Context: an optimization exercise on an open-source flow, tuned for small area and a short achievable clock period. The choices shown serve that exercise and are no tape-out recipe.
Where RTL was checked, it was by simulation tests only, not by an equivalence proof against the original.
The series may have gaps, and a smaller design here may also do less where the tests do not look.
Function not checked in runs 1 to 3 and 5 to 11: the RTL went through the layout flow alone.

**Run 1: placement view**

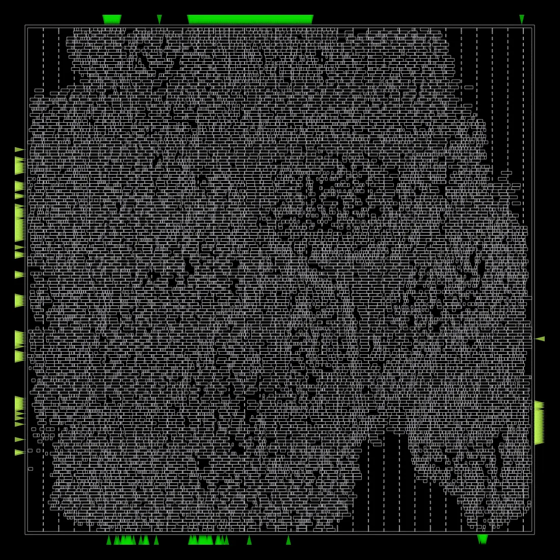
**Run 1: a small window of the routed layout**

Region (212, 303) to (242, 333) microns. Cells in grey, sequential cells in the stronger grey; small squares are vias.
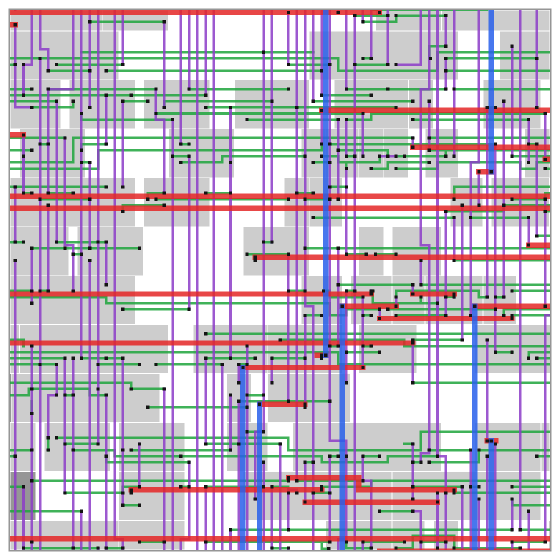
**Run 1: signal wires by layer**

Bar = 100 microns.
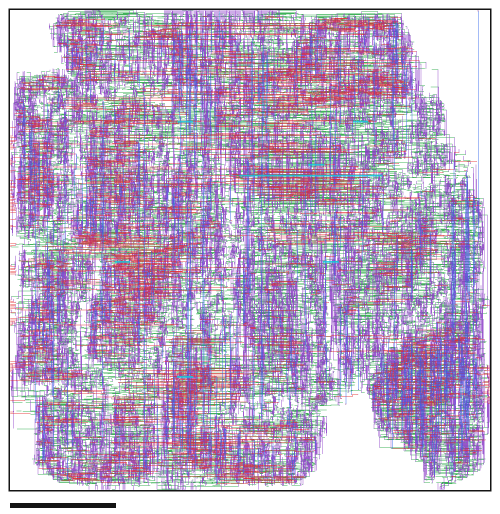
--- flow/design.v: outline only ---
// module mul_pipe: 93 lines
// module unpack: 11 lines
// module expcmp: 12 lines
// module pairsum: 15 lines
// module normpack: 23 lines
// module mul_lo: 580 lines
// module mul_hi: 1076 lines
// module add_sk33: 169 lines
// module add_sk48: 263 lines
// module add_sk51: 279 lines
module mul_pipe(clk, reset, X1, X2, X3, X4, Y1, Y2, Y3, Y4, ans);
  // ...
==> flow/flow/run.sh <==
#!/bin/bash
# Standard ORFS layout with one extra step between synthesis and floorplan:
# flow/polopt.py removes the inverters that Yosys' full-adder extraction leaves
# between adder cells (full adders are self-dual), without changing the logic
# function or any register. Everything else is the standard flow.
set -euo pipefail
R=orfs/results/${FLOW_PLATFORM}/mul_pipe/base
bash standard.sh synth > synth.log 2>&1
cp $R/1_2_yosys.v yosys_netlist.v
python3 flow/polopt.py yosys_netlist.v polopt_netlist.v > polopt.log 2>&1
cp polopt_netlist.v $R/1_2_yosys.v
touch $R/1_2_yosys.v
rm -f $R/1_synth.odb
bash standard.sh > layout.log 2>&1
==> flow/flow/polopt.py <==
#!/usr/bin/env python3
"""Inverter clean-up for a Yosys gate netlist (sky130hd).

Full adders are self-dual: FA(~a,~b,~c) = (~sum, ~cout). Yosys' full-adder
extraction leaves many inverters between adder cells. This pass chooses, for
every fa cell, whether it computes in true or complemented polarity, so that
as few inverted nets as possible are needed, then rewires every pin that was
fed from an inverter chain and rebuilds one inverter per net whose
complement is still needed. The logic function of the netlist is unchanged.

usage: polopt.py IN.v OUT.v
"""
import re
import sys
from collections import defaultdict

INV_RE = re.compile(r'^sky130_fd_sc_hd__(inv|clkinv)_\d+$')
A_INV = 3.7536
AREA = {'and2_1': 6.256, 'nand2_1': 3.7536, 'and3_1': 6.256, 'nand3_1': 5.0048,
        'or2_1': 6.256, 'nor2_1': 3.7536, 'xor2_1': 8.7584, 'xnor2_1': 8.7584}
SWAP = {'and2_1': ('nand2_1', 'X', 'Y'), 'nand2_1': ('and2_1', 'Y', 'X'),
        'and3_1': ('nand3_1', 'X', 'Y'), 'nand3_1': ('and3_1', 'Y', 'X'),
        'or2_1': ('nor2_1', 'X', 'Y'), 'nor2_1': ('or2_1', 'Y', 'X'),
        'xor2_1': ('xnor2_1', 'X', 'Y'), 'xnor2_1': ('xor2_1', 'Y', 'X')}
OUT_PINS = {'X', 'Y', 'Q', 'Q_N', 'SUM', 'COUT', 'HI', 'LO'}
CELL_RE = re.compile(r'^  (sky130_fd_sc_hd__\w+) (\\\S+ |\S+) \($')
PIN_RE = re.compile(r'^    \.(\w+)\((.*)\),?$')


def parse(path):
    lines = open(path).read().split('\n')
    head, cells, tail = [], [], []
    i = 0
    while i < len(lines) and not CELL_RE.match(lines[i]):
        head.append(lines[i])
        i += 1
    while i < len(lines):
        m = CELL_RE.match(lines[i])
        if not m:
            break
        typ, name = m.group(1), m.group(2)
        pins = []
        i += 1
        while lines[i] != '  );':
            pm = PIN_RE.match(lines[i])
            assert pm, lines[i]
            pins.append([pm.group(1), pm.group(2)])
            i += 1
        i += 1
        cells.append({'type': typ, 'name': name, 'pins': pins})
    tail = lines[i:]
    # anything else (assign statements) must not appear between cells
    assert all(not l.strip().startswith('sky130') for l in tail)
    return head, cells, tail


def main(inp, outp):
    head, cells, tail = parse(inp)
    for l in tail:
        assert 'assign' not in l, l
    driver = {}          # net -> (cell index, pin)
    for ci, c in enumerate(cells):
        for p, n in c['pins']:
            if p in OUT_PINS:
                driver[n] = (ci, p)
    is_inv = [bool(INV_RE.match(c['type'])) for c in cells]
    is_fa = [c['type'].startswith('sky130_fd_sc_hd__fa_') for c in cells]

    def base_of(net):
        par = 0
        seen = 0
        while net in driver and is_inv[driver[net][0]]:
            c = cells[driver[net][0]]
            net = dict(c['pins'])['A']
            par ^= 1
            seen += 1
            assert seen < 100
        return net, par

    # consumers: every input pin of every non-inverter cell, plus output ports
    # (ports are handled by keeping nets: a port net driven by an inverter keeps it)
    port_nets = set()
    for l in head:
        m = re.match(r'^  output (?:\[(\d+):(\d+)\] )?(\S+);$', l)
        if m:
            if m.group(1):
                for k in range(int(m.group(2)), int(m.group(1)) + 1):
                    port_nets.add(f"{m.group(3)}[{k}]")
            else:
                port_nets.add(m.group(3))

    cons = []            # (cell index, pin index, base net, parity)
    for ci, c in enumerate(cells):
        if is_inv[ci]:
            continue
        for pi, (p, n) in enumerate(c['pins']):
            if p in OUT_PINS or p == 'CLK':
                continue
            b, par = base_of(n)
            cons.append((ci, pi, b, par))

    # inverters that drive ports must stay as they are (port name is the net)
    keep_inv = set()
    for n in port_nets:
        if n in driver and is_inv[driver[n][0]]:
            # keep whole chain
            net = n
            while net in driver and is_inv[driver[net][0]]:
                keep_inv.add(driver[net][0])
                net = dict(cells[driver[net][0]]['pins'])['A']

    keep_bases = set()
    for ci in keep_inv:
        keep_bases.add(dict(cells[ci]['pins'])['A'])
    flip = [0] * len(cells)
    # per base net: list of (consumer cell, parity)
    by_base = defaultdict(list)
    for (ci, pi, b, par) in cons:
        by_base[b].append((ci, par))

    def drv_flip(b):
        d = driver.get(b)
        return flip[d[0]] if d and is_fa[d[0]] else 0

    def swappable(b):
        d = driver.get(b)
        return d is not None and cells[d[0]]['type'][17:] in SWAP and b not in port_nets \
            and b not in keep_bases

    def wants(b):
        f = drv_flip(b)
        return set(par ^ (flip[ci] if is_fa[ci] else 0) ^ f for (ci, par) in by_base[b])

    def need_inv(b):
        w = wants(b)
        if 1 not in w:
            return 0.0
        if swappable(b) and 0 not in w:
            t = cells[driver[b][0]]['type'][17:]
            return min(A_INV, AREA[SWAP[t][0]] - AREA[t])
        return A_INV

    def need_true(b):
        f = drv_flip(b)
        for (ci, par) in by_base[b]:
            want = par ^ (flip[ci] if is_fa[ci] else 0) ^ f
            if not want:
                return 1
        return 0

    # nets touching each fa
    fa_nets = {}
    for ci, c in enumerate(cells):
        if is_fa[ci]:
            s = set()
            for p, n in c['pins']:
                if p in OUT_PINS:
                    s.add(n)
                else:
                    s.add(base_of(n)[0])
            fa_nets[ci] = s

    def local_cost(ci):
        return sum(need_inv(b) for b in fa_nets[ci])

    before = sum(need_inv(b) for b in by_base)
    # exact parity propagation over fa->fa edges (BFS), then greedy clean-up
    adj = defaultdict(list)
    for (ci, pi, b, par) in cons:
        if is_fa[ci]:
            d = driver.get(b)
            if d and is_fa[d[0]]:
                adj[ci].append((d[0], par))
                adj[d[0]].append((ci, par))
    seen = set()
    for root in fa_nets:
        if root in seen:
            continue
        comp = [root]
        seen.add(root)
        flip[root] = 0
        q = [root]
        while q:
            u = q.pop()
            for v, e in adj[u]:
                if v not in seen:
                    seen.add(v)
                    flip[v] = flip[u] ^ e
                    comp.append(v)
                    q.append(v)
        # choose the better global polarity of the component
        nets = set()
        for u in comp:
            nets |= fa_nets[u]
        c0 = sum(need_inv(b) for b in nets)
        for u in comp:
            flip[u] ^= 1
        c1 = sum(need_inv(b) for b in nets)
        if c0 <= c1:
            for u in comp:
                flip[u] ^= 1
    improved = True
    rounds = 0
    while improved and rounds < 50:
        improved = False
        rounds += 1
        for ci in fa_nets:
            c0 = local_cost(ci)
            flip[ci] ^= 1
            c1 = local_cost(ci)
            if c1 < c0 - 1e-9:
                improved = True
            else:
                flip[ci] ^= 1
    after = sum(need_inv(b) for b in by_base)
    nflip = sum(flip)

    # rewire
    inv_net = {}
    new_cells = []
    k = 0

    def inv_of(b):
        nonlocal k
        if b not in inv_net:
            k += 1
            nn = f"\\polinv_{k} "
            inv_net[b] = nn
            new_cells.append({'type': 'sky130_fd_sc_hd__inv_1', 'name': f"\\polinv_c{k} ",
                              'pins': [['A', b], ['Y', nn]]})
        return inv_net[b]

    swapped = set()
    for b in list(by_base):
        if swappable(b) and wants(b) == {1} and need_inv(b) < A_INV:
            ci = driver[b][0]
            t = cells[ci]['type'][17:]
            nt, op, np_ = SWAP[t]
            cells[ci]['type'] = 'sky130_fd_sc_hd__' + nt
            for pp in cells[ci]['pins']:
                if pp[0] == op:
                    pp[0] = np_
            swapped.add(b)
    for (ci, pi, b, par) in cons:
        want = par ^ (flip[ci] if is_fa[ci] else 0) ^ drv_flip(b)
        if b in swapped:
            want ^= 1
        cells[ci]['pins'][pi][1] = inv_of(b) if want else b
    # a flipped fa computes complemented outputs: nets keep their names and now
    # carry the complement, which the rewiring above already accounts for.
    # Port nets driven by flipped fa outputs need the true value back.
    for ci in fa_nets:
        if flip[ci]:
            for p, n in cells[ci]['pins']:
                if p in OUT_PINS and n in port_nets:
                    raise SystemExit(f"flipped fa drives port {n}")
    # drop inverters no longer used (all except kept chains)
    out_cells = [c for ci, c in enumerate(cells) if not is_inv[ci] or ci in keep_inv]
    # inverters kept for ports read their chain input: if that base is a flipped fa
    # output, make it read the true value
    for ci in keep_inv:
        c = cells[ci]
        a = dict(c['pins'])['A']
        if not (a in driver and is_inv[driver[a][0]]):
            if drv_flip(a):
                raise SystemExit("port inverter fed by flipped fa")
    out_cells += new_cells
    declared = set()
    decl = []
    for nn in inv_net.values():
        decl.append(f"  wire {nn};")
    # strip the old endmodule region: head holds declarations, tail holds endmodule
    with open(outp, 'w') as f:
        f.write('\n'.join(head) + '\n')
        f.write('\n'.join(decl) + '\n')
        for c in out_cells:
            f.write(f"  {c['type']} {c['name']} (\n")
            f.write(',\n'.join(f"    .{p}({n})" for p, n in c['pins']) + '\n')
            f.write("  );\n")
        f.write('\n'.join(tail) + '\n')
    ninv_before = sum(is_inv)
    ninv_after = len(new_cells) + len(keep_inv)
    sys.stderr.write(f"polopt: fa {len(fa_nets)}, flipped {nflip}, polarity cost {before:.0f} -> {after:.0f} um2, "
                     f"inverter cells {ninv_before} -> {ninv_after}, swapped gates {len(swapped)}\n")


if __name__ == '__main__':
    main(sys.argv[1], sys.argv[2])
==> flow/standard.sh <==
#!/bin/bash
# synth_recipe.tcl (not shown) runs the flow's synth.tcl, then flattens the netlist and writes it again
# the make line also repeats each setting of config.mk as NAME=value (left out here)
make -C /OpenROAD-flow-scripts/flow DESIGN_CONFIG=/design/flow/config.mk WORK_HOME=/design/flow/orfs CLKGATE_MAP_FILE= SYNTH_SCRIPT=/design/flow/synth_recipe.tcl "${@:-finish}"
==> flow/config.mk <==
export PLATFORM = sky130hd
export DESIGN_NAME = mul_pipe
export DESIGN_NICKNAME = mul_pipe
export VERILOG_FILES = /design/flow/design.v
export SDC_FILE = /design/flow/constraint.sdc
export NUM_CORES = 4
export LEC_CHECK = 0
export CAP_MARGIN = 20
export CORE_MARGIN = 2
export CORE_UTILIZATION = 55
export PLACE_DENSITY = 0.7
export SETUP_SLACK_MARGIN = 3.7
export SLEW_MARGIN = 20
==> flow/constraint.sdc <==
create_clock -name core_clock -period 11.0 [get_ports {clk}]
set_input_delay 2.2000 -clock core_clock [delete_from_list [all_inputs] [get_ports {clk}]]
set_output_delay 2.2000 -clock core_clock [all_outputs]
set_load 0.01 [all_outputs]
==> flow_summary_export.csv, run 1 <==
group,metric,value,unit
run_status,status,"complete, no violations",
global_routing,grt_use_met1,0.4710,
routing,postRouteAntennaNets,0,
clock_tree,post-cts-setup-buffer-count,167,
synth,synth.yosys.warnings,2,
placement,pre_cts_slack,1.412,ns
sta,worst_hold_slack,0.3242,ns
clock_tree,clock_path_buffers,3,
flow_run,timing.max_cap.violations,0,
setup_path,critical-path-top-cell-by-count,"sky130_fd_sc_hd__buf_6",
clock_tree,clk_pin_slew_worst_paths,0.06,ns
hold_path,hold_depth,0,
setup_path,cp-start-kind,"flop",
layout,most_common_cell_after_layout_fill_and_taps_aside,"sky130_fd_sc_hd__nand2_1",
floorplan,design.core.area,0.2017,sq mm
floorplan,io-pin-count,290,
layout,fraction_of_standard_cell_area_in_multi_input_logic,0.7377,
sta,slew_at_the_pin_with_the_worst_max_slew_slack,1.206,ns
routing,detailedRoute.firstPassIterationCount,9,
setup_path,worst-path-stages,19,
routing,highest_layer,"met5",
layout,top_area_cell_class,"multi-input gates",
global_routing,met2_track_demand_over_resource_in_global_routing,0.5493,
sta,setup_viol_count_final,0,
layout,most-common-layout-cells,"2,283 x sky130_fd_sc_hd__nand2_1, 1,850 x sky130_fd_sc_hd__fa_1, 939 x sky130_fd_sc_hd__inv_1",
routing,met3RoutedLength,46.37,mm
setup_path,reg2regPathDepth,27,
clock_tree,cts_hold_buf,0,
layout,layout-drive-gt1-share,0.1332,
sta,maxClockFrequency,0.1313,GHz
layout,n_clock_buffer,107,
layout,layout.nonclk_buf_frac,0.06759,
global_routing,pin_count_of_the_biggest_net_entering_global_routing,92,
setup_path,path_cells,"or4_4, o211a_1, o21ai_4, buf_4, buf_6, a21oi_1, a21oi_2, mux2i_1, mux2i_2, nor2_1, a31oi_4, o2111ai_4, nor4_4, nand4_1, o21ai_2, buf_6, buf_6, mux2i_2, buf_4",
setup_path,critPathSlowestCell,"sky130_fd_sc_hd__or4_4",
layout,antenna_cells_inserted,15,
routing,drc,0,
global_routing,grt_pass1_wl,565.4,mm
setup_path,worst_path_dominant_cell_family,"compound AO/OA/AOI/OAI gates",
sta,setup-tns-final,0,ns
layout,areaGrowthSynthToFinish,13.89,%
synth,synth_area,0.1114,sq mm
layout,finalInstanceArea,0.1269,sq mm
routing,wl_met2,167.0,mm
placement,placed_wire_length_estimate_after_detailed_placement,284.0,mm
setup_path,crit_buf_inv,5,
synth,mappedNetlistNets,14973,
sta,timing.final.hold_violations,0,
clock_tree,cts.sinks,716,
clock_tree,worstSkewPairLatency,0.75,ns
synth,avgSynthCellArea,9.317,sq um
setup_path,timing.critical_path.required,8.80,ns
global_routing,first_global_vias,95586,
sta,finalClockSkew,0.06779,ns
routing,routedLengthMet1,143.7,mm
layout,final_core_util,0.6292,
placement,port-buffer-count,289,
floorplan,chipHeight,454.1,microns
layout,seq-cell-share,0.1153,
setup_path,crit_path_max_fanout,10,
setup_path,worstPathArrival,5.41,ns
floorplan,die_width,454.1,microns
layout,clk_share,0.02384,
global_routing,grt_antenna_before_repair,23,
setup_path,criticalPathCategory,"reg2out",
sta,timing.max_slew.rel_slack,0.1936,
routing,detail_route.vias_per_cell,6.193,
global_routing,grt.overflow.total,0,
setup_path,end_kind,"primary output",
layout,num-nonclk-buffers,783,
placement,finalWeightedCongestion,1.036,
sta,worst_slack,3.385,ns
global_routing,gr-usage-met3,0.1082,
placement,dp_cells,14434,
global_routing,grt_most_used_layer,"met2",
routing,dr.first_iter.drc_count,9237,
sta,grt_setup_unrepaired,"yes",
placement,placed_area,0.1168,sq mm
floorplan,floorplan.die_area,0.2062,sq mm
clock_tree,clock_tree.root_cell,"sky130_fd_sc_hd__clkbuf_16",
layout,num-nets-final,15191,
sta,fin_crit,7.615,ns
clock_tree,post_cts_resize_count,770,
floorplan,initial_utilization,0.5525,
hold_path,min-delay-path-class,"reg2reg",
clock_tree,cts-htree-levels,3,
layout,final-seq-area,0.01463,sq mm
setup_path,setup.reg_to_reg.worst_slack,3.90,ns
clock_tree,cts_tree,"built",
layout,multi_input_cells,9626,
sta,final_max_slew_violation_count,0,
setup_path,slowest_delay,0.56,ns
layout,multi_input_comb_area,0.09362,sq mm
layout,nonClockInverterCount,964,
synth,synth_cells,11960,
clock_tree,num_cts_buffers,87,
sta,period_share,0.6922,
About 'placement view':
number of standard cells in the final layout excluding fillers: 14,939
sequential cells: 716
fill cell instance count of the final layout: 16,232
tap cells: 2,672
# rows: 165

About 'a small window of the routed layout':
purple -> met2
red -> met3
blue -> met4
green -> met1
most frequent = mux2i_1 (14), mux4_2 (10)
sequential cells in the window = 0
cells with their middle in the window = 56

About 'signal wires by layer':
red -> met3  # wire length 46.4 mm
purple -> met2  # wire length 167 mm
blue -> met4  # wire length 19,200 microns
cyan -> met5  # wire length 214 microns
green -> met1  # wire length 144 mm
total track usage: 0.3579
per-cell routed wire length: 25.20 microns
count of vias placed by the detailed router: 92,521
overall routed net length: 376.5 mm

==> run 2, diff against run 1 <==
--- a/flow/design.v
+++ b/flow/design.v
@@ -98,7 +98,9 @@
 	output [7:0] e;
 	output [23:0] a, b;
 	assign s = f32 ? X[31] ^ Y[31] : X[15] ^ Y[15];
-	assign e = f32 ? X[30:23] + Y[30:23] - 8'd127 : {3'b0, X[14:10]} + {3'b0, Y[14:10]} - 8'd15;
+	wire [7:0] xe = f32 ? X[30:23] : {3'b0, X[14:10]};
+	wire [7:0] ye = f32 ? Y[30:23] : {3'b0, Y[14:10]};
+	assign e = xe + ye + (f32 ? 8'h81 : 8'hf1);	 
 	assign a = f32 ? {1'b1, X[22:0]} : {13'b0, 1'b1, X[9:0]};
 	assign b = f32 ? {1'b1, Y[22:0]} : {13'b0, 1'b1, Y[9:0]};
 endmodule
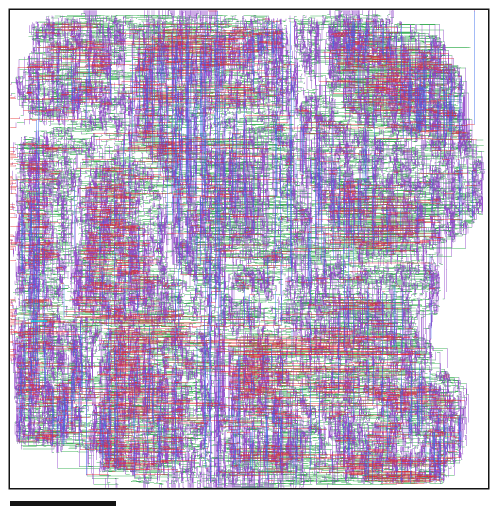
**Above:** run 2 (signal wires by layer).
Bar = 100 microns.
blue -> met4  # wire length 19,400 microns
cyan -> met5  # wire length 13.8 microns
purple -> met2  # wire length 162 mm
red -> met3  # wire length 40.5 mm
green -> met1  # wire length 142 mm
total track usage: 0.3506
overall routed net length: 364.0 mm
count of vias placed by the detailed router: 91,244

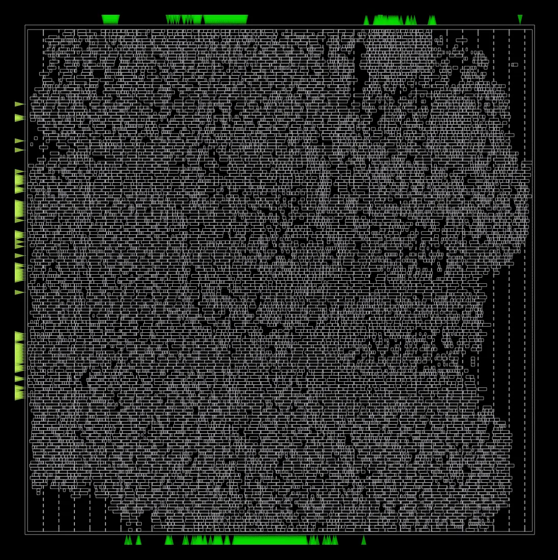
**Above:** run 2 (placement view).
sequential cell area share: 0.1170
number of standard cells in the final layout excluding fillers: 14,814
fill cell instance count of the final layout: 16,511

==> flow_summary_export.csv, run 2 <==
group,metric,value,unit
synth,mappedNetlistNets,14899,
sta,worst_hold_slack,0.3181,ns
layout,multi_input_comb_area,0.09238,sq mm
layout,top_area_cell_class,"multi-input gates",
synth,synth_area,0.1108,sq mm
routing,wl_met2,162.1,mm
global_routing,first_global_vias,95298,
run_status,status,"complete, no violations",
layout,most-common-layout-cells,"2,350 x sky130_fd_sc_hd__nand2_1, 1,845 x sky130_fd_sc_hd__fa_1, 940 x sky130_fd_sc_hd__inv_1",
clock_tree,post-cts-setup-buffer-count,175,
clock_tree,num_cts_buffers,85,
placement,placed_wire_length_estimate_after_detailed_placement,276.0,mm
placement,dp_cells,14351,
floorplan,io-pin-count,290,
sta,timing.final.hold_violations,0,
floorplan,num_rows,164,
setup_path,slowest_delay,0.43,ns
layout,final_core_util,0.6243,
global_routing,grt_pass1_wl,555.7,mm
layout,n_clock_buffer,98,
synth,avgSynthCellArea,9.301,sq um
sta,timing.max_slew.rel_slack,0.2814,
global_routing,grt_use_met1,0.4639,
placement,port-buffer-count,289,
floorplan,design.core.area,0.2001,sq mm
clock_tree,worstSkewPairLatency,0.75,ns
layout,final-seq-area,0.01462,sq mm
sta,fin_crit,8.223,ns
global_routing,pin_count_of_the_biggest_net_entering_global_routing,93,
sta,grt_setup_unrepaired,"yes",
sta,period_share,0.7475,
synth,synth.yosys.warnings,2,
layout,areaGrowthSynthToFinish,12.71,%
hold_path,hold_depth,0,
synth,synth_cells,11914,
setup_path,crit_buf_inv,6,
floorplan,floorplan.die_area,0.2051,sq mm
clock_tree,clock_tree.root_cell,"sky130_fd_sc_hd__clkbuf_16",
layout,flops_and_latches,716,
routing,dr.first_iter.drc_count,9204,
sta,setup-tns-final,0,ns
placement,pre_cts_slack,1.678,ns
clock_tree,post_cts_resize_count,684,
sta,final_max_slew_violation_count,0,
routing,detail_route.vias_per_cell,6.159,
layout,layout-drive-gt1-share,0.1237,
setup_path,crit_path_max_fanout,10,
routing,postRouteAntennaNets,0,
flow_run,timing.max_cap.violations,0,
setup_path,timing.critical_path.required,8.80,ns
global_routing,grt.overflow.total,0,
placement,finalWeightedCongestion,1.018,
floorplan,nWellTaps,2656,
setup_path,reg2regPathDepth,23,
clock_tree,cts.sinks,716,
layout,finalInstanceArea,0.1249,sq mm
layout,most_common_cell_after_layout_fill_and_taps_aside,"sky130_fd_sc_hd__nand2_1",
setup_path,worst_path_dominant_cell_family,"compound AO/OA/AOI/OAI gates",
clock_tree,cts_hold_buf,0,
layout,num-nets-final,15056,
layout,num-nonclk-buffers,733,
routing,routedLengthMet1,142.0,mm
global_routing,grt_antenna_before_repair,21,
sta,setup_viol_count_final,0,
global_routing,gr-usage-met3,0.09256,
routing,detailedRoute.firstPassIterationCount,9,
routing,drc,0,
hold_path,min-delay-path-class,"reg2reg",
floorplan,initial_utilization,0.5539,
layout,multi_input_cells,9581,
layout,fraction_of_standard_cell_area_in_multi_input_logic,0.7396,
routing,per_cell_routed_wire_length,24.57,microns
placement,placed_area,0.1162,sq mm
setup_path,cp-start-kind,"flop",
layout,clk_share,0.02427,
setup_path,criticalPathCategory,"reg2out",
setup_path,end_kind,"primary output",
sta,worst_slack,2.777,ns
setup_path,path_cells,"nor2_1, a2111o_1, or3_4, o211a_4, a21oi_4, buf_6, buf_6, a221o_1, a2bb2oi_1, o211ai_1, mux2_2, a221oi_4, ha_2, inv_2, nor3b_4, nand2_2, buf_6, nor4_4, buf_4, a31oi_1, nor3_1, buf_2",
setup_path,worst-path-stages,22,
sta,maxClockFrequency,0.1216,GHz
layout,antenna_cells_inserted,18,
sta,slew_at_the_pin_with_the_worst_max_slew_slack,1.067,ns
global_routing,met2_track_demand_over_resource_in_global_routing,0.5414,
setup_path,worstPathArrival,6.02,ns
floorplan,die_width,452.9,microns
sta,finalClockSkew,0.03923,ns
layout,layout.nonclk_buf_frac,0.06316,
clock_tree,clock_path_buffers,3,
routing,met3RoutedLength,40.48,mm
clock_tree,cts-htree-levels,3,
floorplan,chipHeight,452.9,microns
setup_path,setup.reg_to_reg.worst_slack,3.88,ns
routing,highest_layer,"met5",
setup_path,critical-path-top-cell-by-count,"sky130_fd_sc_hd__buf_6",
setup_path,critPathSlowestCell,"sky130_fd_sc_hd__a2111o_1",
clock_tree,clk_pin_slew_worst_paths,0.06,ns
layout,nonClockInverterCount,954,
global_routing,grt_most_used_layer,"met2",
clock_tree,cts_tree,"built",
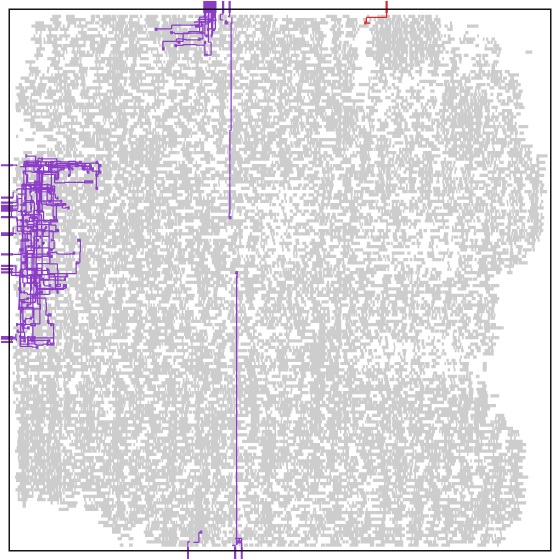
**Above:** run 2 (wires at chosen ports, followed through buffers).
red -> reset  # bits 1, direction input, edge top, end cells 1, buffers 1, wire 32.0 microns
purple -> Y4  # bits 32, direction input, edge 17 left, 12 top, 3 bottom, end cells 220, buffers 33, wire 4,380 microns

==> run 3, diff against run 2 <==
--- a/flow/config.mk
+++ b/flow/config.mk
@@ -8,6 +8,7 @@
 export CAP_MARGIN = 20
 export CORE_MARGIN = 2
 export CORE_UTILIZATION = 55
+export CTS_BUF_LIST = sky130_fd_sc_hd__clkbuf_8
 export PLACE_DENSITY = 0.7
 export SETUP_SLACK_MARGIN = 3.7
 export SLEW_MARGIN = 20
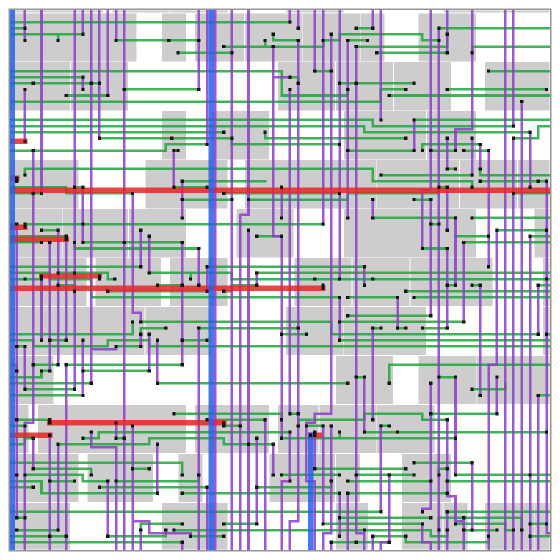
**Above:** run 3 (a small window of the routed layout).
Region (211, 302) to (241, 332) microns. Cells in grey, sequential cells in the stronger grey; small squares are vias.
blue -> met4
green -> met1
red -> met3
purple -> met2
cells with their middle in the window = 60
sequential cells in the window = 0
most frequent = xor2_1 (13), mux2i_1 (9), xnor2_1 (8)

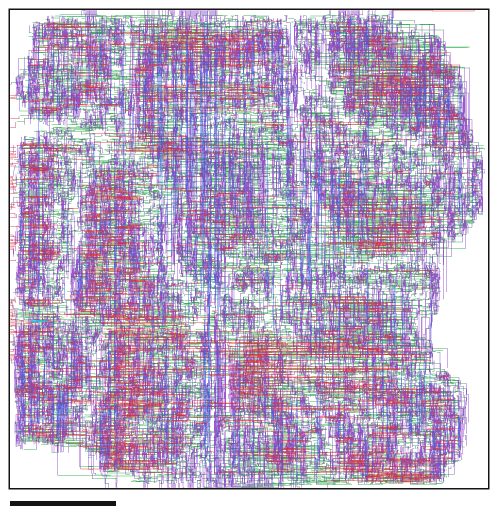
**Above:** run 3 (signal wires by layer).
Bar = 100 microns.
red -> met3  # wire length 41.0 mm
purple -> met2  # wire length 162 mm
green -> met1  # wire length 140 mm
blue -> met4  # wire length 18,400 microns
cyan -> met5  # wire length 13.8 microns
overall routed net length: 361.4 mm
count of vias placed by the detailed router: 91,078
per-cell routed wire length: 24.35 microns
total track usage: 0.3489

==> flow_summary_export.csv, run 3 <==
group,metric,value,unit
clock_tree,num_cts_buffers,132,
global_routing,grt_pass1_wl,552.8,mm
synth,synth_cells,11914,
synth,synth.yosys.warnings,2,
floorplan,chipHeight,452.9,microns
routing,wl_met2,161.8,mm
routing,routedLengthMet1,140.2,mm
floorplan,floorplan.die_area,0.2051,sq mm
layout,most_common_cell_after_layout_fill_and_taps_aside,"sky130_fd_sc_hd__nand2_1",
routing,detailedRoute.firstPassIterationCount,9,
global_routing,gr-usage-met3,0.09570,
placement,placed_wire_length_estimate_after_detailed_placement,276.0,mm
clock_tree,clk_pin_slew_worst_paths,0.07,ns
sta,period_share,0.7507,
placement,finalWeightedCongestion,1.018,
layout,clk_share,0.02261,
layout,most-common-layout-cells,"2,351 x sky130_fd_sc_hd__nand2_1, 1,854 x sky130_fd_sc_hd__fa_1, 968 x sky130_fd_sc_hd__inv_1",
sta,timing.final.hold_violations,0,
clock_tree,cts.sinks,716,
layout,layout-drive-gt1-share,0.1227,
layout,nonClockInverterCount,954,
setup_path,criticalPathCategory,"reg2out",
setup_path,setup.reg_to_reg.worst_slack,3.88,ns
setup_path,slowest_delay,0.40,ns
placement,port-buffer-count,289,
clock_tree,cts_tree,"built",
layout,final_core_util,0.6196,
clock_tree,cts-htree-levels,4,
setup_path,reg2regPathDepth,24,
layout,fraction_of_standard_cell_area_in_multi_input_logic,0.7444,
layout,final-instance-count-excl-fill,14846,
sta,worst_hold_slack,0.3201,ns
floorplan,num_rows,164,
layout,num-nets-final,15065,
global_routing,first_global_vias,95198,
sta,grt_setup_unrepaired,"yes",
layout,seq-cell-share,0.1179,
synth,avgSynthCellArea,9.301,sq um
layout,finalInstanceArea,0.1240,sq mm
run_status,status,"complete, no violations",
sta,setup-tns-final,0,ns
setup_path,worst-path-stages,21,
floorplan,initial_utilization,0.5539,
placement,dp_cells,14351,
setup_path,cp-start-kind,"flop",
clock_tree,worstSkewPairLatency,0.93,ns
routing,postRouteAntennaNets,0,
layout,areaGrowthSynthToFinish,11.88,%
setup_path,path_cells,"or2_0, a2111o_1, or3_4, o211a_4, a21oi_4, buf_4, buf_6, a221o_1, a2bb2oi_1, o211ai_1, mux2_2, a221oi_4, ha_2, inv_2, nor3b_4, nand2_2, buf_6, nor4_4, a31oi_1, nor3_1, buf_2",
clock_tree,clock_tree.root_cell,"sky130_fd_sc_hd__clkbuf_8",
sta,maxClockFrequency,0.1211,GHz
setup_path,crit_path_max_fanout,6,
routing,detail_route.vias_per_cell,6.135,
routing,met3RoutedLength,41.04,mm
layout,flops_and_latches,716,
sta,fin_crit,8.258,ns
floorplan,design.core.area,0.2001,sq mm
setup_path,crit_buf_inv,5,
sta,final_max_slew_violation_count,0,
routing,drc,0,
sta,worst_slack,2.742,ns
clock_tree,post-cts-setup-buffer-count,146,
layout,n_clock_buffer,152,
layout,antenna_cells_inserted,18,
synth,mappedNetlistNets,14899,
synth,synth_area,0.1108,sq mm
global_routing,grt_antenna_before_repair,22,
floorplan,nWellTaps,2656,
routing,highest_layer,"met5",
clock_tree,post_cts_resize_count,539,
placement,pre_cts_slack,1.678,ns
setup_path,worstPathArrival,6.06,ns
sta,slew_at_the_pin_with_the_worst_max_slew_slack,1.089,ns
hold_path,hold_depth,0,
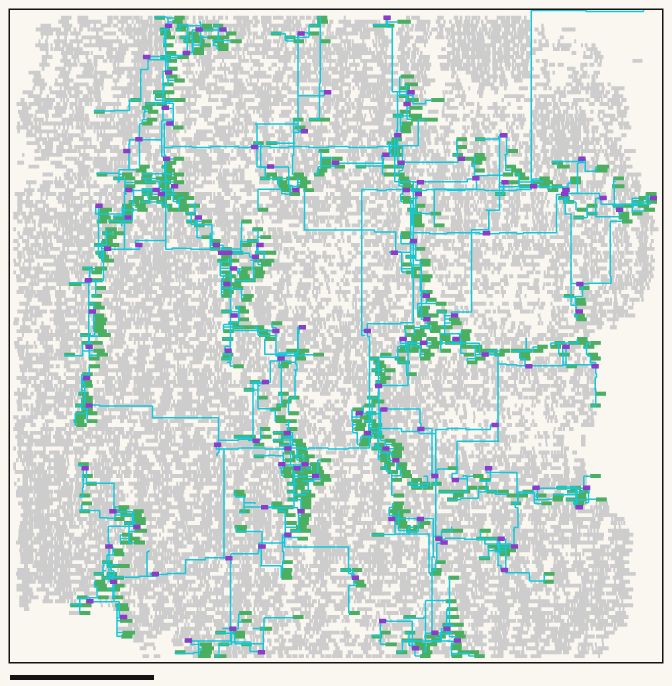
**Above:** run 3 (clock wires, drivers and flops).
Bar = 100 microns.
green -> flip-flops  # count 716
cyan -> clock wires  # length 11,300 microns
purple -> cells driving clock nets  # count 132
routed clock nets = 133
worst clock skew on the final layout: 0.05570 ns

==> run 4, diff against run 3 <==
--- a/flow/design.v
+++ b/flow/design.v
@@ -82,13 +82,11 @@
 	reg [49:0] mag4;
 	always @(posedge clk or posedge reset) begin
 		if (reset) begin
-			sgn4 <= 1'b0; e4 <= 8'd0;
+			sgn4 <= 1'b0; e4 <= 8'd0; mag4 <= 50'd0;
 		end else begin
-			sgn4 <= sgn; e4 <= e3;
+			sgn4 <= sgn; e4 <= e3; mag4 <= mag;
 		end
 	end
-	always @(posedge clk)
-		mag4 <= mag;
 	normpack np(sgn4, e4, mag4, ans);
 endmodule
 module unpack(f32, X, Y, s, e, a, b);
@@ -98,9 +96,7 @@
 	output [7:0] e;
 	output [23:0] a, b;
 	assign s = f32 ? X[31] ^ Y[31] : X[15] ^ Y[15];
-	wire [7:0] xe = f32 ? X[30:23] : {3'b0, X[14:10]};
-	wire [7:0] ye = f32 ? Y[30:23] : {3'b0, Y[14:10]};
-	assign e = xe + ye + (f32 ? 8'h81 : 8'hf1);	 
+	assign e = f32 ? X[30:23] + Y[30:23] - 8'd127 : {3'b0, X[14:10]} + {3'b0, Y[14:10]} - 8'd15;
 	assign a = f32 ? {1'b1, X[22:0]} : {13'b0, 1'b1, X[9:0]};
 	assign b = f32 ? {1'b1, Y[22:0]} : {13'b0, 1'b1, Y[9:0]};
 endmodule
--- a/flow/config.mk
+++ b/flow/config.mk
@@ -8,7 +8,6 @@
 export CAP_MARGIN = 20
 export CORE_MARGIN = 2
 export CORE_UTILIZATION = 55
-export CTS_BUF_LIST = sky130_fd_sc_hd__clkbuf_8
 export PLACE_DENSITY = 0.7
-export SETUP_SLACK_MARGIN = 3.7
+export SETUP_SLACK_MARGIN = 3.5
 export SLEW_MARGIN = 20
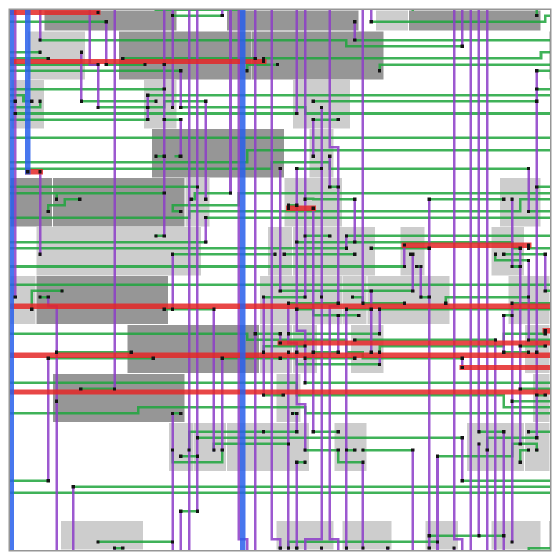
**Above:** run 4 (a small window of the routed layout).
Region (212, 303) to (242, 333) microns. Cells in grey, sequential cells in the stronger grey; small squares are vias.
red -> met3
green -> met1
blue -> met4
purple -> met2
sequential cells in the window = 7
most frequent = dfxtp_1 (7), a21oi_1 (5), ha_1 (5)
cells with their middle in the window = 40

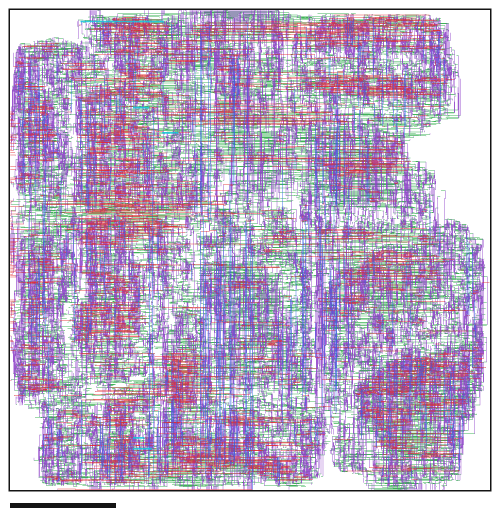
**Above:** run 4 (signal wires by layer).
Bar = 100 microns.
purple -> met2  # wire length 162 mm
green -> met1  # wire length 143 mm
blue -> met4  # wire length 17,700 microns
red -> met3  # wire length 41.6 mm
cyan -> met5  # wire length 131 microns
count of vias placed by the detailed router: 91,297
overall routed net length: 364.6 mm
total track usage: 0.3482

==> flow_summary_export.csv, run 4 <==
group,metric,value,unit
placement,placed_area,0.1169,sq mm
setup_path,critical-path-top-cell-by-count,"sky130_fd_sc_hd__ha_1",
setup_path,crit_buf_inv,1,
clock_tree,num_cts_buffers,84,
floorplan,design.core.area,0.2019,sq mm
layout,top_area_cell_class,"multi-input gates",
sta,grt_setup_unrepaired,"yes",
sta,worst_hold_slack,0.3263,ns
layout,num-nets-final,15118,
global_routing,grt.overflow.total,0,
setup_path,end_kind,"flop",
sta,timing.max_slew.rel_slack,0.2102,
sta,timing.final.hold_violations,0,
routing,drc,0,
setup_path,worst-path-stages,24,
clock_tree,post_cts_resize_count,613,
run_status,status,"complete, no violations",
sta,slew_at_the_pin_with_the_worst_max_slew_slack,1.176,ns
synth,avgSynthCellArea,9.338,sq um
layout,fraction_of_standard_cell_area_in_multi_input_logic,0.7416,
placement,pre_cts_slack,1.086,ns
layout,nFillCells,16707,
clock_tree,worstSkewPairLatency,0.75,ns
floorplan,floorplan.die_area,0.2067,sq mm
layout,layout.nonclk_buf_frac,0.06105,
setup_path,setup.reg_to_reg.worst_slack,3.75,ns
layout,multi_input_cells,9626,
global_routing,met2_track_demand_over_resource_in_global_routing,0.5338,
layout,multi_input_comb_area,0.09315,sq mm
layout,flops_and_latches,716,
floorplan,initial_utilization,0.5531,
sta,setup-tns-final,0,ns
global_routing,grt_use_met1,0.4658,
synth,mappedNetlistNets,14973,
sta,period_share,0.6950,
routing,dr.first_iter.drc_count,8638,
setup_path,path_cells,"clkdlybuf4s15_1, and2_1, fa_1, fa_1, ha_1, ha_1, ha_1, ha_1, fa_1, ha_4, a21oi_1, nand2_1, a21oi_1, o21ai_1, a21oi_2, o31ai_2, o311a_1, a31o_4, o211a_1, o21a_1, o21a_1, o41a_1, a21oi_2, o21bai_1",
floorplan,nWellTaps,2672,
setup_path,criticalPathCategory,"in2reg",
layout,antenna_cells_inserted,11,
hold_path,min-delay-path-class,"reg2reg",
global_routing,first_global_vias,94799,
setup_path,reg2regPathDepth,23,
layout,finalInstanceArea,0.1256,sq mm
layout,most-common-layout-cells,"2,285 x sky130_fd_sc_hd__nand2_1, 1,864 x sky130_fd_sc_hd__fa_1, 946 x sky130_fd_sc_hd__inv_1",
placement,placed_wire_length_estimate_after_detailed_placement,278.7,mm
sta,final_max_slew_violation_count,0,
global_routing,grt_antenna_before_repair,20,
setup_path,slowest_delay,0.54,ns
clock_tree,cts_tree,"built",
routing,postRouteAntennaNets,0,
clock_tree,cts_hold_buf,0,
routing,per_cell_routed_wire_length,24.54,microns
sta,maxClockFrequency,0.1308,GHz
setup_path,worstPathArrival,8.25,ns
routing,routedLengthMet1,143.1,mm
global_routing,gr-usage-met3,0.09469,
global_routing,grt_pass1_wl,553.4,mm
hold_path,hold_depth,0,
layout,most_common_cell_after_layout_fill_and_taps_aside,"sky130_fd_sc_hd__nand2_1",
setup_path,cp-start-kind,"primary input",
clock_tree,clock_tree.root_cell,"sky130_fd_sc_hd__clkbuf_16",
clock_tree,clock_path_buffers,3,
synth,synth_cells,11960,
sta,finalClockSkew,0.05474,ns
placement,dp_cells,14425,
clock_tree,cts-htree-levels,3,
sta,fin_crit,7.645,ns
setup_path,worst_path_dominant_cell_family,"compound AO/OA/AOI/OAI gates",
setup_path,crit_path_max_fanout,10,
clock_tree,cts.sinks,716,
floorplan,num_rows,165,
routing,detail_route.vias_per_cell,6.145,
layout,final-seq-area,0.01478,sq mm
routing,highest_layer,"met5",
global_routing,grt_most_used_layer,"met2",
layout,final-instance-count-excl-fill,14858,
setup_path,critPathSlowestCell,"sky130_fd_sc_hd__fa_1",
floorplan,chipHeight,454.6,microns
sta,worst_slack,3.355,ns
setup_path,timing.critical_path.required,11.60,ns
clock_tree,clk_pin_slew_worst_paths,0.06,ns
layout,nonClockInverterCount,961,
routing,met3RoutedLength,41.61,mm
global_routing,pin_count_of_the_biggest_net_entering_global_routing,90,
synth,synth.yosys.warnings,2,
routing,detailedRoute.firstPassIterationCount,6,
sta,setup_viol_count_final,0,
placement,finalWeightedCongestion,0.9958,
floorplan,die_width,454.6,microns
flow_run,timing.max_cap.violations,0,
layout,num-nonclk-buffers,716,
layout,areaGrowthSynthToFinish,12.47,%
synth,synth_area,0.1117,sq mm
floorplan,io-pin-count,290,
layout,layout-drive-gt1-share,0.1198,
layout,clk_share,0.02396,
routing,wl_met2,162.1,mm
placement,port-buffer-count,289,
clock_tree,post-cts-setup-buffer-count,118,
layout,n_clock_buffer,100,
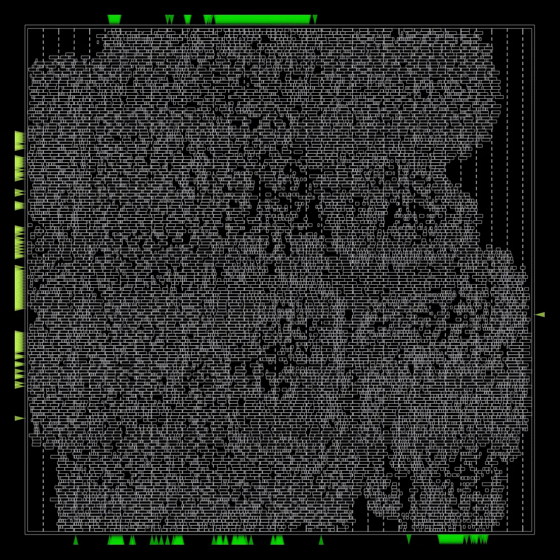
**Above:** run 4 (placement view).
share of the core filled with cells: 0.6221
sequential cell area share: 0.1176

==> run 5, diff against run 4 <==
--- a/flow/design.v
+++ b/flow/design.v
@@ -82,11 +82,13 @@
 	reg [49:0] mag4;
 	always @(posedge clk or posedge reset) begin
 		if (reset) begin
-			sgn4 <= 1'b0; e4 <= 8'd0; mag4 <= 50'd0;
+			sgn4 <= 1'b0; e4 <= 8'd0;
 		end else begin
-			sgn4 <= sgn; e4 <= e3; mag4 <= mag;
+			sgn4 <= sgn; e4 <= e3;
 		end
 	end
+	always @(posedge clk)
+		mag4 <= mag;
 	normpack np(sgn4, e4, mag4, ans);
 endmodule
 module unpack(f32, X, Y, s, e, a, b);
@@ -96,7 +98,9 @@
 	output [7:0] e;
 	output [23:0] a, b;
 	assign s = f32 ? X[31] ^ Y[31] : X[15] ^ Y[15];
-	assign e = f32 ? X[30:23] + Y[30:23] - 8'd127 : {3'b0, X[14:10]} + {3'b0, Y[14:10]} - 8'd15;
+	wire [7:0] xe = f32 ? X[30:23] : {3'b0, X[14:10]};
+	wire [7:0] ye = f32 ? Y[30:23] : {3'b0, Y[14:10]};
+	assign e = xe + ye + (f32 ? 8'h81 : 8'hf1);	 
 	assign a = f32 ? {1'b1, X[22:0]} : {13'b0, 1'b1, X[9:0]};
 	assign b = f32 ? {1'b1, Y[22:0]} : {13'b0, 1'b1, Y[9:0]};
 endmodule
@@ -143,11 +147,28 @@
 	wire [48:0] bl = norm[48:0];	 
 	wire zero = ~|mag;
 	wire flag = |mag[49:24];
-	wire [7:0] eo = zero ? e + 8'd30 : flag ? e + 8'd3 - {2'b0, lzc} : e + 8'd29 - {2'b0, lzc};
+	wire [7:0] ebase = flag ? e + 8'd3 : e + 8'd29;
+	wire [7:0] ez = e + 8'd30;
+	wire [7:0] eo = zero ? ez : ebase - {2'b0, lzc};
 	wire f2 = flag & (|bl[48:26]);
-	wire [22:0] m23 = bl[48:26] + (bl[25] & (bl[24] | (|bl[23:2]) | bl[26]));
+	wire [22:0] x23 = bl[48:26];
+	wire r23 = bl[25] & (bl[24] | (|bl[23:2]) | bl[26]);
+	wire [22:0] a23;
+	assign a23[0] = 1'b1;
+	genvar k;
+	generate for (k = 1; k < 23; k = k + 1) begin : g23
+		assign a23[k] = &x23[k-1:0];
+	end endgenerate
+	wire [22:0] m23 = x23 ^ (a23 & {23{r23}});
 	wire [20:0] w = flag ? bl[22:2] : bl[48:28];
-	wire [9:0] m10 = w[20:11] + (w[10] & (w[9] | (|w[8:0]) | w[11]));
+	wire [9:0] x10 = w[20:11];
+	wire r10 = w[10] & (w[9] | (|w[8:0]) | w[11]);
+	wire [9:0] a10;
+	assign a10[0] = 1'b1;
+	generate for (k = 1; k < 10; k = k + 1) begin : g10
+		assign a10[k] = &x10[k-1:0];
+	end endgenerate
+	wire [9:0] m10 = x10 ^ (a10 & {10{r10}});
 	assign ans = f2 ? {sgn, eo, m23} : {16'b0, sgn, eo[4:0], m10};
 endmodule
 module mul_lo(a, b, p);
--- a/flow/flow/polopt.py
+++ b/flow/flow/polopt.py
@@ -65,6 +65,9 @@
                 driver[n] = (ci, p)
     is_inv = [bool(INV_RE.match(c['type'])) for c in cells]
     is_fa = [c['type'].startswith('sky130_fd_sc_hd__fa_') for c in cells]
+    # half adders can take either input polarity: ha(~a,~b) = (xor2(a,b), nor2(a,b)),
+    # ha(~a,b) = (xnor2(a,b), nor2b(a,b))
+    is_ha = [c['type'] == 'sky130_fd_sc_hd__ha_1' for c in cells]
 
     def base_of(net):
         par = 0
@@ -129,7 +132,8 @@
 
     def wants(b):
         f = drv_flip(b)
-        return set(par ^ (flip[ci] if is_fa[ci] else 0) ^ f for (ci, par) in by_base[b])
+        return set(par ^ (flip[ci] if is_fa[ci] else 0) ^ f for (ci, par) in by_base[b]
+                   if not is_ha[ci])
 
     def need_inv(b):
         w = wants(b)
@@ -241,11 +245,47 @@
                 if pp[0] == op:
                     pp[0] = np_
             swapped.add(b)
+    ha_want = defaultdict(dict)
     for (ci, pi, b, par) in cons:
         want = par ^ (flip[ci] if is_fa[ci] else 0) ^ drv_flip(b)
         if b in swapped:
             want ^= 1
+        if is_ha[ci]:
+            ha_want[ci][cells[ci]['pins'][pi][0]] = (b, want)
+            continue
         cells[ci]['pins'][pi][1] = inv_of(b) if want else b
+    ha_cells = []
+    nha = [0, 0, 0]
+    drop = set()
+    for ci, w in ha_want.items():
+        (ba, wa), (bb, wb) = w['A'], w['B']
+        pins = dict(cells[ci]['pins'])
+        s, co = pins['SUM'], pins['COUT']
+        nm = cells[ci]['name'].strip().lstrip('\\')
+        if wa == 0 and wb == 0:
+            cells[ci]['pins'] = [['A', ba], ['B', bb], ['COUT', co], ['SUM', s]]
+            nha[0] += 1
+        elif wa and wb:
+            drop.add(ci)
+            ha_cells.append({'type': 'sky130_fd_sc_hd__xor2_1', 'name': f"\\polx_{nm} ",
+                             'pins': [['A', ba], ['B', bb], ['X', s]]})
+            ha_cells.append({'type': 'sky130_fd_sc_hd__nor2_1', 'name': f"\\poln_{nm} ",
+                             'pins': [['A', ba], ['B', bb], ['Y', co]]})
+            nha[1] += 1
+        else:
+            bi, bt = (ba, bb) if wa else (bb, ba)     # inverted-want input, true-want input
+            if bi in inv_net:
+                ia = inv_net[bi]
+                cells[ci]['pins'] = [['A', ia if wa else ba], ['B', ia if wb else bb],
+                                     ['COUT', co], ['SUM', s]]
+                nha[0] += 1
+            else:
+                drop.add(ci)
+                ha_cells.append({'type': 'sky130_fd_sc_hd__xnor2_1', 'name': f"\\polx_{nm} ",
+                                 'pins': [['A', bi], ['B', bt], ['Y', s]]})
+                ha_cells.append({'type': 'sky130_fd_sc_hd__nor2b_1', 'name': f"\\poln_{nm} ",
+                                 'pins': [['A', bi], ['B_N', bt], ['Y', co]]})
+                nha[2] += 1
     # a flipped fa computes complemented outputs: nets keep their names and now
     # carry the complement, which the rewiring above already accounts for.
     # Port nets driven by flipped fa outputs need the true value back.
@@ -255,7 +295,9 @@
                 if p in OUT_PINS and n in port_nets:
                     raise SystemExit(f"flipped fa drives port {n}")
     # drop inverters no longer used (all except kept chains)
-    out_cells = [c for ci, c in enumerate(cells) if not is_inv[ci] or ci in keep_inv]
+    out_cells = [c for ci, c in enumerate(cells)
+                 if (not is_inv[ci] or ci in keep_inv) and ci not in drop]
+    out_cells += ha_cells
     # inverters kept for ports read their chain input: if that base is a flipped fa
     # output, make it read the true value
     for ci in keep_inv:
@@ -281,7 +323,8 @@
     ninv_before = sum(is_inv)
     ninv_after = len(new_cells) + len(keep_inv)
     sys.stderr.write(f"polopt: fa {len(fa_nets)}, flipped {nflip}, polarity cost {before:.0f} -> {after:.0f} um2, "
-                     f"inverter cells {ninv_before} -> {ninv_after}, swapped gates {len(swapped)}\n")
+                     f"inverter cells {ninv_before} -> {ninv_after}, swapped gates {len(swapped)}, "
+                     f"half adders kept/xor-nor/xnor-nor2b {nha}\n")
 
 
 if __name__ == '__main__':
--- a/flow/config.mk
+++ b/flow/config.mk
@@ -8,6 +8,7 @@
 export CAP_MARGIN = 20
 export CORE_MARGIN = 2
 export CORE_UTILIZATION = 55
+export CTS_BUF_LIST = sky130_fd_sc_hd__clkbuf_8
 export PLACE_DENSITY = 0.7
-export SETUP_SLACK_MARGIN = 3.5
+export SETUP_SLACK_MARGIN = 3.7
 export SLEW_MARGIN = 20
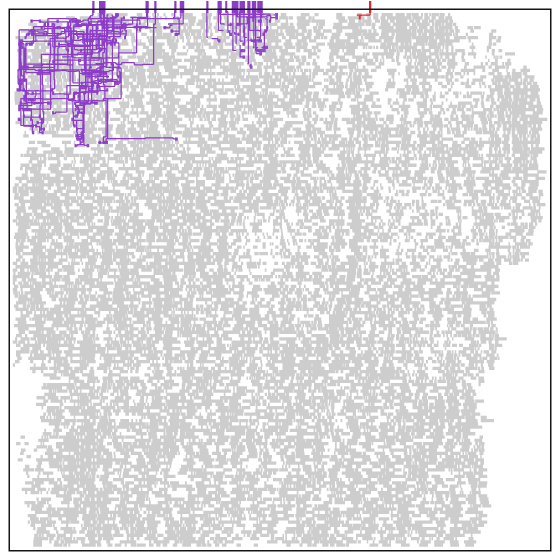
**Above:** run 5 (wires at chosen ports, followed through buffers).
red -> reset  # bits 1, direction input, edge top, end cells 1, buffers 1, wire 18.2 microns
purple -> Y4  # bits 32, direction input, edge top, end cells 220, buffers 46, wire 5,380 microns

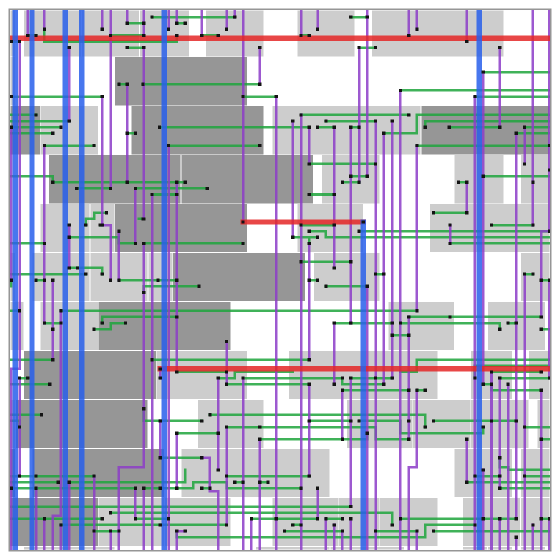
**Above:** run 5 (a small window of the routed layout).
Region (209, 299) to (239, 329) microns. Cells in grey, sequential cells in the stronger grey; small squares are vias.
red -> met3
blue -> met4
purple -> met2
green -> met1
cells with their middle in the window = 50
sequential cells in the window = 12
most frequent = dfxtp_1 (12), xor2_1 (9), mux2i_1 (8)

==> flow_summary_export.csv, run 5 <==
group,metric,value,unit
sta,maxClockFrequency,0.1236,GHz
floorplan,floorplan.die_area,0.2012,sq mm
setup_path,worst_path_dominant_cell_family,"buffers and inverters",
routing,postRouteAntennaNets,0,
routing,per_cell_routed_wire_length,25.42,microns
routing,count_of_vias_placed_by_the_detailed_router,91789,
setup_path,setup.reg_to_reg.worst_slack,3.85,ns
routing,drc,0,
layout,finalInstanceArea,0.1231,sq mm
layout,final-instance-count-excl-fill,14706,
flow_run,timing.max_cap.violations,0,
setup_path,slowest_delay,0.73,ns
setup_path,crit_buf_inv,9,
sta,setup-tns-final,0,ns
layout,n_clock_buffer,155,
placement,port-buffer-count,289,
layout,flops_and_latches,716,
clock_tree,post_cts_resize_count,707,
floorplan,initial_utilization,0.5523,
sta,setup_viol_count_final,0,
setup_path,criticalPathCategory,"reg2out",
setup_path,path_cells,"nor4_1, o2111a_2, o21a_4, nor2_4, clkinvlp_4, buf_6, buf_8, mux2i_1, mux4_2, and2_4, a211oi_2, a2111oi_2, buf_4, nand4_4, nor3_4, a31oi_4, clkinvlp_4, buf_6, buf_4, buf_6, nor2_2, buf_2",
clock_tree,cts_hold_buf,0,
floorplan,die_width,448.6,microns
routing,wl,373.9,mm
setup_path,cp-start-kind,"flop",
sta,worst_hold_slack,0.2917,ns
clock_tree,num_cts_buffers,134,
setup_path,worstPathArrival,5.89,ns
global_routing,grt_most_used_layer,"met2",
setup_path,critical-path-top-cell-by-count,"sky130_fd_sc_hd__buf_6",
sta,worst_slack,2.908,ns
synth,synth_cells,11743,
routing,wl_met2,162.2,mm
sta,timing.final.hold_violations,0,
global_routing,grt_antenna_before_repair,49,
layout,multi_input_comb_area,0.09271,sq mm
sta,timing.max_slew.rel_slack,0.2303,
clock_tree,worstSkewPairLatency,0.94,ns
routing,detailedRoute.firstPassIterationCount,11,
floorplan,io-pin-count,290,
layout,areaGrowthSynthToFinish,13.22,%
placement,placed_wire_length_estimate_after_detailed_placement,281.9,mm
floorplan,chipHeight,448.6,microns
layout,clk_share,0.02369,
global_routing,grt.overflow.total,0,
run_status,status,"complete, no violations",
hold_path,min-delay-path-class,"reg2reg",
routing,dr.first_iter.drc_count,9578,
sta,slew_at_the_pin_with_the_worst_max_slew_slack,1.151,ns
global_routing,gr-usage-all-layers,0.3624,
layout,num-nets-final,14491,
layout,most_common_cell_after_layout_fill_and_taps_aside,"sky130_fd_sc_hd__nand2_1",
routing,detail_route.vias_per_cell,6.242,
placement,placed_area,0.1138,sq mm
clock_tree,cts_tree,"built",
setup_path,timing.critical_path.required,8.80,ns
synth,avgSynthCellArea,9.257,sq um
global_routing,first_global_vias,95116,
global_routing,pin_count_of_the_biggest_net_entering_global_routing,85,
global_routing,gr-usage-met3,0.1211,
setup_path,worst-path-stages,22,
routing,met3RoutedLength,49.55,mm
layout,layout.nonclk_buf_frac,0.06542,
routing,highest_layer,"met5",
setup_path,critPathSlowestCell,"sky130_fd_sc_hd__dfxtp_1",
layout,final-seq-area,0.01469,sq mm
sta,grt_setup_unrepaired,"yes",
layout,antenna_cells_inserted,23,
setup_path,reg2regPathDepth,21,
synth,mappedNetlistNets,14292,
routing,routedLengthMet1,139.6,mm
placement,finalWeightedCongestion,0.9929,
clock_tree,clock_tree.root_cell,"sky130_fd_sc_hd__clkbuf_8",
sta,final_max_slew_violation_count,0,
layout,most-common-layout-cells,"2,350 x sky130_fd_sc_hd__nand2_1, 1,829 x sky130_fd_sc_hd__fa_1, 830 x sky130_fd_sc_hd__nor2_1",
hold_path,hold_depth,0,
layout,top_area_cell_class,"multi-input gates",
sta,period_share,0.7356,
clock_tree,clock_path_buffers,3,
floorplan,num_rows,163,
global_routing,grt_pass1_wl,562.2,mm
placement,dp_cells,14151,
clock_tree,clk_pin_slew_worst_paths,0.05,ns
sta,fin_crit,8.092,ns
layout,layout-drive-gt1-share,0.1352,
sta,finalClockSkew,0.09690,ns
global_routing,grt_use_met1,0.4682,
layout,nonClockInverterCount,342,
synth,synth_area,0.1087,sq mm
setup_path,end_kind,"primary output",
clock_tree,cts.sinks,716,
global_routing,met2_track_demand_over_resource_in_global_routing,0.5423,
layout,multi_input_cells,10013,
layout,fraction_of_standard_cell_area_in_multi_input_logic,0.7533,
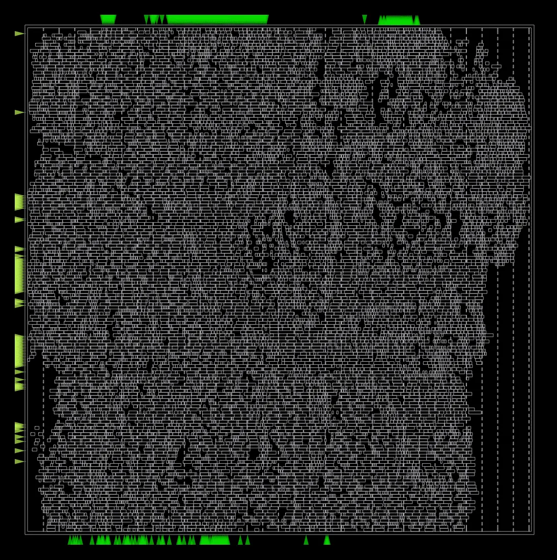
**Above:** run 5 (placement view).
tap cells: 2,640
sequential cell area share: 0.1194
fill cell instance count of the final layout: 16,280
core area: 0.1968 sq mm

==> run 6, diff against run 5 <==
--- a/flow/config.mk
+++ b/flow/config.mk
@@ -10,5 +10,5 @@
 export CORE_UTILIZATION = 55
 export CTS_BUF_LIST = sky130_fd_sc_hd__clkbuf_8
 export PLACE_DENSITY = 0.7
-export SETUP_SLACK_MARGIN = 3.7
+export SETUP_SLACK_MARGIN = 3.4
 export SLEW_MARGIN = 20
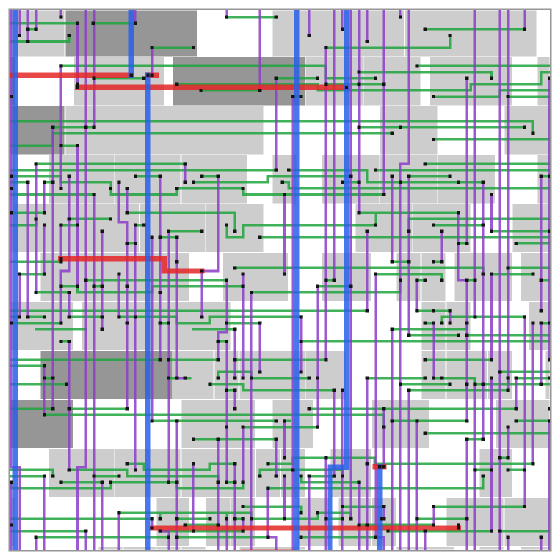
**Above:** run 6 (a small window of the routed layout).
Region (209, 299) to (239, 329) microns. Cells in grey, sequential cells in the stronger grey; small squares are vias.
green -> met1
blue -> met4
red -> met3
purple -> met2
most frequent = xor2_1 (10), mux2i_1 (8), nor2_1 (7)
cells with their middle in the window = 62
sequential cells in the window = 3

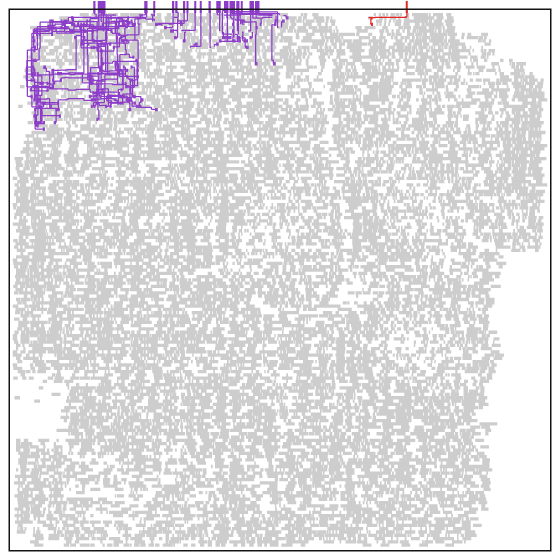
**Above:** run 6 (wires at chosen ports, followed through buffers).
red -> reset  # bits 1, direction input, edge top, end cells 1, buffers 1, wire 44.3 microns
purple -> Y4  # bits 32, direction input, edge top, end cells 220, buffers 37, wire 4,190 microns
IO buf count: 289
IO Pins: 290

==> flow_summary_export.csv, run 6 <==
group,metric,value,unit
global_routing,first_global_vias,94470,
sta,final_max_slew_violation_count,0,
setup_path,reg2regPathDepth,22,
layout,nFillCells,16555,
global_routing,grt.overflow.total,0,
layout,n_clock_buffer,151,
layout,layout.nonclk_buf_frac,0.05480,
clock_tree,clk_pin_slew_worst_paths,0.06,ns
clock_tree,cts_tree,"built",
hold_path,min-delay-path-class,"reg2reg",
global_routing,grt_antenna_before_repair,35,
routing,detailedRoute.firstPassIterationCount,6,
sta,worst_slack,3.079,ns
setup_path,end_kind,"primary output",
setup_path,criticalPathCategory,"reg2out",
global_routing,grt_pass1_wl,554.9,mm
layout,finalInstanceArea,0.1210,sq mm
layout,areaGrowthSynthToFinish,11.34,%
routing,highest_layer,"met5",
layout,final_core_util,0.6150,
sta,setup_viol_count_final,0,
layout,seq-cell-share,0.1200,
layout,flops_and_latches,716,
setup_path,worst_path_dominant_cell_family,"compound AO/OA/AOI/OAI gates",
sta,fin_crit,7.921,ns
layout,multi_input_comb_area,0.09212,sq mm
layout,num-nonclk-buffers,647,
synth,synth_area,0.1087,sq mm
sta,finalClockSkew,0.07089,ns
layout,final-instance-count-excl-fill,14610,
placement,placed_area,0.1138,sq mm
synth,avgSynthCellArea,9.257,sq um
flow_run,timing.max_cap.violations,0,
setup_path,cp-start-kind,"flop",
setup_path,timing.critical_path.required,8.80,ns
synth,synth.yosys.warnings,2,
sta,setup-tns-final,0,ns
setup_path,critical-path-top-cell-by-count,"sky130_fd_sc_hd__buf_4",
synth,synth_cells,11743,
layout,clk_share,0.02575,
clock_tree,post-cts-setup-buffer-count,123,
routing,count_of_vias_placed_by_the_detailed_router,90588,
setup_path,crit_buf_inv,7,
layout,fraction_of_standard_cell_area_in_multi_input_logic,0.7611,
clock_tree,worstSkewPairLatency,0.93,ns
run_status,status,"complete, no violations",
setup_path,crit_path_max_fanout,11,
routing,detail_route.vias_per_cell,6.200,
routing,met3RoutedLength,44.18,mm
clock_tree,cts-htree-levels,4,
sta,grt_setup_unrepaired,"yes",
layout,antenna_cells_inserted,10,
routing,drc,0,
layout,multi_input_cells,10013,
clock_tree,num_cts_buffers,134,
global_routing,grt_use_met1,0.4648,
setup_path,setup.reg_to_reg.worst_slack,3.68,ns
setup_path,worst-path-stages,20,
clock_tree,cts.sinks,716,
sta,maxClockFrequency,0.1262,GHz
floorplan,num_rows,163,
placement,placed_wire_length_estimate_after_detailed_placement,276.7,mm
routing,postRouteAntennaNets,0,
layout,most-common-layout-cells,"2,354 x sky130_fd_sc_hd__nand2_1, 1,862 x sky130_fd_sc_hd__fa_1, 841 x sky130_fd_sc_hd__nor2_1",
setup_path,critPathSlowestCell,"sky130_fd_sc_hd__mux4_2",
floorplan,initial_utilization,0.5523,
floorplan,die_width,448.6,microns
sta,timing.final.hold_violations,0,
setup_path,worstPathArrival,5.72,ns
placement,dp_cells,14153,
placement,finalWeightedCongestion,0.9985,
setup_path,slowest_delay,0.61,ns
global_routing,met2_track_demand_over_resource_in_global_routing,0.5447,
clock_tree,clock_tree.root_cell,"sky130_fd_sc_hd__clkbuf_8",
layout,nonClockInverterCount,340,
layout,layout-drive-gt1-share,0.1145,
floorplan,nWellTaps,2640,
floorplan,design.core.area,0.1968,sq mm
routing,routedLengthMet1,138.7,mm
hold_path,hold_depth,0,
layout,num-nets-final,14401,
sta,worst_hold_slack,0.3076,ns
global_routing,pin_count_of_the_biggest_net_entering_global_routing,85,
placement,pre_cts_slack,1.247,ns
clock_tree,cts_hold_buf,0,
floorplan,chipHeight,448.6,microns
layout,final-seq-area,0.01452,sq mm
layout,most_common_cell_after_layout_fill_and_taps_aside,"sky130_fd_sc_hd__nand2_1",
setup_path,path_cells,"or4_4, buf_12, a211oi_4, buf_4, buf_4, o21a_4, o21ai_0, mux4_2, nand2_1, o21ai_1, a211oi_4, o211ai_1, buf_4, o31ai_4, buf_4, a2111oi_4, buf_4, xnor2_1, mux2i_1, buf_2",
synth,mappedNetlistNets,14292,
sta,slew_at_the_pin_with_the_worst_max_slew_slack,1.069,ns
clock_tree,post_cts_resize_count,457,
routing,wl_met2,160.0,mm
clock_tree,clock_path_buffers,3,
floorplan,floorplan.die_area,0.2012,sq mm
sta,timing.max_slew.rel_slack,0.2874,
routing,dr.first_iter.drc_count,9162,
sta,period_share,0.7201,
global_routing,gr-usage-met3,0.1105,
global_routing,grt_most_used_layer,"met2",
layout,top_area_cell_class,"multi-input gates",
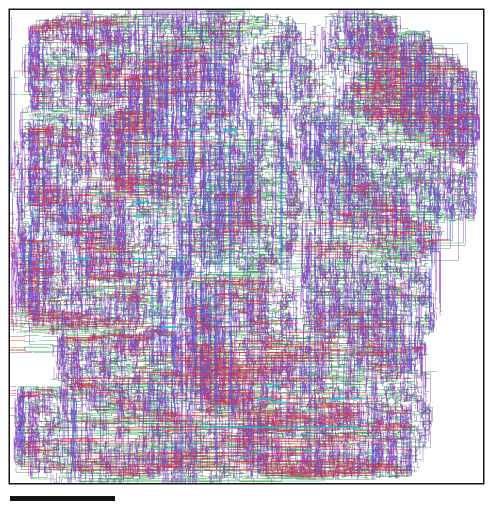
**Above:** run 6 (signal wires by layer).
Bar = 100 microns.
red -> met3  # wire length 44.2 mm
green -> met1  # wire length 139 mm
purple -> met2  # wire length 160 mm
blue -> met4  # wire length 19,700 microns
cyan -> met5  # wire length 351 microns
per-cell routed wire length: 24.84 microns
overall routed net length: 362.8 mm
total track usage: 0.3568

==> run 7, diff against run 6 <==
--- a/flow/design.v
+++ b/flow/design.v
@@ -160,17 +160,25 @@
 		assign a23[k] = &x23[k-1:0];
 	end endgenerate
 	wire [22:0] m23 = x23 ^ (a23 & {23{r23}});
-	wire [20:0] w = flag ? bl[22:2] : bl[48:28];
-	wire [9:0] x10 = w[20:11];
-	wire r10 = w[10] & (w[9] | (|w[8:0]) | w[11]);
-	wire [9:0] a10;
-	assign a10[0] = 1'b1;
-	generate for (k = 1; k < 10; k = k + 1) begin : g10
-		assign a10[k] = &x10[k-1:0];
-	end endgenerate
-	wire [9:0] m10 = x10 ^ (a10 & {10{r10}});
+	wire [9:0] m10a, m10b;
+	round10 ra(bl[48:28], m10a);
+	round10 rb(bl[22:2], m10b);
+	wire [9:0] m10 = flag ? m10b : m10a;
 	assign ans = f2 ? {sgn, eo, m23} : {16'b0, sgn, eo[4:0], m10};
 endmodule
+module round10(w, m);
+	input [20:0] w;
+	output [9:0] m;
+	wire [9:0] x = w[20:11];
+	wire r = w[10] & (w[9] | (|w[8:0]) | w[11]);
+	wire [9:0] a;
+	assign a[0] = 1'b1;
+	genvar k;
+	generate for (k = 1; k < 10; k = k + 1) begin : g
+		assign a[k] = &x[k-1:0];
+	end endgenerate
+	assign m = x ^ (a & {10{r}});
+endmodule
 module mul_lo(a, b, p);
 	input [23:0] a;
 	input [8:0] b;
--- a/flow/config.mk
+++ b/flow/config.mk
@@ -8,7 +8,6 @@
 export CAP_MARGIN = 20
 export CORE_MARGIN = 2
 export CORE_UTILIZATION = 55
-export CTS_BUF_LIST = sky130_fd_sc_hd__clkbuf_8
 export PLACE_DENSITY = 0.7
-export SETUP_SLACK_MARGIN = 3.4
+export SETUP_SLACK_MARGIN = 3.5
 export SLEW_MARGIN = 20
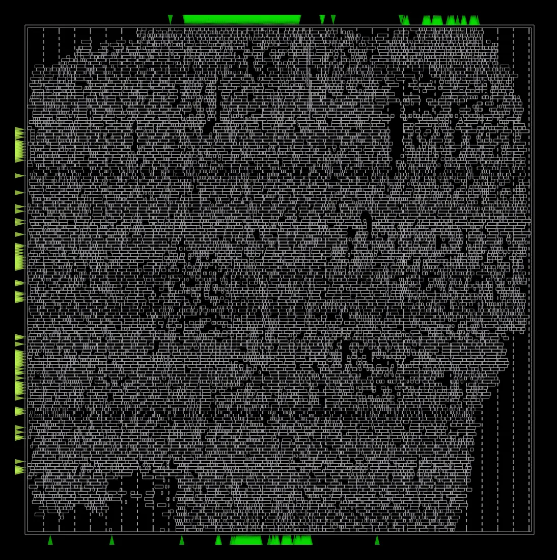
**Above:** run 7 (placement view).
sequential cell area share: 0.1195
share of the core filled with cells: 0.6206
fill cell instance count of the final layout: 16,392
number of standard cells in the final layout excluding fillers: 14,616

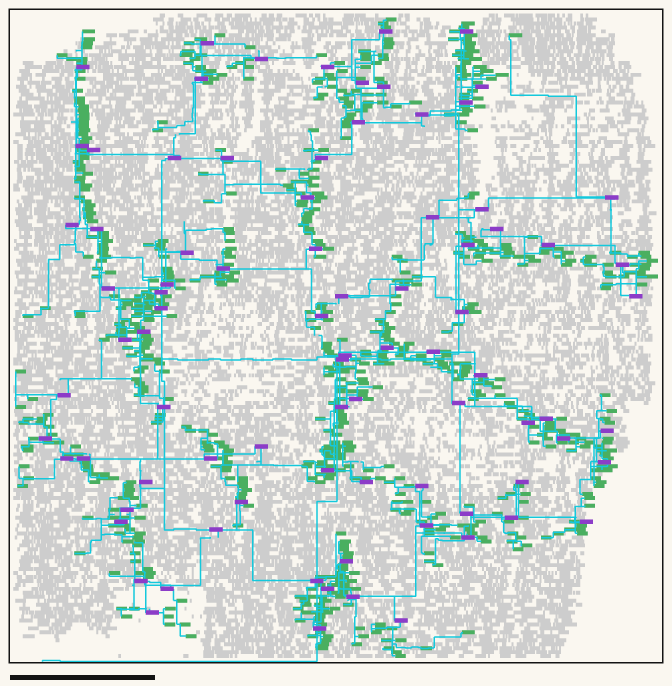
**Above:** run 7 (clock wires, drivers and flops).
Bar = 100 microns.
cyan -> clock wires  # length 11,000 microns
purple -> cells driving clock nets  # count 85
green -> flip-flops  # count 716
flops lie = spread over the die
routed clock nets = 86

==> flow_summary_export.csv, run 7 <==
group,metric,value,unit
run_status,status,"complete, no violations",
layout,finalInstanceArea,0.1221,sq mm
setup_path,criticalPathCategory,"reg2out",
sta,fin_crit,7.794,ns
synth,synth.yosys.warnings,2,
global_routing,pin_count_of_the_biggest_net_entering_global_routing,68,
clock_tree,cts.sinks,716,
floorplan,die_width,448.6,microns
clock_tree,post_cts_resize_count,661,
layout,num-nets-final,14403,
setup_path,worst_path_dominant_cell_family,"simple AND/OR/NAND/NOR gates",
sta,grt_setup_unrepaired,"yes",
setup_path,critPathSlowestCell,"sky130_fd_sc_hd__or4_4",
global_routing,gr-usage-all-layers,0.3605,
layout,multi_input_comb_area,0.09289,sq mm
layout,most-common-layout-cells,"2,366 x sky130_fd_sc_hd__nand2_1, 1,857 x sky130_fd_sc_hd__fa_1, 810 x sky130_fd_sc_hd__nor2_1",
sta,setup_viol_count_final,0,
global_routing,grt_use_met1,0.4474,
layout,n_clock_buffer,101,
clock_tree,cts_hold_buf,0,
setup_path,cp-start-kind,"flop",
layout,top_area_cell_class,"multi-input gates",
setup_path,crit_buf_inv,7,
layout,clk_share,0.02437,
setup_path,worstPathArrival,5.59,ns
setup_path,timing.critical_path.required,8.80,ns
synth,synth_cells,11758,
routing,wl,368.8,mm
global_routing,grt_antenna_before_repair,29,
floorplan,initial_utilization,0.5523,
layout,fraction_of_standard_cell_area_in_multi_input_logic,0.7605,
clock_tree,clk_pin_slew_worst_paths,0.06,ns
routing,drc,0,
routing,per_cell_routed_wire_length,25.23,microns
sta,maxClockFrequency,0.1283,GHz
layout,layout-drive-gt1-share,0.1275,
global_routing,grt_pass1_wl,561.1,mm
floorplan,num_rows,163,
setup_path,reg2regPathDepth,28,
hold_path,hold_depth,0,
global_routing,gr-usage-met3,0.07524,
routing,detailedRoute.firstPassIterationCount,8,
routing,postRouteAntennaNets,0,
sta,setup-tns-final,0,ns
setup_path,crit_path_max_fanout,7,
synth,mappedNetlistNets,14305,
global_routing,grt_most_used_layer,"met2",
clock_tree,num_cts_buffers,85,
layout,antenna_cells_inserted,52,
clock_tree,cts-htree-levels,3,
sta,worst_hold_slack,0.3232,ns
placement,dp_cells,14150,
synth,avgSynthCellArea,9.244,sq um
layout,flops_and_latches,716,
placement,placed_wire_length_estimate_after_detailed_placement,280.5,mm
placement,port-buffer-count,289,
sta,timing.final.hold_violations,0,
sta,final_max_slew_violation_count,0,
floorplan,chipHeight,448.6,microns
sta,period_share,0.7085,
clock_tree,clock_path_buffers,3,
routing,detail_route.vias_per_cell,6.236,
layout,layout.nonclk_buf_frac,0.05782,
placement,pre_cts_slack,1.422,ns
clock_tree,post-cts-setup-buffer-count,136,
global_routing,first_global_vias,95341,
setup_path,path_cells,"or4_4, o21ai_4, a31oi_4, buf_6, o21ai_4, a21o_4, clkinvlp_4, buf_6, buf_4, nand3_1, a31oi_4, a22oi_2, nand4_1, nor4_4, buf_4, buf_4, a21oi_2, ha_2, xnor2_2, a21oi_1, mux2i_1, buf_2",
floorplan,design.core.area,0.1968,sq mm
routing,wl_met2,169.6,mm
setup_path,end_kind,"primary output",
routing,highest_layer,"met5",
global_routing,met2_track_demand_over_resource_in_global_routing,0.5743,
clock_tree,cts_tree,"built",
synth,synth_area,0.1087,sq mm
routing,dr.first_iter.drc_count,8839,
sta,worst_slack,3.206,ns
global_routing,grt.overflow.total,0,
layout,most_common_cell_after_layout_fill_and_taps_aside,"sky130_fd_sc_hd__nand2_1",
hold_path,min-delay-path-class,"reg2reg",
floorplan,floorplan.die_area,0.2012,sq mm
routing,met3RoutedLength,35.46,mm
layout,multi_input_cells,10042,
layout,num-nonclk-buffers,708,
placement,placed_area,0.1136,sq mm
setup_path,setup.reg_to_reg.worst_slack,3.76,ns
layout,areaGrowthSynthToFinish,12.36,%
routing,count_of_vias_placed_by_the_detailed_router,91142,
sta,timing.max_slew.rel_slack,0.2810,
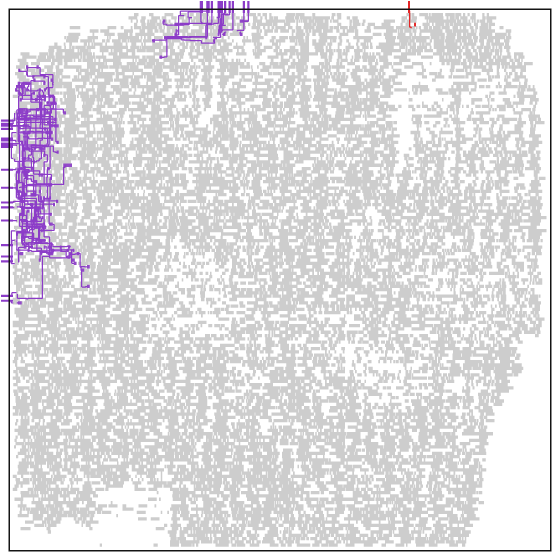
**Above:** run 7 (wires at chosen ports, followed through buffers).
purple -> Y4  # bits 32, direction input, edge 19 left, 13 top, end cells 220, buffers 32, wire 3,900 microns
red -> reset  # bits 1, direction input, edge top, end cells 1, buffers 1, wire 18.6 microns

==> run 8, diff against run 7 <==
--- a/flow/config.mk
+++ b/flow/config.mk
@@ -11,3 +11,4 @@
 export PLACE_DENSITY = 0.7
 export SETUP_SLACK_MARGIN = 3.5
 export SLEW_MARGIN = 20
+export TNS_END_PERCENT = 10
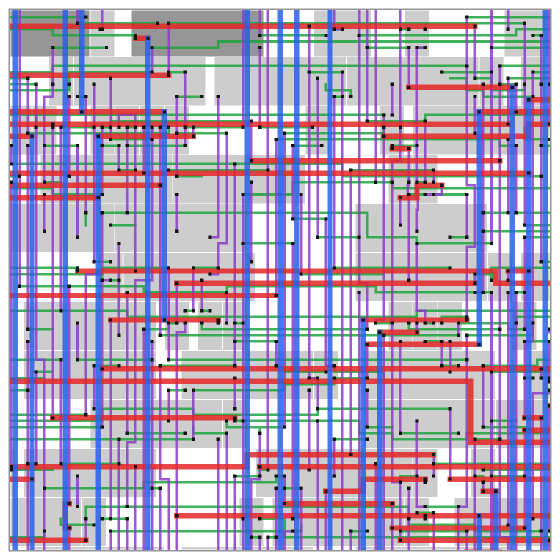
**Above:** run 8 (a small window of the routed layout).
Region (209, 299) to (239, 329) microns. Cells in grey, sequential cells in the stronger grey; small squares are vias.
red -> met3
purple -> met2
green -> met1
blue -> met4
cells with their middle in the window = 58
most frequent = nand2_1 (30), fa_1 (22)
sequential cells in the window = 2

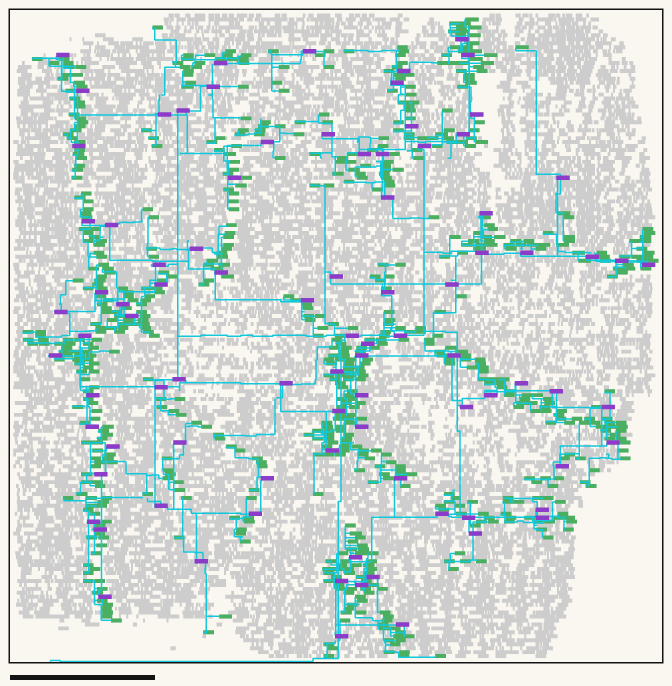
**Above:** run 8 (clock wires, drivers and flops).
Bar = 100 microns.
green -> flip-flops  # count 716
purple -> cells driving clock nets  # count 89
cyan -> clock wires  # length 10,800 microns
routed clock nets = 90
flops lie = spread over the die
insertion delay to the later sink of the worst-skew pair: 0.73 ns
worst clock skew on the final layout: 0.03049 ns

==> flow_summary_export.csv, run 8 <==
group,metric,value,unit
floorplan,initial_utilization,0.5523,
global_routing,grt_most_used_layer,"met2",
setup_path,path_cells,"inv_1, a211oi_2, o21ai_2, o21a_2, a21oi_4, o21ai_4, buf_12, o211ai_1, a32o_1, o221a_1, buf_4, nor4b_4, buf_4, buf_4, nand4b_4, nor4_4, a21bo_2, a41o_1, clkbuf_2",
layout,nonClockInverterCount,304,
layout,seq-cell-share,0.1194,
setup_path,crit_path_max_fanout,18,
clock_tree,num_cts_buffers,89,
layout,clk_share,0.02565,
layout,final-seq-area,0.01453,sq mm
clock_tree,clock_tree.root_cell,"sky130_fd_sc_hd__clkbuf_16",
global_routing,gr-usage-all-layers,0.3568,
clock_tree,cts_tree,"built",
routing,dr.first_iter.drc_count,9067,
setup_path,critPathSlowestCell,"sky130_fd_sc_hd__o211ai_1",
routing,met3RoutedLength,36.25,mm
global_routing,pin_count_of_the_biggest_net_entering_global_routing,93,
clock_tree,clk_pin_slew_worst_paths,0.06,ns
floorplan,floorplan.die_area,0.2012,sq mm
synth,avgSynthCellArea,9.244,sq um
layout,most-common-layout-cells,"2,374 x sky130_fd_sc_hd__nand2_1, 1,885 x sky130_fd_sc_hd__fa_1, 823 x sky130_fd_sc_hd__nor2_1",
floorplan,nWellTaps,2640,
setup_path,critical-path-top-cell-by-count,"sky130_fd_sc_hd__buf_4",
synth,synth_cells,11758,
setup_path,slowest_delay,0.61,ns
placement,placed_area,0.1136,sq mm
setup_path,worst-path-stages,19,
routing,detail_route.vias_per_cell,6.238,
routing,postRouteAntennaNets,0,
sta,fin_crit,7.720,ns
sta,worst_hold_slack,0.3178,ns
layout,num-nets-final,14414,
layout,layout-drive-gt1-share,0.1168,
layout,n_clock_buffer,110,
global_routing,grt_pass1_wl,556.9,mm
global_routing,grt_antenna_before_repair,32,
sta,setup_viol_count_final,0,
sta,final_max_slew_violation_count,0,
layout,num-nonclk-buffers,715,
global_routing,first_global_vias,94842,
floorplan,chipHeight,448.6,microns
layout,layout.nonclk_buf_frac,0.05797,
layout,areaGrowthSynthToFinish,12.01,%
hold_path,min-delay-path-class,"reg2reg",
hold_path,hold_depth,0,
global_routing,grt_use_met1,0.4557,
run_status,status,"complete, no violations",
routing,per_cell_routed_wire_length,24.96,microns
setup_path,worstPathArrival,5.52,ns
sta,timing.final.hold_violations,0,
clock_tree,post_cts_resize_count,494,
layout,finalInstanceArea,0.1218,sq mm
placement,finalWeightedCongestion,1.011,
layout,nFillCells,16501,
layout,final_core_util,0.6187,
setup_path,worst_path_dominant_cell_family,"compound AO/OA/AOI/OAI gates",
setup_path,end_kind,"primary output",
floorplan,design.core.area,0.1968,sq mm
setup_path,setup.reg_to_reg.worst_slack,3.45,ns
placement,placed_wire_length_estimate_after_detailed_placement,277.1,mm
flow_run,timing.max_cap.violations,0,
floorplan,die_width,448.6,microns
routing,wl,365.1,mm
synth,synth.yosys.warnings,2,
sta,worst_slack,3.280,ns
sta,maxClockFrequency,0.1295,GHz
routing,routedLengthMet1,136.0,mm
clock_tree,clock_path_buffers,3,
layout,multi_input_cells,10041,
routing,highest_layer,"met5",
clock_tree,cts-htree-levels,3,
sta,grt_setup_unrepaired,"yes",
synth,mappedNetlistNets,14305,
synth,synth_area,0.1087,sq mm
setup_path,reg2regPathDepth,29,
routing,count_of_vias_placed_by_the_detailed_router,91248,
setup_path,cp-start-kind,"flop",
routing,detailedRoute.firstPassIterationCount,9,
layout,antenna_cells_inserted,48,
global_routing,met2_track_demand_over_resource_in_global_routing,0.5647,
setup_path,timing.critical_path.required,8.80,ns
setup_path,criticalPathCategory,"reg2out",
layout,flops_and_latches,716,
layout,multi_input_comb_area,0.09243,sq mm
clock_tree,cts.sinks,716,
clock_tree,post-cts-setup-buffer-count,130,
routing,wl_met2,166.8,mm
global_routing,grt.overflow.total,0,
global_routing,gr-usage-met3,0.06695,
sta,setup-tns-final,0,ns
placement,port-buffer-count,289,
layout,top_area_cell_class,"multi-input gates",
routing,drc,0,
layout,most_common_cell_after_layout_fill_and_taps_aside,"sky130_fd_sc_hd__nand2_1",
setup_path,crit_buf_inv,6,
layout,final-instance-count-excl-fill,14627,
layout,fraction_of_standard_cell_area_in_multi_input_logic,0.7591,
sta,timing.max_slew.rel_slack,0.2407,
sta,slew_at_the_pin_with_the_worst_max_slew_slack,1.131,ns
placement,pre_cts_slack,1.209,ns
clock_tree,cts_hold_buf,0,
sta,period_share,0.7018,
floorplan,num_rows,163,
placement,dp_cells,14153,
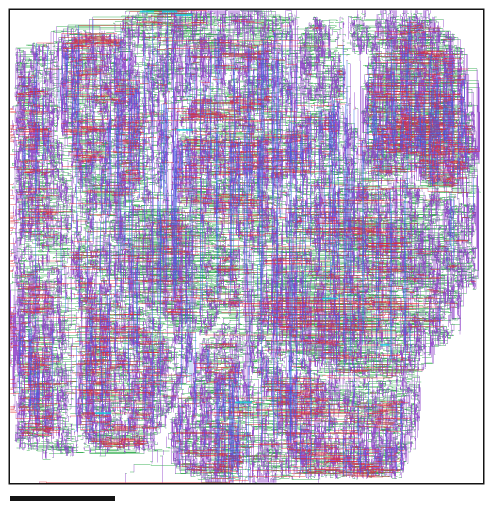
**Above:** run 8 (signal wires by layer).
Bar = 100 microns.
blue -> met4  # wire length 26.0 mm
green -> met1  # wire length 136 mm
purple -> met2  # wire length 167 mm
cyan -> met5  # wire length 103 microns
red -> met3  # wire length 36.2 mm

==> run 9, diff against run 8 <==
--- a/flow/config.mk
+++ b/flow/config.mk
@@ -9,6 +9,6 @@
 export CORE_MARGIN = 2
 export CORE_UTILIZATION = 55
 export PLACE_DENSITY = 0.7
-export SETUP_SLACK_MARGIN = 3.5
+export SETUP_SLACK_MARGIN = 3.8
 export SLEW_MARGIN = 20
 export TNS_END_PERCENT = 10
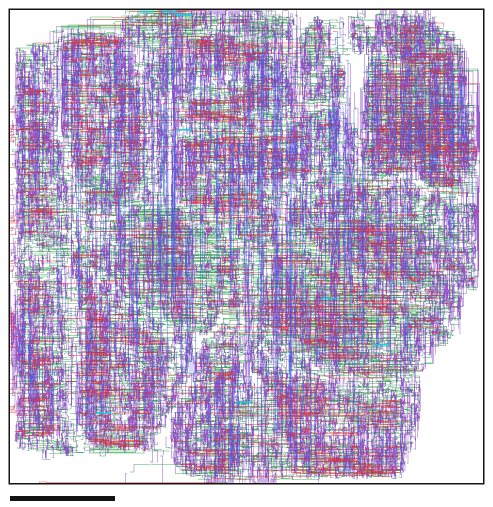
**Above:** run 9 (signal wires by layer).
Bar = 100 microns.
red -> met3  # wire length 37.4 mm
purple -> met2  # wire length 168 mm
cyan -> met5  # wire length 110 microns
blue -> met4  # wire length 26.9 mm
green -> met1  # wire length 136 mm
total track usage: 0.3580
overall routed net length: 368.4 mm
per-cell routed wire length: 25.10 microns
count of vias placed by the detailed router: 91,686

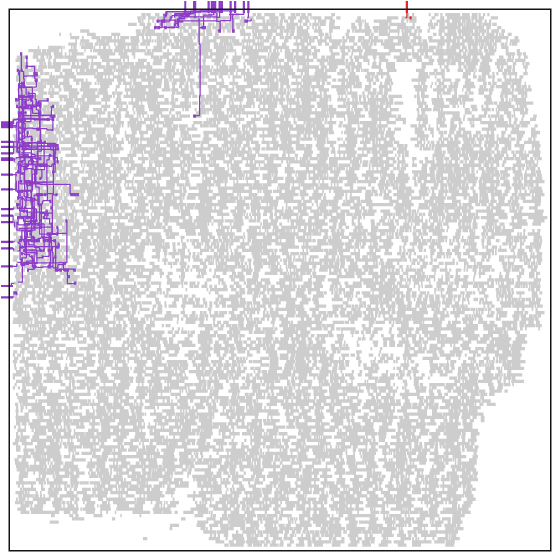
**Above:** run 9 (wires at chosen ports, followed through buffers).
red -> reset  # bits 1, direction input, edge top, end cells 1, buffers 1, wire 7.70 microns
purple -> Y4  # bits 32, direction input, edge 19 left, 13 top, end cells 220, buffers 35, wire 3,850 microns

==> flow_summary_export.csv, run 9 <==
group,metric,value,unit
setup_path,worst_path_dominant_cell_family,"compound AO/OA/AOI/OAI gates",
setup_path,reg2regPathDepth,22,
layout,antenna_cells_inserted,48,
clock_tree,cts.sinks,716,
setup_path,timing.critical_path.required,8.80,ns
layout,areaGrowthSynthToFinish,13.06,%
global_routing,grt_pass1_wl,558.6,mm
clock_tree,cts_tree,"built",
clock_tree,clock_tree.root_cell,"sky130_fd_sc_hd__clkbuf_16",
sta,slew_at_the_pin_with_the_worst_max_slew_slack,1.122,ns
sta,final_max_slew_violation_count,0,
layout,layout-drive-gt1-share,0.1291,
synth,synth_area,0.1087,sq mm
routing,dr.first_iter.drc_count,9200,
sta,setup_viol_count_final,0,
sta,period_share,0.7025,
layout,most-common-layout-cells,"2,373 x sky130_fd_sc_hd__nand2_1, 1,869 x sky130_fd_sc_hd__fa_1, 819 x sky130_fd_sc_hd__nor2_1",
clock_tree,worstSkewPairLatency,0.74,ns
setup_path,critPathSlowestCell,"sky130_fd_sc_hd__or4_4",
placement,pre_cts_slack,1.209,ns
clock_tree,clk_pin_slew_worst_paths,0.06,ns
setup_path,cp-start-kind,"flop",
sta,worst_slack,3.273,ns
hold_path,hold_depth,0,
global_routing,pin_count_of_the_biggest_net_entering_global_routing,93,
layout,flops_and_latches,716,
layout,fraction_of_standard_cell_area_in_multi_input_logic,0.7557,
sta,maxClockFrequency,0.1294,GHz
clock_tree,cts-htree-levels,3,
routing,drc,0,
setup_path,worst-path-stages,20,
sta,worst_hold_slack,0.3081,ns
global_routing,first_global_vias,95280,
sta,fin_crit,7.728,ns
global_routing,gr-usage-met3,0.06755,
synth,avgSynthCellArea,9.244,sq um
run_status,status,"complete, no violations",
layout,most_common_cell_after_layout_fill_and_taps_aside,"sky130_fd_sc_hd__nand2_1",
floorplan,chipHeight,448.6,microns
global_routing,grt.overflow.total,0,
floorplan,floorplan.die_area,0.2012,sq mm
placement,finalWeightedCongestion,1.011,
layout,top_area_cell_class,"multi-input gates",
layout,nonClockInverterCount,305,
global_routing,grt_most_used_layer,"met2",
setup_path,slowest_delay,0.48,ns
synth,synth.yosys.warnings,2,
routing,detail_route.vias_per_cell,6.247,
layout,n_clock_buffer,110,
flow_run,timing.max_cap.violations,0,
sta,finalClockSkew,0.03608,ns
layout,multi_input_cells,10041,
placement,placed_wire_length_estimate_after_detailed_placement,277.1,mm
global_routing,met2_track_demand_over_resource_in_global_routing,0.5679,
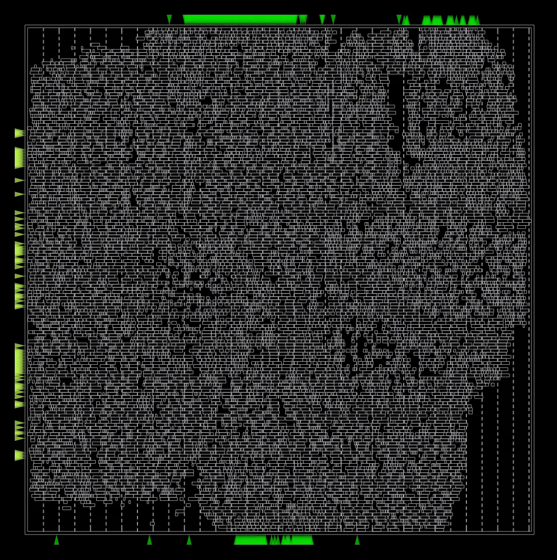
**Above:** run 9 (placement view).
sequential cell area share: 0.1183
# rows: 163
share of the core filled with cells: 0.6245
number of standard cells in the final layout excluding fillers: 14,677
fill cell instance count of the final layout: 16,417

==> run 10, diff against run 9 <==
--- a/flow/config.mk
+++ b/flow/config.mk
@@ -8,7 +8,7 @@
 export CAP_MARGIN = 20
 export CORE_MARGIN = 2
 export CORE_UTILIZATION = 55
+export CTS_BUF_LIST = sky130_fd_sc_hd__clkbuf_8
 export PLACE_DENSITY = 0.7
-export SETUP_SLACK_MARGIN = 3.8
+export SETUP_SLACK_MARGIN = 3.4
 export SLEW_MARGIN = 20
-export TNS_END_PERCENT = 10
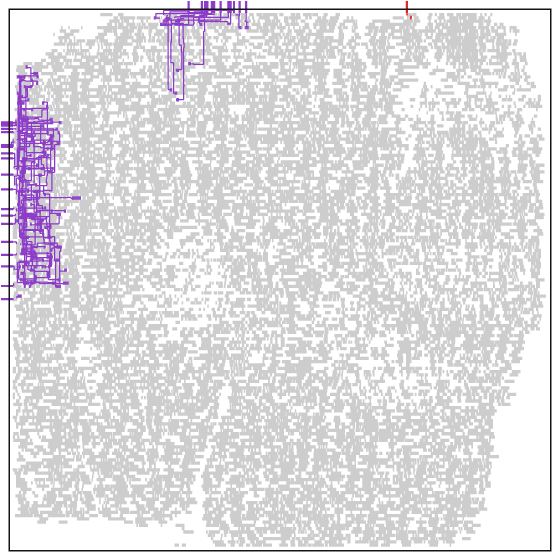
**Above:** run 10 (wires at chosen ports, followed through buffers).
purple -> Y4  # bits 32, direction input, edge 19 left, 13 top, end cells 220, buffers 38, wire 4,240 microns
red -> reset  # bits 1, direction input, edge top, end cells 1, buffers 1, wire 6.50 microns

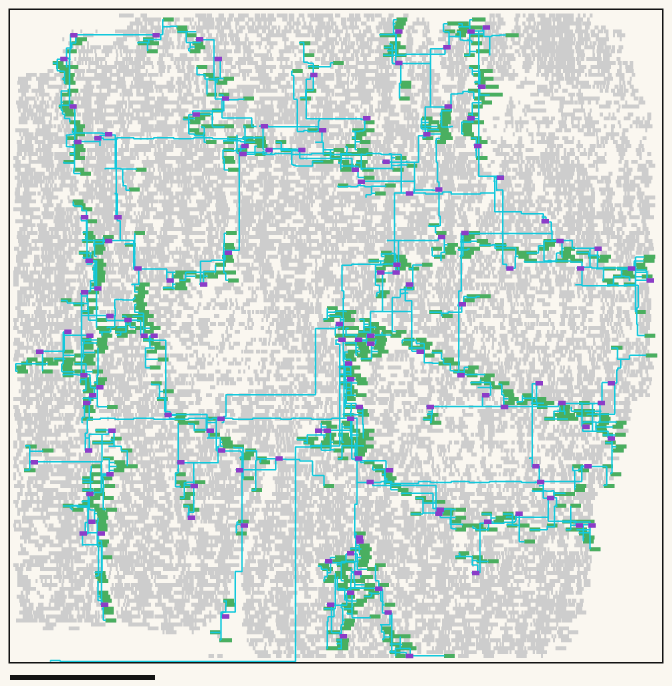
**Above:** run 10 (clock wires, drivers and flops).
Bar = 100 microns.
green -> flip-flops  # count 716
purple -> cells driving clock nets  # count 137
cyan -> clock wires  # length 11,500 microns
routed clock nets = 138

==> flow_summary_export.csv, run 10 <==
group,metric,value,unit
setup_path,timing.critical_path.required,8.80,ns
synth,synth_area,0.1087,sq mm
layout,layout.nonclk_buf_frac,0.05542,
clock_tree,post-cts-setup-buffer-count,119,
clock_tree,clock_tree.root_cell,"sky130_fd_sc_hd__clkbuf_8",
floorplan,die_width,448.6,microns
sta,fin_crit,8.019,ns
layout,n_clock_buffer,158,
routing,per_cell_routed_wire_length,25.15,microns
routing,wl,369.1,mm
clock_tree,worstSkewPairLatency,0.93,ns
hold_path,hold_depth,0,
global_routing,grt_most_used_layer,"met2",
layout,nonClockInverterCount,305,
sta,period_share,0.7290,
setup_path,critPathSlowestCell,"sky130_fd_sc_hd__dfxtp_2",
global_routing,gr-usage-met3,0.06885,
placement,placed_wire_length_estimate_after_detailed_placement,279.5,mm
global_routing,grt.overflow.total,0,
placement,pre_cts_slack,1.346,ns
setup_path,slowest_delay,0.46,ns
global_routing,grt_pass1_wl,560.0,mm
flow_run,timing.max_cap.violations,0,
synth,avgSynthCellArea,9.244,sq um
routing,dr.first_iter.drc_count,8944,
run_status,status,"complete, no violations",
placement,finalWeightedCongestion,1.009,
clock_tree,post_cts_resize_count,542,
setup_path,cp-start-kind,"flop",
setup_path,reg2regPathDepth,24,
routing,drc,0,
layout,top_area_cell_class,"multi-input gates",
sta,maxClockFrequency,0.1247,GHz
clock_tree,cts_tree,"built",
floorplan,chipHeight,448.6,microns
layout,layout-drive-gt1-share,0.1198,
clock_tree,cts.sinks,716,
clock_tree,cts-htree-levels,4,
routing,detail_route.vias_per_cell,6.229,
floorplan,io-pin-count,290,
sta,setup_viol_count_final,0,
global_routing,pin_count_of_the_biggest_net_entering_global_routing,122,
setup_path,worst-path-stages,19,
routing,count_of_vias_placed_by_the_detailed_router,91409,
layout,num-nets-final,14435,
layout,most_common_cell_after_layout_fill_and_taps_aside,"sky130_fd_sc_hd__nand2_1",
hold_path,min-delay-path-class,"reg2reg",
sta,finalClockSkew,0.06299,ns
layout,most-common-layout-cells,"2,370 x sky130_fd_sc_hd__nand2_1, 1,891 x sky130_fd_sc_hd__fa_1, 818 x sky130_fd_sc_hd__nor2_1",
layout,multi_input_cells,10042,
sta,slew_at_the_pin_with_the_worst_max_slew_slack,1.056,ns
sta,final_max_slew_violation_count,0,
setup_path,criticalPathCategory,"reg2out",
clock_tree,clk_pin_slew_worst_paths,0.07,ns
sta,setup-tns-final,0,ns
setup_path,worst_path_dominant_cell_family,"compound AO/OA/AOI/OAI gates",
sta,timing.max_slew.rel_slack,0.2911,
layout,fraction_of_standard_cell_area_in_multi_input_logic,0.7628,
setup_path,end_kind,"primary output",
layout,areaGrowthSynthToFinish,11.53,%
global_routing,first_global_vias,95449,
sta,worst_hold_slack,0.2914,ns
synth,synth.yosys.warnings,2,
setup_path,crit_path_max_fanout,51,
floorplan,floorplan.die_area,0.2012,sq mm
layout,flops_and_latches,716,
global_routing,met2_track_demand_over_resource_in_global_routing,0.5697,
floorplan,num_rows,163,
global_routing,gr-usage-all-layers,0.3609,
layout,antenna_cells_inserted,50,
sta,worst_slack,2.981,ns
clock_tree,clock_path_buffers,3,
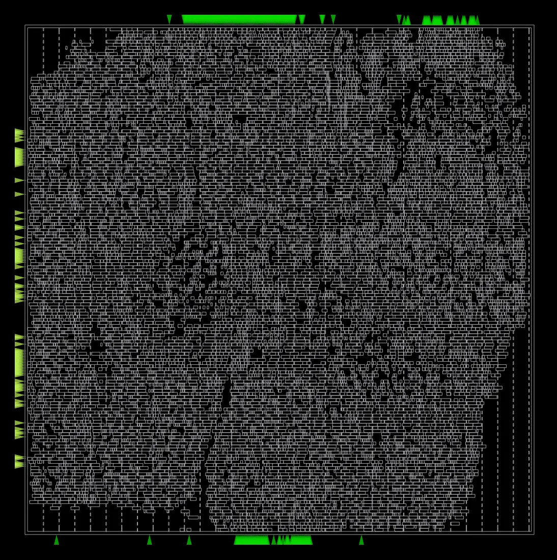
**Above:** run 10 (placement view).
number of standard cells in the final layout excluding fillers: 14,674
share of the core filled with cells: 0.6160
sequential cell area share: 0.1199
fill cell instance count of the final layout: 16,599

==> run 11, diff against run 10 <==
==> flow/config.mk (replaced) <==
export PLATFORM = sky130hd
export DESIGN_NAME = mul_pipe
export DESIGN_NICKNAME = mul_pipe
export VERILOG_FILES = /design/flow/design.v
export SDC_FILE = /design/flow/constraint.sdc
export NUM_CORES = 4
export LEC_CHECK = 0
export CAP_MARGIN = 20
export CORE_MARGIN = 2
export CORE_UTILIZATION = 65
export PLACE_DENSITY = 0.8
export SETUP_SLACK_MARGIN = 3.5
export SLEW_MARGIN = 20
export TNS_END_PERCENT = 10
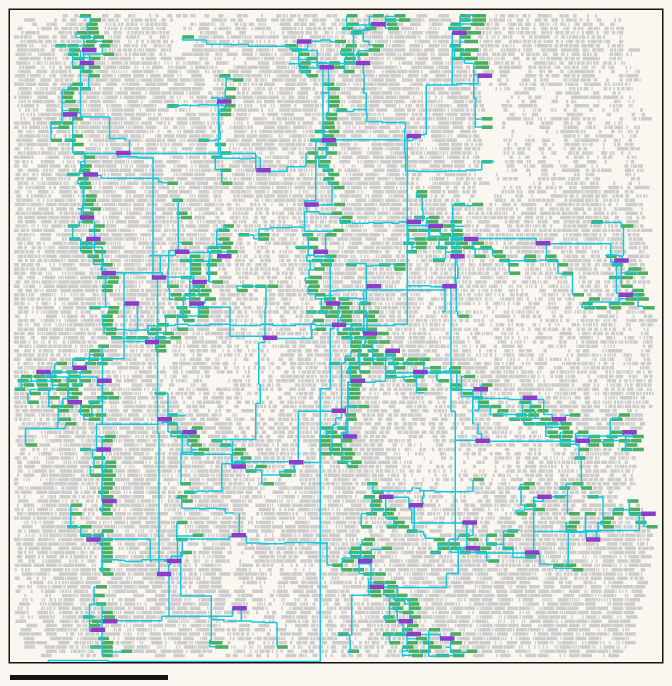
**Above:** run 11 (clock wires, drivers and flops).
Bar = 100 microns.
cyan -> clock wires  # length 10,500 microns
green -> flip-flops  # count 716
purple -> cells driving clock nets  # count 81
flops lie = spread over the die
routed clock nets = 82
insertion delay to the later sink of the worst-skew pair: 0.76 ns
worst clock skew on the final layout: 0.04423 ns

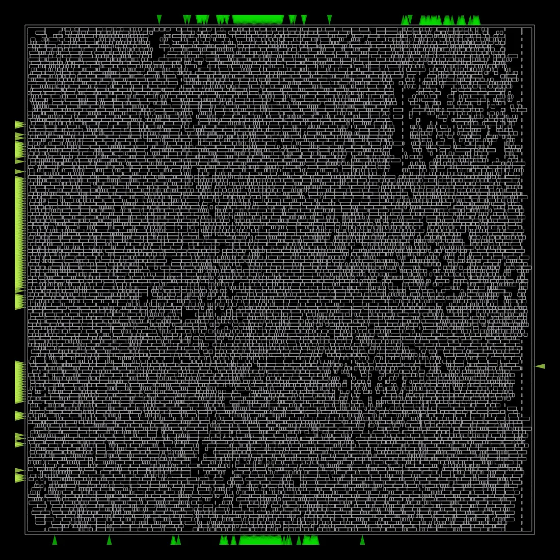
**Above:** run 11 (placement view).
# rows: 150
fill cell instance count of the final layout: 12,361
number of standard cells in the final layout excluding fillers: 14,103

==> flow_summary_export.csv, run 11 <==
group,metric,value,unit
layout,most_common_cell_after_layout_fill_and_taps_aside,"sky130_fd_sc_hd__nand2_1",
routing,detail_route.vias_per_cell,6.584,
setup_path,cp-start-kind,"primary input",
layout,layout.nonclk_buf_frac,0.05399,
layout,n_clock_buffer,93,
clock_tree,cts_tree,"built",
layout,num-nonclk-buffers,655,
synth,synth_area,0.1087,sq mm
layout,fraction_of_standard_cell_area_in_multi_input_logic,0.7668,
global_routing,grt_pass1_wl,558.0,mm
layout,antenna_cells_inserted,30,
global_routing,pin_count_of_the_biggest_net_entering_global_routing,74,
sta,worst_hold_slack,0.3129,ns
routing,postRouteAntennaNets,0,
sta,fin_crit,7.769,ns
floorplan,design.core.area,0.1667,sq mm
layout,flops_and_latches,716,
synth,mappedNetlistNets,14305,
floorplan,initial_utilization,0.6522,
setup_path,reg2regPathDepth,22,
hold_path,hold_depth,0,
setup_path,timing.critical_path.required,11.58,ns
global_routing,gr-usage-met3,0.1130,
setup_path,end_kind,"flop",
global_routing,grt_use_met1,0.5301,
sta,period_share,0.7063,
layout,layout-drive-gt1-share,0.1102,
layout,seq-cell-share,0.1206,
layout,final-seq-area,0.01452,sq mm
routing,routedLengthMet1,127.3,mm
floorplan,nWellTaps,2204,
routing,wl_met2,164.1,mm
sta,slew_at_the_pin_with_the_worst_max_slew_slack,1.151,ns
setup_path,path_cells,"clkdlybuf4s15_1, nand2_1, fa_1, fa_1, fa_2, fa_1, fa_1, xor2_1, o21a_1, o21a_1, o211ai_1, a31oi_2, o41a_1, a41o_1, o21a_4, o41ai_4, o21ai_2, o41ai_4, o21ai_1, or2_1, xor2_1",
layout,top_area_cell_class,"multi-input gates",
clock_tree,num_cts_buffers,81,
floorplan,io-pin-count,290,
setup_path,worstPathArrival,8.35,ns
floorplan,die_width,412.9,microns
clock_tree,clk_pin_slew_worst_paths,0.07,ns
sta,worst_slack,3.231,ns
sta,timing.max_slew.rel_slack,0.2302,
hold_path,min-delay-path-class,"reg2reg",
global_routing,grt_antenna_before_repair,32,
layout,areaGrowthSynthToFinish,10.71,%
clock_tree,clock_path_buffers,3,
clock_tree,clock_tree.root_cell,"sky130_fd_sc_hd__clkbuf_16",
setup_path,critical-path-top-cell-by-count,"sky130_fd_sc_hd__fa_1",
layout,num-nets-final,14349,
layout,nonClockInverterCount,305,
synth,synth.yosys.warnings,2,
clock_tree,cts-htree-levels,3,
layout,multi_input_cells,10043,
routing,wl,367.0,mm
global_routing,met2_track_demand_over_resource_in_global_routing,0.6673,
setup_path,worst-path-stages,21,
setup_path,criticalPathCategory,"in2reg",
routing,highest_layer,"met5",
routing,dr.first_iter.drc_count,10207,
clock_tree,post-cts-setup-buffer-count,108,
clock_tree,post_cts_resize_count,428,
run_status,status,"complete, no violations",
global_routing,grt.overflow.total,0,
placement,pre_cts_slack,1.376,ns
routing,drc,0,
setup_path,crit_buf_inv,1,
setup_path,worst_path_dominant_cell_family,"compound AO/OA/AOI/OAI gates",
global_routing,gr-usage-all-layers,0.4287,
sta,final_max_slew_violation_count,0,
setup_path,crit_path_max_fanout,10,
sta,setup-tns-final,0,ns
layout,clk_share,0.02509,
routing,per_cell_routed_wire_length,26.03,microns
routing,count_of_vias_placed_by_the_detailed_router,92858,
floorplan,chipHeight,412.9,microns
clock_tree,cts_hold_buf,0,
synth,synth_cells,11758,
setup_path,critPathSlowestCell,"sky130_fd_sc_hd__fa_1",
flow_run,timing.max_cap.violations,0,
clock_tree,cts.sinks,716,
placement,finalWeightedCongestion,1.039,
placement,dp_cells,13710,
floorplan,floorplan.die_area,0.1705,sq mm
placement,placed_wire_length_estimate_after_detailed_placement,278.5,mm
layout,multi_input_comb_area,0.09228,sq mm
layout,most-common-layout-cells,"2,375 x sky130_fd_sc_hd__nand2_1, 1,877 x sky130_fd_sc_hd__fa_1, 823 x sky130_fd_sc_hd__nor2_1",
synth,avgSynthCellArea,9.244,sq um
layout,final_core_util,0.7221,
sta,maxClockFrequency,0.1287,GHz
global_routing,grt_most_used_layer,"met2",
sta,timing.final.hold_violations,0,
global_routing,first_global_vias,96472,
sta,setup_viol_count_final,0,
routing,detailedRoute.firstPassIterationCount,10,
setup_path,slowest_delay,0.58,ns
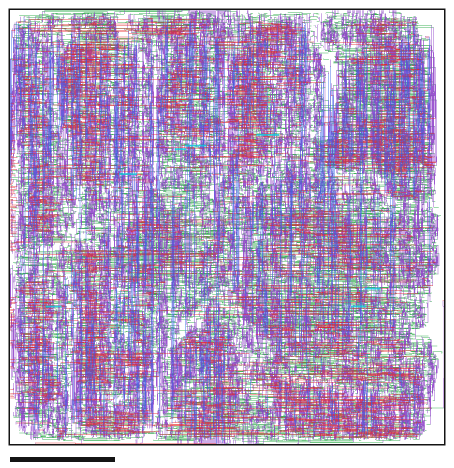
**Above:** run 11 (signal wires by layer).
Bar = 100 microns.
green -> met1  # wire length 127 mm
cyan -> met5  # wire length 105 microns
blue -> met4  # wire length 30.6 mm
purple -> met2  # wire length 164 mm
red -> met3  # wire length 44.9 mm

==> run 12, diff against run 11 <==
--- a/flow/design.v
+++ b/flow/design.v
@@ -77,9 +77,14 @@
 	add_sk51 am(~(x ^ y), {x[49:0] | y[49:0], 1'b0}, totm1);
 	wire        sgn = tot[50];
 	wire [49:0] mag = sgn ? ~totm1[49:0] : tot[49:0];
+	wire [12:0] nz;
+	wire [25:0] lz;
+	nibsum ns(mag, nz, lz);
 	reg        sgn4;
 	reg [7:0]  e4;
 	reg [49:0] mag4;
+	reg [12:0] nz4;
+	reg [25:0] lz4;
 	always @(posedge clk or posedge reset) begin
 		if (reset) begin
 			sgn4 <= 1'b0; e4 <= 8'd0;
@@ -87,9 +92,10 @@
 			sgn4 <= sgn; e4 <= e3;
 		end
 	end
-	always @(posedge clk)
-		mag4 <= mag;
-	normpack np(sgn4, e4, mag4, ans);
+	always @(posedge clk) begin
+		mag4 <= mag; nz4 <= nz; lz4 <= lz;
+	end
+	normpack np(sgn4, e4, mag4, nz4, lz4, ans);
 endmodule
 module unpack(f32, X, Y, s, e, a, b);
 	input f32;
@@ -131,25 +137,28 @@
 	wire [49:0] y = {2'b0, sml_sh} ^ {50{ssmall}};
 	assign q = x + y + {48'd0, sbig & ssmall, sbig ^ ssmall};
 endmodule
-module normpack(sgn, e, mag, ans);
+module normpack(sgn, e, mag, nz, lz, ans);
 	input sgn;
 	input [7:0] e;
 	input [49:0] mag;
+	input [12:0] nz;	 
+	input [25:0] lz;	 
 	output [31:0] ans;
-	reg [5:0] lzc;
+	reg [5:0] lzc52;
 	integer i;
 	always @(*) begin
-		lzc = 6'd50;
-		for (i = 0; i < 50; i = i + 1)
-			if (mag[i]) lzc = 6'd49 - i;
+		lzc52 = 6'd0;
+		for (i = 0; i < 13; i = i + 1)
+			if (nz[i]) lzc52 = {4'd12 - i[3:0], lz[2*i +: 2]};
 	end
-	wire [49:0] norm = mag << lzc;
+	wire [51:0] n52 = {2'b0, mag} << lzc52;
+	wire [49:0] norm = n52[51:2];
 	wire [48:0] bl = norm[48:0];	 
-	wire zero = ~|mag;
+	wire zero = ~|nz;
 	wire flag = |mag[49:24];
-	wire [7:0] ebase = flag ? e + 8'd3 : e + 8'd29;
+	wire [7:0] ebase = flag ? e + 8'd5 : e + 8'd31;
 	wire [7:0] ez = e + 8'd30;
-	wire [7:0] eo = zero ? ez : ebase - {2'b0, lzc};
+	wire [7:0] eo = zero ? ez : ebase - {2'b0, lzc52};
 	wire f2 = flag & (|bl[48:26]);
 	wire [22:0] x23 = bl[48:26];
 	wire r23 = bl[25] & (bl[24] | (|bl[23:2]) | bl[26]);
@@ -166,6 +175,19 @@
 	wire [9:0] m10 = flag ? m10b : m10a;
 	assign ans = f2 ? {sgn, eo, m23} : {16'b0, sgn, eo[4:0], m10};
 endmodule
+module nibsum(mag, nz, lz);
+	input [49:0] mag;
+	output [12:0] nz;
+	output [25:0] lz;
+	wire [51:0] m = {2'b0, mag};
+	genvar k;
+	generate for (k = 0; k < 13; k = k + 1) begin : g
+		wire [3:0] q = m[4*k+3:4*k];
+		assign nz[k] = |q;
+		assign lz[2*k+1] = ~(q[3] | q[2]);
+		assign lz[2*k] = ~q[3] & (q[2] | ~q[1]);
+	end endgenerate
+endmodule
 module round10(w, m);
 	input [20:0] w;
 	output [9:0] m;
--- a/flow/config.mk
+++ b/flow/config.mk
@@ -7,8 +7,8 @@
 export LEC_CHECK = 0
 export CAP_MARGIN = 20
 export CORE_MARGIN = 2
-export CORE_UTILIZATION = 65
-export PLACE_DENSITY = 0.8
-export SETUP_SLACK_MARGIN = 3.5
+export CORE_UTILIZATION = 55
+export PLACE_DENSITY = 0.7
+export SETUP_SLACK_MARGIN = 3.3
 export SLEW_MARGIN = 20
 export TNS_END_PERCENT = 10
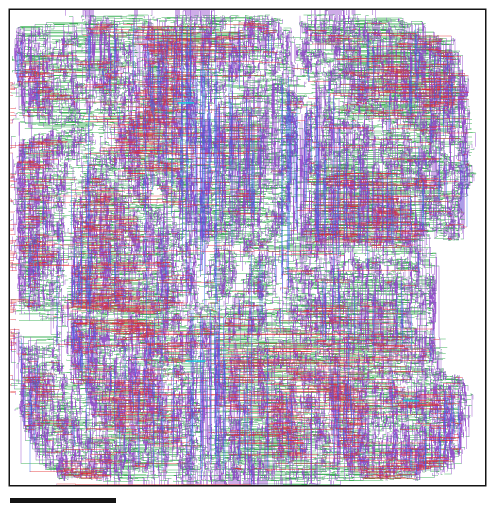
**Above:** run 12 (signal wires by layer).
Bar = 100 microns.
cyan -> met5  # wire length 45.1 microns
blue -> met4  # wire length 17,900 microns
green -> met1  # wire length 139 mm
purple -> met2  # wire length 158 mm
red -> met3  # wire length 38.7 mm
total track usage: 0.3467
overall routed net length: 354.2 mm
per-cell routed wire length: 24.47 microns

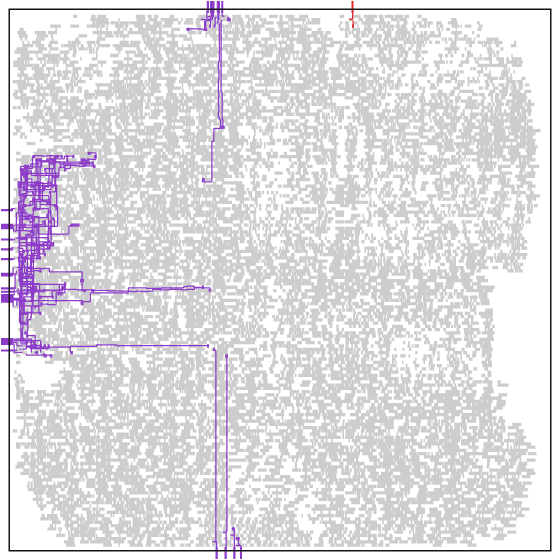
**Above:** run 12 (wires at chosen ports, followed through buffers).
purple -> Y4  # bits 32, direction input, edge 21 left, 7 top, 4 bottom, end cells 204, buffers 38, wire 4,490 microns
red -> reset  # bits 1, direction input, edge top, end cells 1, buffers 1, wire 15.0 microns

==> flow_summary_export.csv, run 12 <==
group,metric,value,unit
global_routing,first_global_vias,92892,
setup_path,cp-start-kind,"flop",
floorplan,die_width,450,microns
clock_tree,cts_hold_buf,0,
clock_tree,post_cts_resize_count,196,
global_routing,grt.overflow.total,0,
layout,final-instance-count-excl-fill,14477,
clock_tree,clk_pin_slew_worst_paths,0.06,ns
hold_path,min-delay-path-class,"reg2reg",
clock_tree,cts_tree,"built",
layout,top_area_cell_class,"multi-input gates",
sta,final_max_slew_violation_count,0,
layout,layout.nonclk_buf_frac,0.04385,
layout,num-nonclk-buffers,530,
global_routing,met2_track_demand_over_resource_in_global_routing,0.5393,
routing,postRouteAntennaNets,0,
layout,multi_input_cells,10049,
layout,final_core_util,0.6063,
layout,nonClockInverterCount,336,
setup_path,crit_path_max_fanout,10,
layout,most-common-layout-cells,"2,447 x sky130_fd_sc_hd__nand2_1, 1,898 x sky130_fd_sc_hd__fa_1, 815 x sky130_fd_sc_hd__nor2_1",
global_routing,pin_count_of_the_biggest_net_entering_global_routing,80,
floorplan,num_rows,163,
hold_path,hold_depth,0,
floorplan,nWellTaps,2640,
setup_path,path_cells,"a211o_1, a211o_1, a311o_1, nand2_4, clkinvlp_4, a2111oi_0, a221oi_1, o31ai_1, buf_4, nand4b_1, or3_4, nor4_4, xnor2_1, a311oi_1, a31oi_1, clkdlybuf4s50_1",
clock_tree,clock_tree.root_cell,"sky130_fd_sc_hd__clkbuf_16",
routing,count_of_vias_placed_by_the_detailed_router,89371,
routing,routedLengthMet1,139.3,mm
global_routing,grt_pass1_wl,544.1,mm
floorplan,io-pin-count,290,
layout,layout-drive-gt1-share,0.08429,
setup_path,worstPathArrival,5.46,ns
floorplan,chipHeight,450,microns
setup_path,worst_path_dominant_cell_family,"compound AO/OA/AOI/OAI gates",
layout,final-seq-area,0.01522,sq mm
synth,synth.yosys.warnings,2,
sta,setup_viol_count_final,0,
clock_tree,clock_path_buffers,3,
global_routing,gr-usage-met3,0.08024,
global_routing,grt_antenna_before_repair,18,
layout,multi_input_comb_area,0.09146,sq mm
layout,seq-cell-share,0.1272,
setup_path,end_kind,"primary output",
layout,fraction_of_standard_cell_area_in_multi_input_logic,0.7642,
routing,dr.first_iter.drc_count,8531,
setup_path,critical-path-top-cell-by-count,"sky130_fd_sc_hd__a211o_1",
clock_tree,cts.sinks,754,
setup_path,criticalPathCategory,"reg2out",
sta,slew_at_the_pin_with_the_worst_max_slew_slack,1.187,ns
synth,avgSynthCellArea,9.265,sq um
layout,areaGrowthSynthToFinish,9.397,%
clock_tree,num_cts_buffers,86,
synth,mappedNetlistNets,14354,
layout,nFillCells,16887,
placement,placed_wire_length_estimate_after_detailed_placement,275.6,mm
synth,synth_area,0.1094,sq mm
placement,finalWeightedCongestion,0.9952,
run_status,status,"complete, no violations",
setup_path,crit_buf_inv,3,
layout,num-nets-final,14302,
synth,synth_cells,11809,
layout,n_clock_buffer,109,
setup_path,critPathSlowestCell,"sky130_fd_sc_hd__clkdlybuf4s50_1",
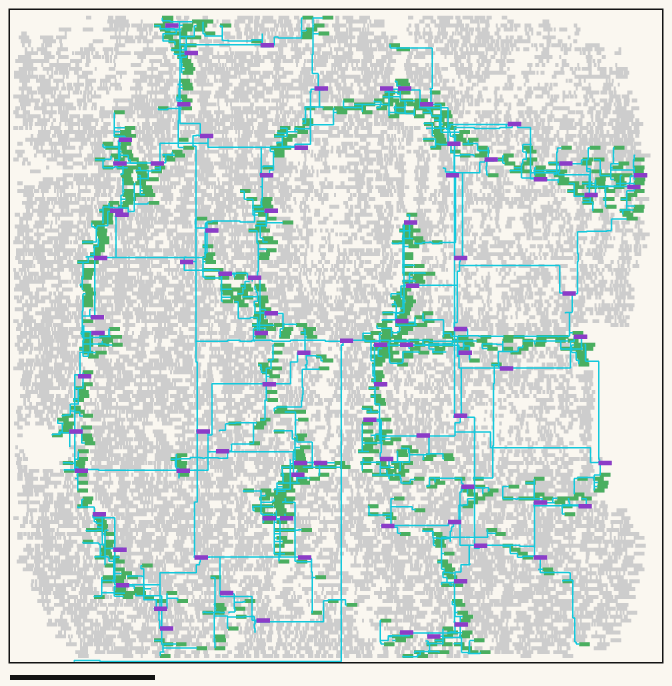
**Above:** run 12 (clock wires, drivers and flops).
Bar = 100 microns.
purple -> cells driving clock nets  # count 86
green -> flip-flops  # count 754
cyan -> clock wires  # length 11,100 microns
flops lie = spread over the die
routed clock nets = 87
worst clock skew on the final layout: 0.03630 ns
insertion delay to the later sink of the worst-skew pair: 0.74 ns

==> run 13, diff against run 12 <==
--- a/flow/config.mk
+++ b/flow/config.mk
@@ -9,6 +9,6 @@
 export CORE_MARGIN = 2
 export CORE_UTILIZATION = 55
 export PLACE_DENSITY = 0.7
-export SETUP_SLACK_MARGIN = 3.3
+export SETUP_SLACK_MARGIN = 3.5
 export SLEW_MARGIN = 20
 export TNS_END_PERCENT = 10
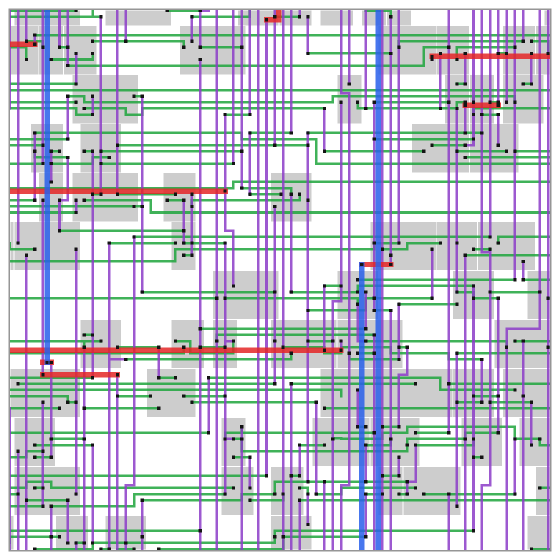
**Above:** run 13 (a small window of the routed layout).
Region (210, 300) to (240, 330) microns. Cells in grey, sequential cells in the stronger grey; small squares are vias.
green -> met1
purple -> met2
red -> met3
blue -> met4
sequential cells in the window = 0
most frequent = o21ai_0 (9), mux2i_1 (9), nand2_1 (7)
cells with their middle in the window = 52

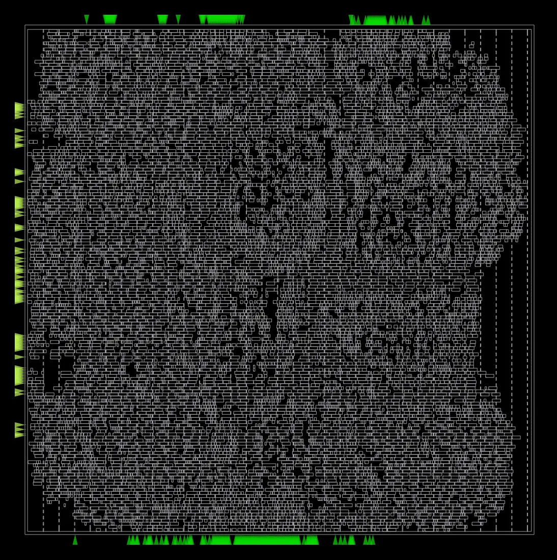
**Above:** run 13 (placement view).
core area: 0.1974 sq mm
number of standard cells in the final layout excluding fillers: 14,516
fill cell instance count of the final layout: 16,929

==> flow_summary_export.csv, run 13 <==
group,metric,value,unit
layout,num-nets-final,14333,
sta,setup-tns-final,0,ns
sta,fin_crit,7.667,ns
layout,nonClockInverterCount,333,
clock_tree,num_cts_buffers,89,
routing,per_cell_routed_wire_length,24.37,microns
placement,placed_area,0.1143,sq mm
global_routing,grt_pass1_wl,546.1,mm
routing,postRouteAntennaNets,0,
clock_tree,post_cts_resize_count,227,
sta,worst_slack,3.333,ns
clock_tree,clk_pin_slew_worst_paths,0.06,ns
sta,setup_viol_count_final,0,
routing,detailedRoute.firstPassIterationCount,8,
routing,met3RoutedLength,37.07,mm
global_routing,gr-usage-met3,0.07850,
global_routing,grt_antenna_before_repair,18,
sta,timing.max_slew.rel_slack,0.2499,
clock_tree,clock_tree.root_cell,"sky130_fd_sc_hd__clkbuf_16",
clock_tree,cts.sinks,754,
hold_path,hold_depth,0,
sta,final_max_slew_violation_count,0,
clock_tree,cts-htree-levels,3,
setup_path,path_cells,"nor2b_2, nor4_4, a21oi_4, buf_12, inv_8, mux2i_1, mux2i_1, mux2i_1, o22a_1, o211ai_1, nor4_2, nand4_1, and4b_4, buf_4, a21oi_4, buf_12, mux2_4, clkdlybuf4s50_1",
setup_path,criticalPathCategory,"reg2out",
routing,wl,353.7,mm
layout,n_clock_buffer,116,
layout,clk_share,0.02619,
layout,multi_input_comb_area,0.09137,sq mm
setup_path,worst_path_dominant_cell_family,"multiplexers",
routing,detail_route.vias_per_cell,6.173,
sta,grt_setup_unrepaired,"yes",
layout,most-common-layout-cells,"2,447 x sky130_fd_sc_hd__nand2_1, 1,902 x sky130_fd_sc_hd__fa_1, 814 x sky130_fd_sc_hd__nor2_1",
synth,avgSynthCellArea,9.265,sq um
clock_tree,clock_path_buffers,3,
hold_path,min-delay-path-class,"reg2reg",
floorplan,die_width,450,microns
layout,final-seq-area,0.01523,sq mm
global_routing,grt_use_met1,0.4649,
routing,drc,0,
routing,count_of_vias_placed_by_the_detailed_router,89611,
global_routing,met2_track_demand_over_resource_in_global_routing,0.5425,
synth,synth_cells,11809,
floorplan,chipHeight,450,microns
layout,fraction_of_standard_cell_area_in_multi_input_logic,0.7606,
layout,multi_input_cells,10048,
layout,num-nonclk-buffers,562,
sta,timing.final.hold_violations,0,
layout,most_common_cell_after_layout_fill_and_taps_aside,"sky130_fd_sc_hd__nand2_1",
placement,finalWeightedCongestion,0.9933,
layout,seq-cell-share,0.1268,
routing,routedLengthMet1,139.5,mm
placement,placed_wire_length_estimate_after_detailed_placement,274.6,mm
routing,highest_layer,"met5",
layout,antenna_cells_inserted,14,
layout,flops_and_latches,754,
layout,top_area_cell_class,"multi-input gates",
run_status,status,"complete, no violations",
global_routing,grt_most_used_layer,"met2",
floorplan,nWellTaps,2640,
clock_tree,cts_tree,"built",
global_routing,grt.overflow.total,0,
floorplan,floorplan.die_area,0.2025,sq mm
setup_path,setup.reg_to_reg.worst_slack,3.47,ns
layout,finalInstanceArea,0.1201,sq mm
setup_path,crit_path_max_fanout,15,
sta,slew_at_the_pin_with_the_worst_max_slew_slack,1.125,ns
floorplan,initial_utilization,0.5542,
sta,maxClockFrequency,0.1304,GHz
clock_tree,post-cts-setup-buffer-count,86,
setup_path,slowest_delay,0.49,ns
setup_path,critical-path-top-cell-by-count,"sky130_fd_sc_hd__mux2i_1",
synth,synth_area,0.1094,sq mm
global_routing,pin_count_of_the_biggest_net_entering_global_routing,148,
placement,port-buffer-count,289,
setup_path,reg2regPathDepth,21,
setup_path,cp-start-kind,"flop",
routing,dr.first_iter.drc_count,8396,
setup_path,end_kind,"primary output",
synth,synth.yosys.warnings,2,
layout,final_core_util,0.6085,
sta,worst_hold_slack,0.3220,ns
routing,wl_met2,159.8,mm
global_routing,gr-usage-all-layers,0.3473,
setup_path,worst-path-stages,18,
setup_path,timing.critical_path.required,8.80,ns
layout,layout.nonclk_buf_frac,0.04804,
synth,mappedNetlistNets,14354,
floorplan,io-pin-count,290,
setup_path,worstPathArrival,5.47,ns
flow_run,timing.max_cap.violations,0,
layout,layout-drive-gt1-share,0.08531,
placement,dp_cells,14214,
clock_tree,cts_hold_buf,0,
layout,areaGrowthSynthToFinish,9.810,%
sta,period_share,0.6970,
placement,pre_cts_slack,1.892,ns
setup_path,critPathSlowestCell,"sky130_fd_sc_hd__clkdlybuf4s50_1",
setup_path,crit_buf_inv,5,
global_routing,first_global_vias,93895,
floorplan,num_rows,163,
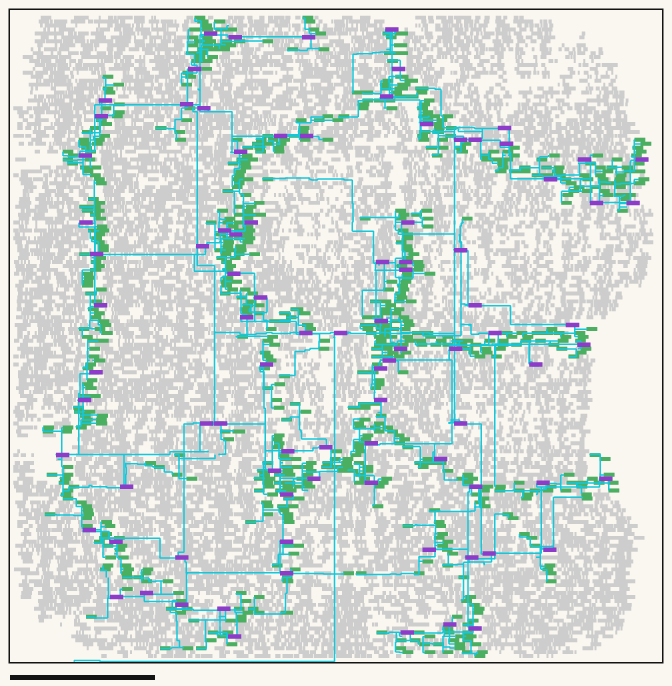
**Above:** run 13 (clock wires, drivers and flops).
Bar = 100 microns.
green -> flip-flops  # count 754
purple -> cells driving clock nets  # count 89
cyan -> clock wires  # length 10,800 microns
flops lie = spread over the die
routed clock nets = 90
worst clock skew on the final layout: 0.03669 ns
insertion delay to the later sink of the worst-skew pair: 0.75 ns

[separate check: timing with driven ports]
How much do the figures lean on ideal ports? The routed layouts below were timed once more, with nothing changed but the port constraints.
Step 1 assumes that a clkbuf_16 drives the clock port and a buf_2 every other input.
Step 2 times the ports against the registers' clock, not the clock port: input delays grow and output delays shrink by t, the midpoint of the rising clock arrivals with the driver on.
Three values: ideal ports, drivers, drivers and shift; two values: the first two.
| run | t, ns | slack for setup (ns) | clock arrival spread, ns |
|---|---|---|---|
| run 1 | 0.840 | 3.385 / 3.283 / 2.639 | 0.111 / 0.111 |
| run 2 | 0.824 | 2.777 / 2.684 / 2.738 | 0.046 / 0.046 |
| run 3 | 0.988 | 2.742 / 2.651 / 2.795 | 0.063 / 0.062 |
| run 4 | 0.804 | 3.355 / 3.298 / 2.588 | 0.057 / 0.057 |
| run 5 | 0.979 | 2.908 / 2.820 / 2.381 | 0.106 / 0.106 |
| run 6 | 0.986 | 3.079 / 2.989 / 2.550 | 0.077 / 0.078 |
| run 7 | 0.816 | 3.206 / 3.124 / 2.816 | 0.070 / 0.070 |
| run 8 | 0.798 | 3.280 / 3.196 / 2.667 | 0.030 / 0.031 |
| run 9 | 0.807 | 3.272 / 3.185 / 2.725 | 0.036 / 0.036 |
| run 10 | 0.979 | 2.981 / 2.898 / 2.572 | 0.073 / 0.072 |
| run 11 | 0.806 | 3.231 / 3.175 / 2.479 | 0.061 / 0.061 |
| run 12 | 0.801 | 3.337 / 3.256 / 2.656 | 0.038 / 0.038 |
| run 13 | 0.812 | 3.333 / 3.247 / 2.673 | 0.037 / 0.038 |
After both steps setup and hold are still met in every run listed. For run 4, which loses most, drivers alone change the setup slack by -0.057 ns; drivers and shift together by -0.767 ns.
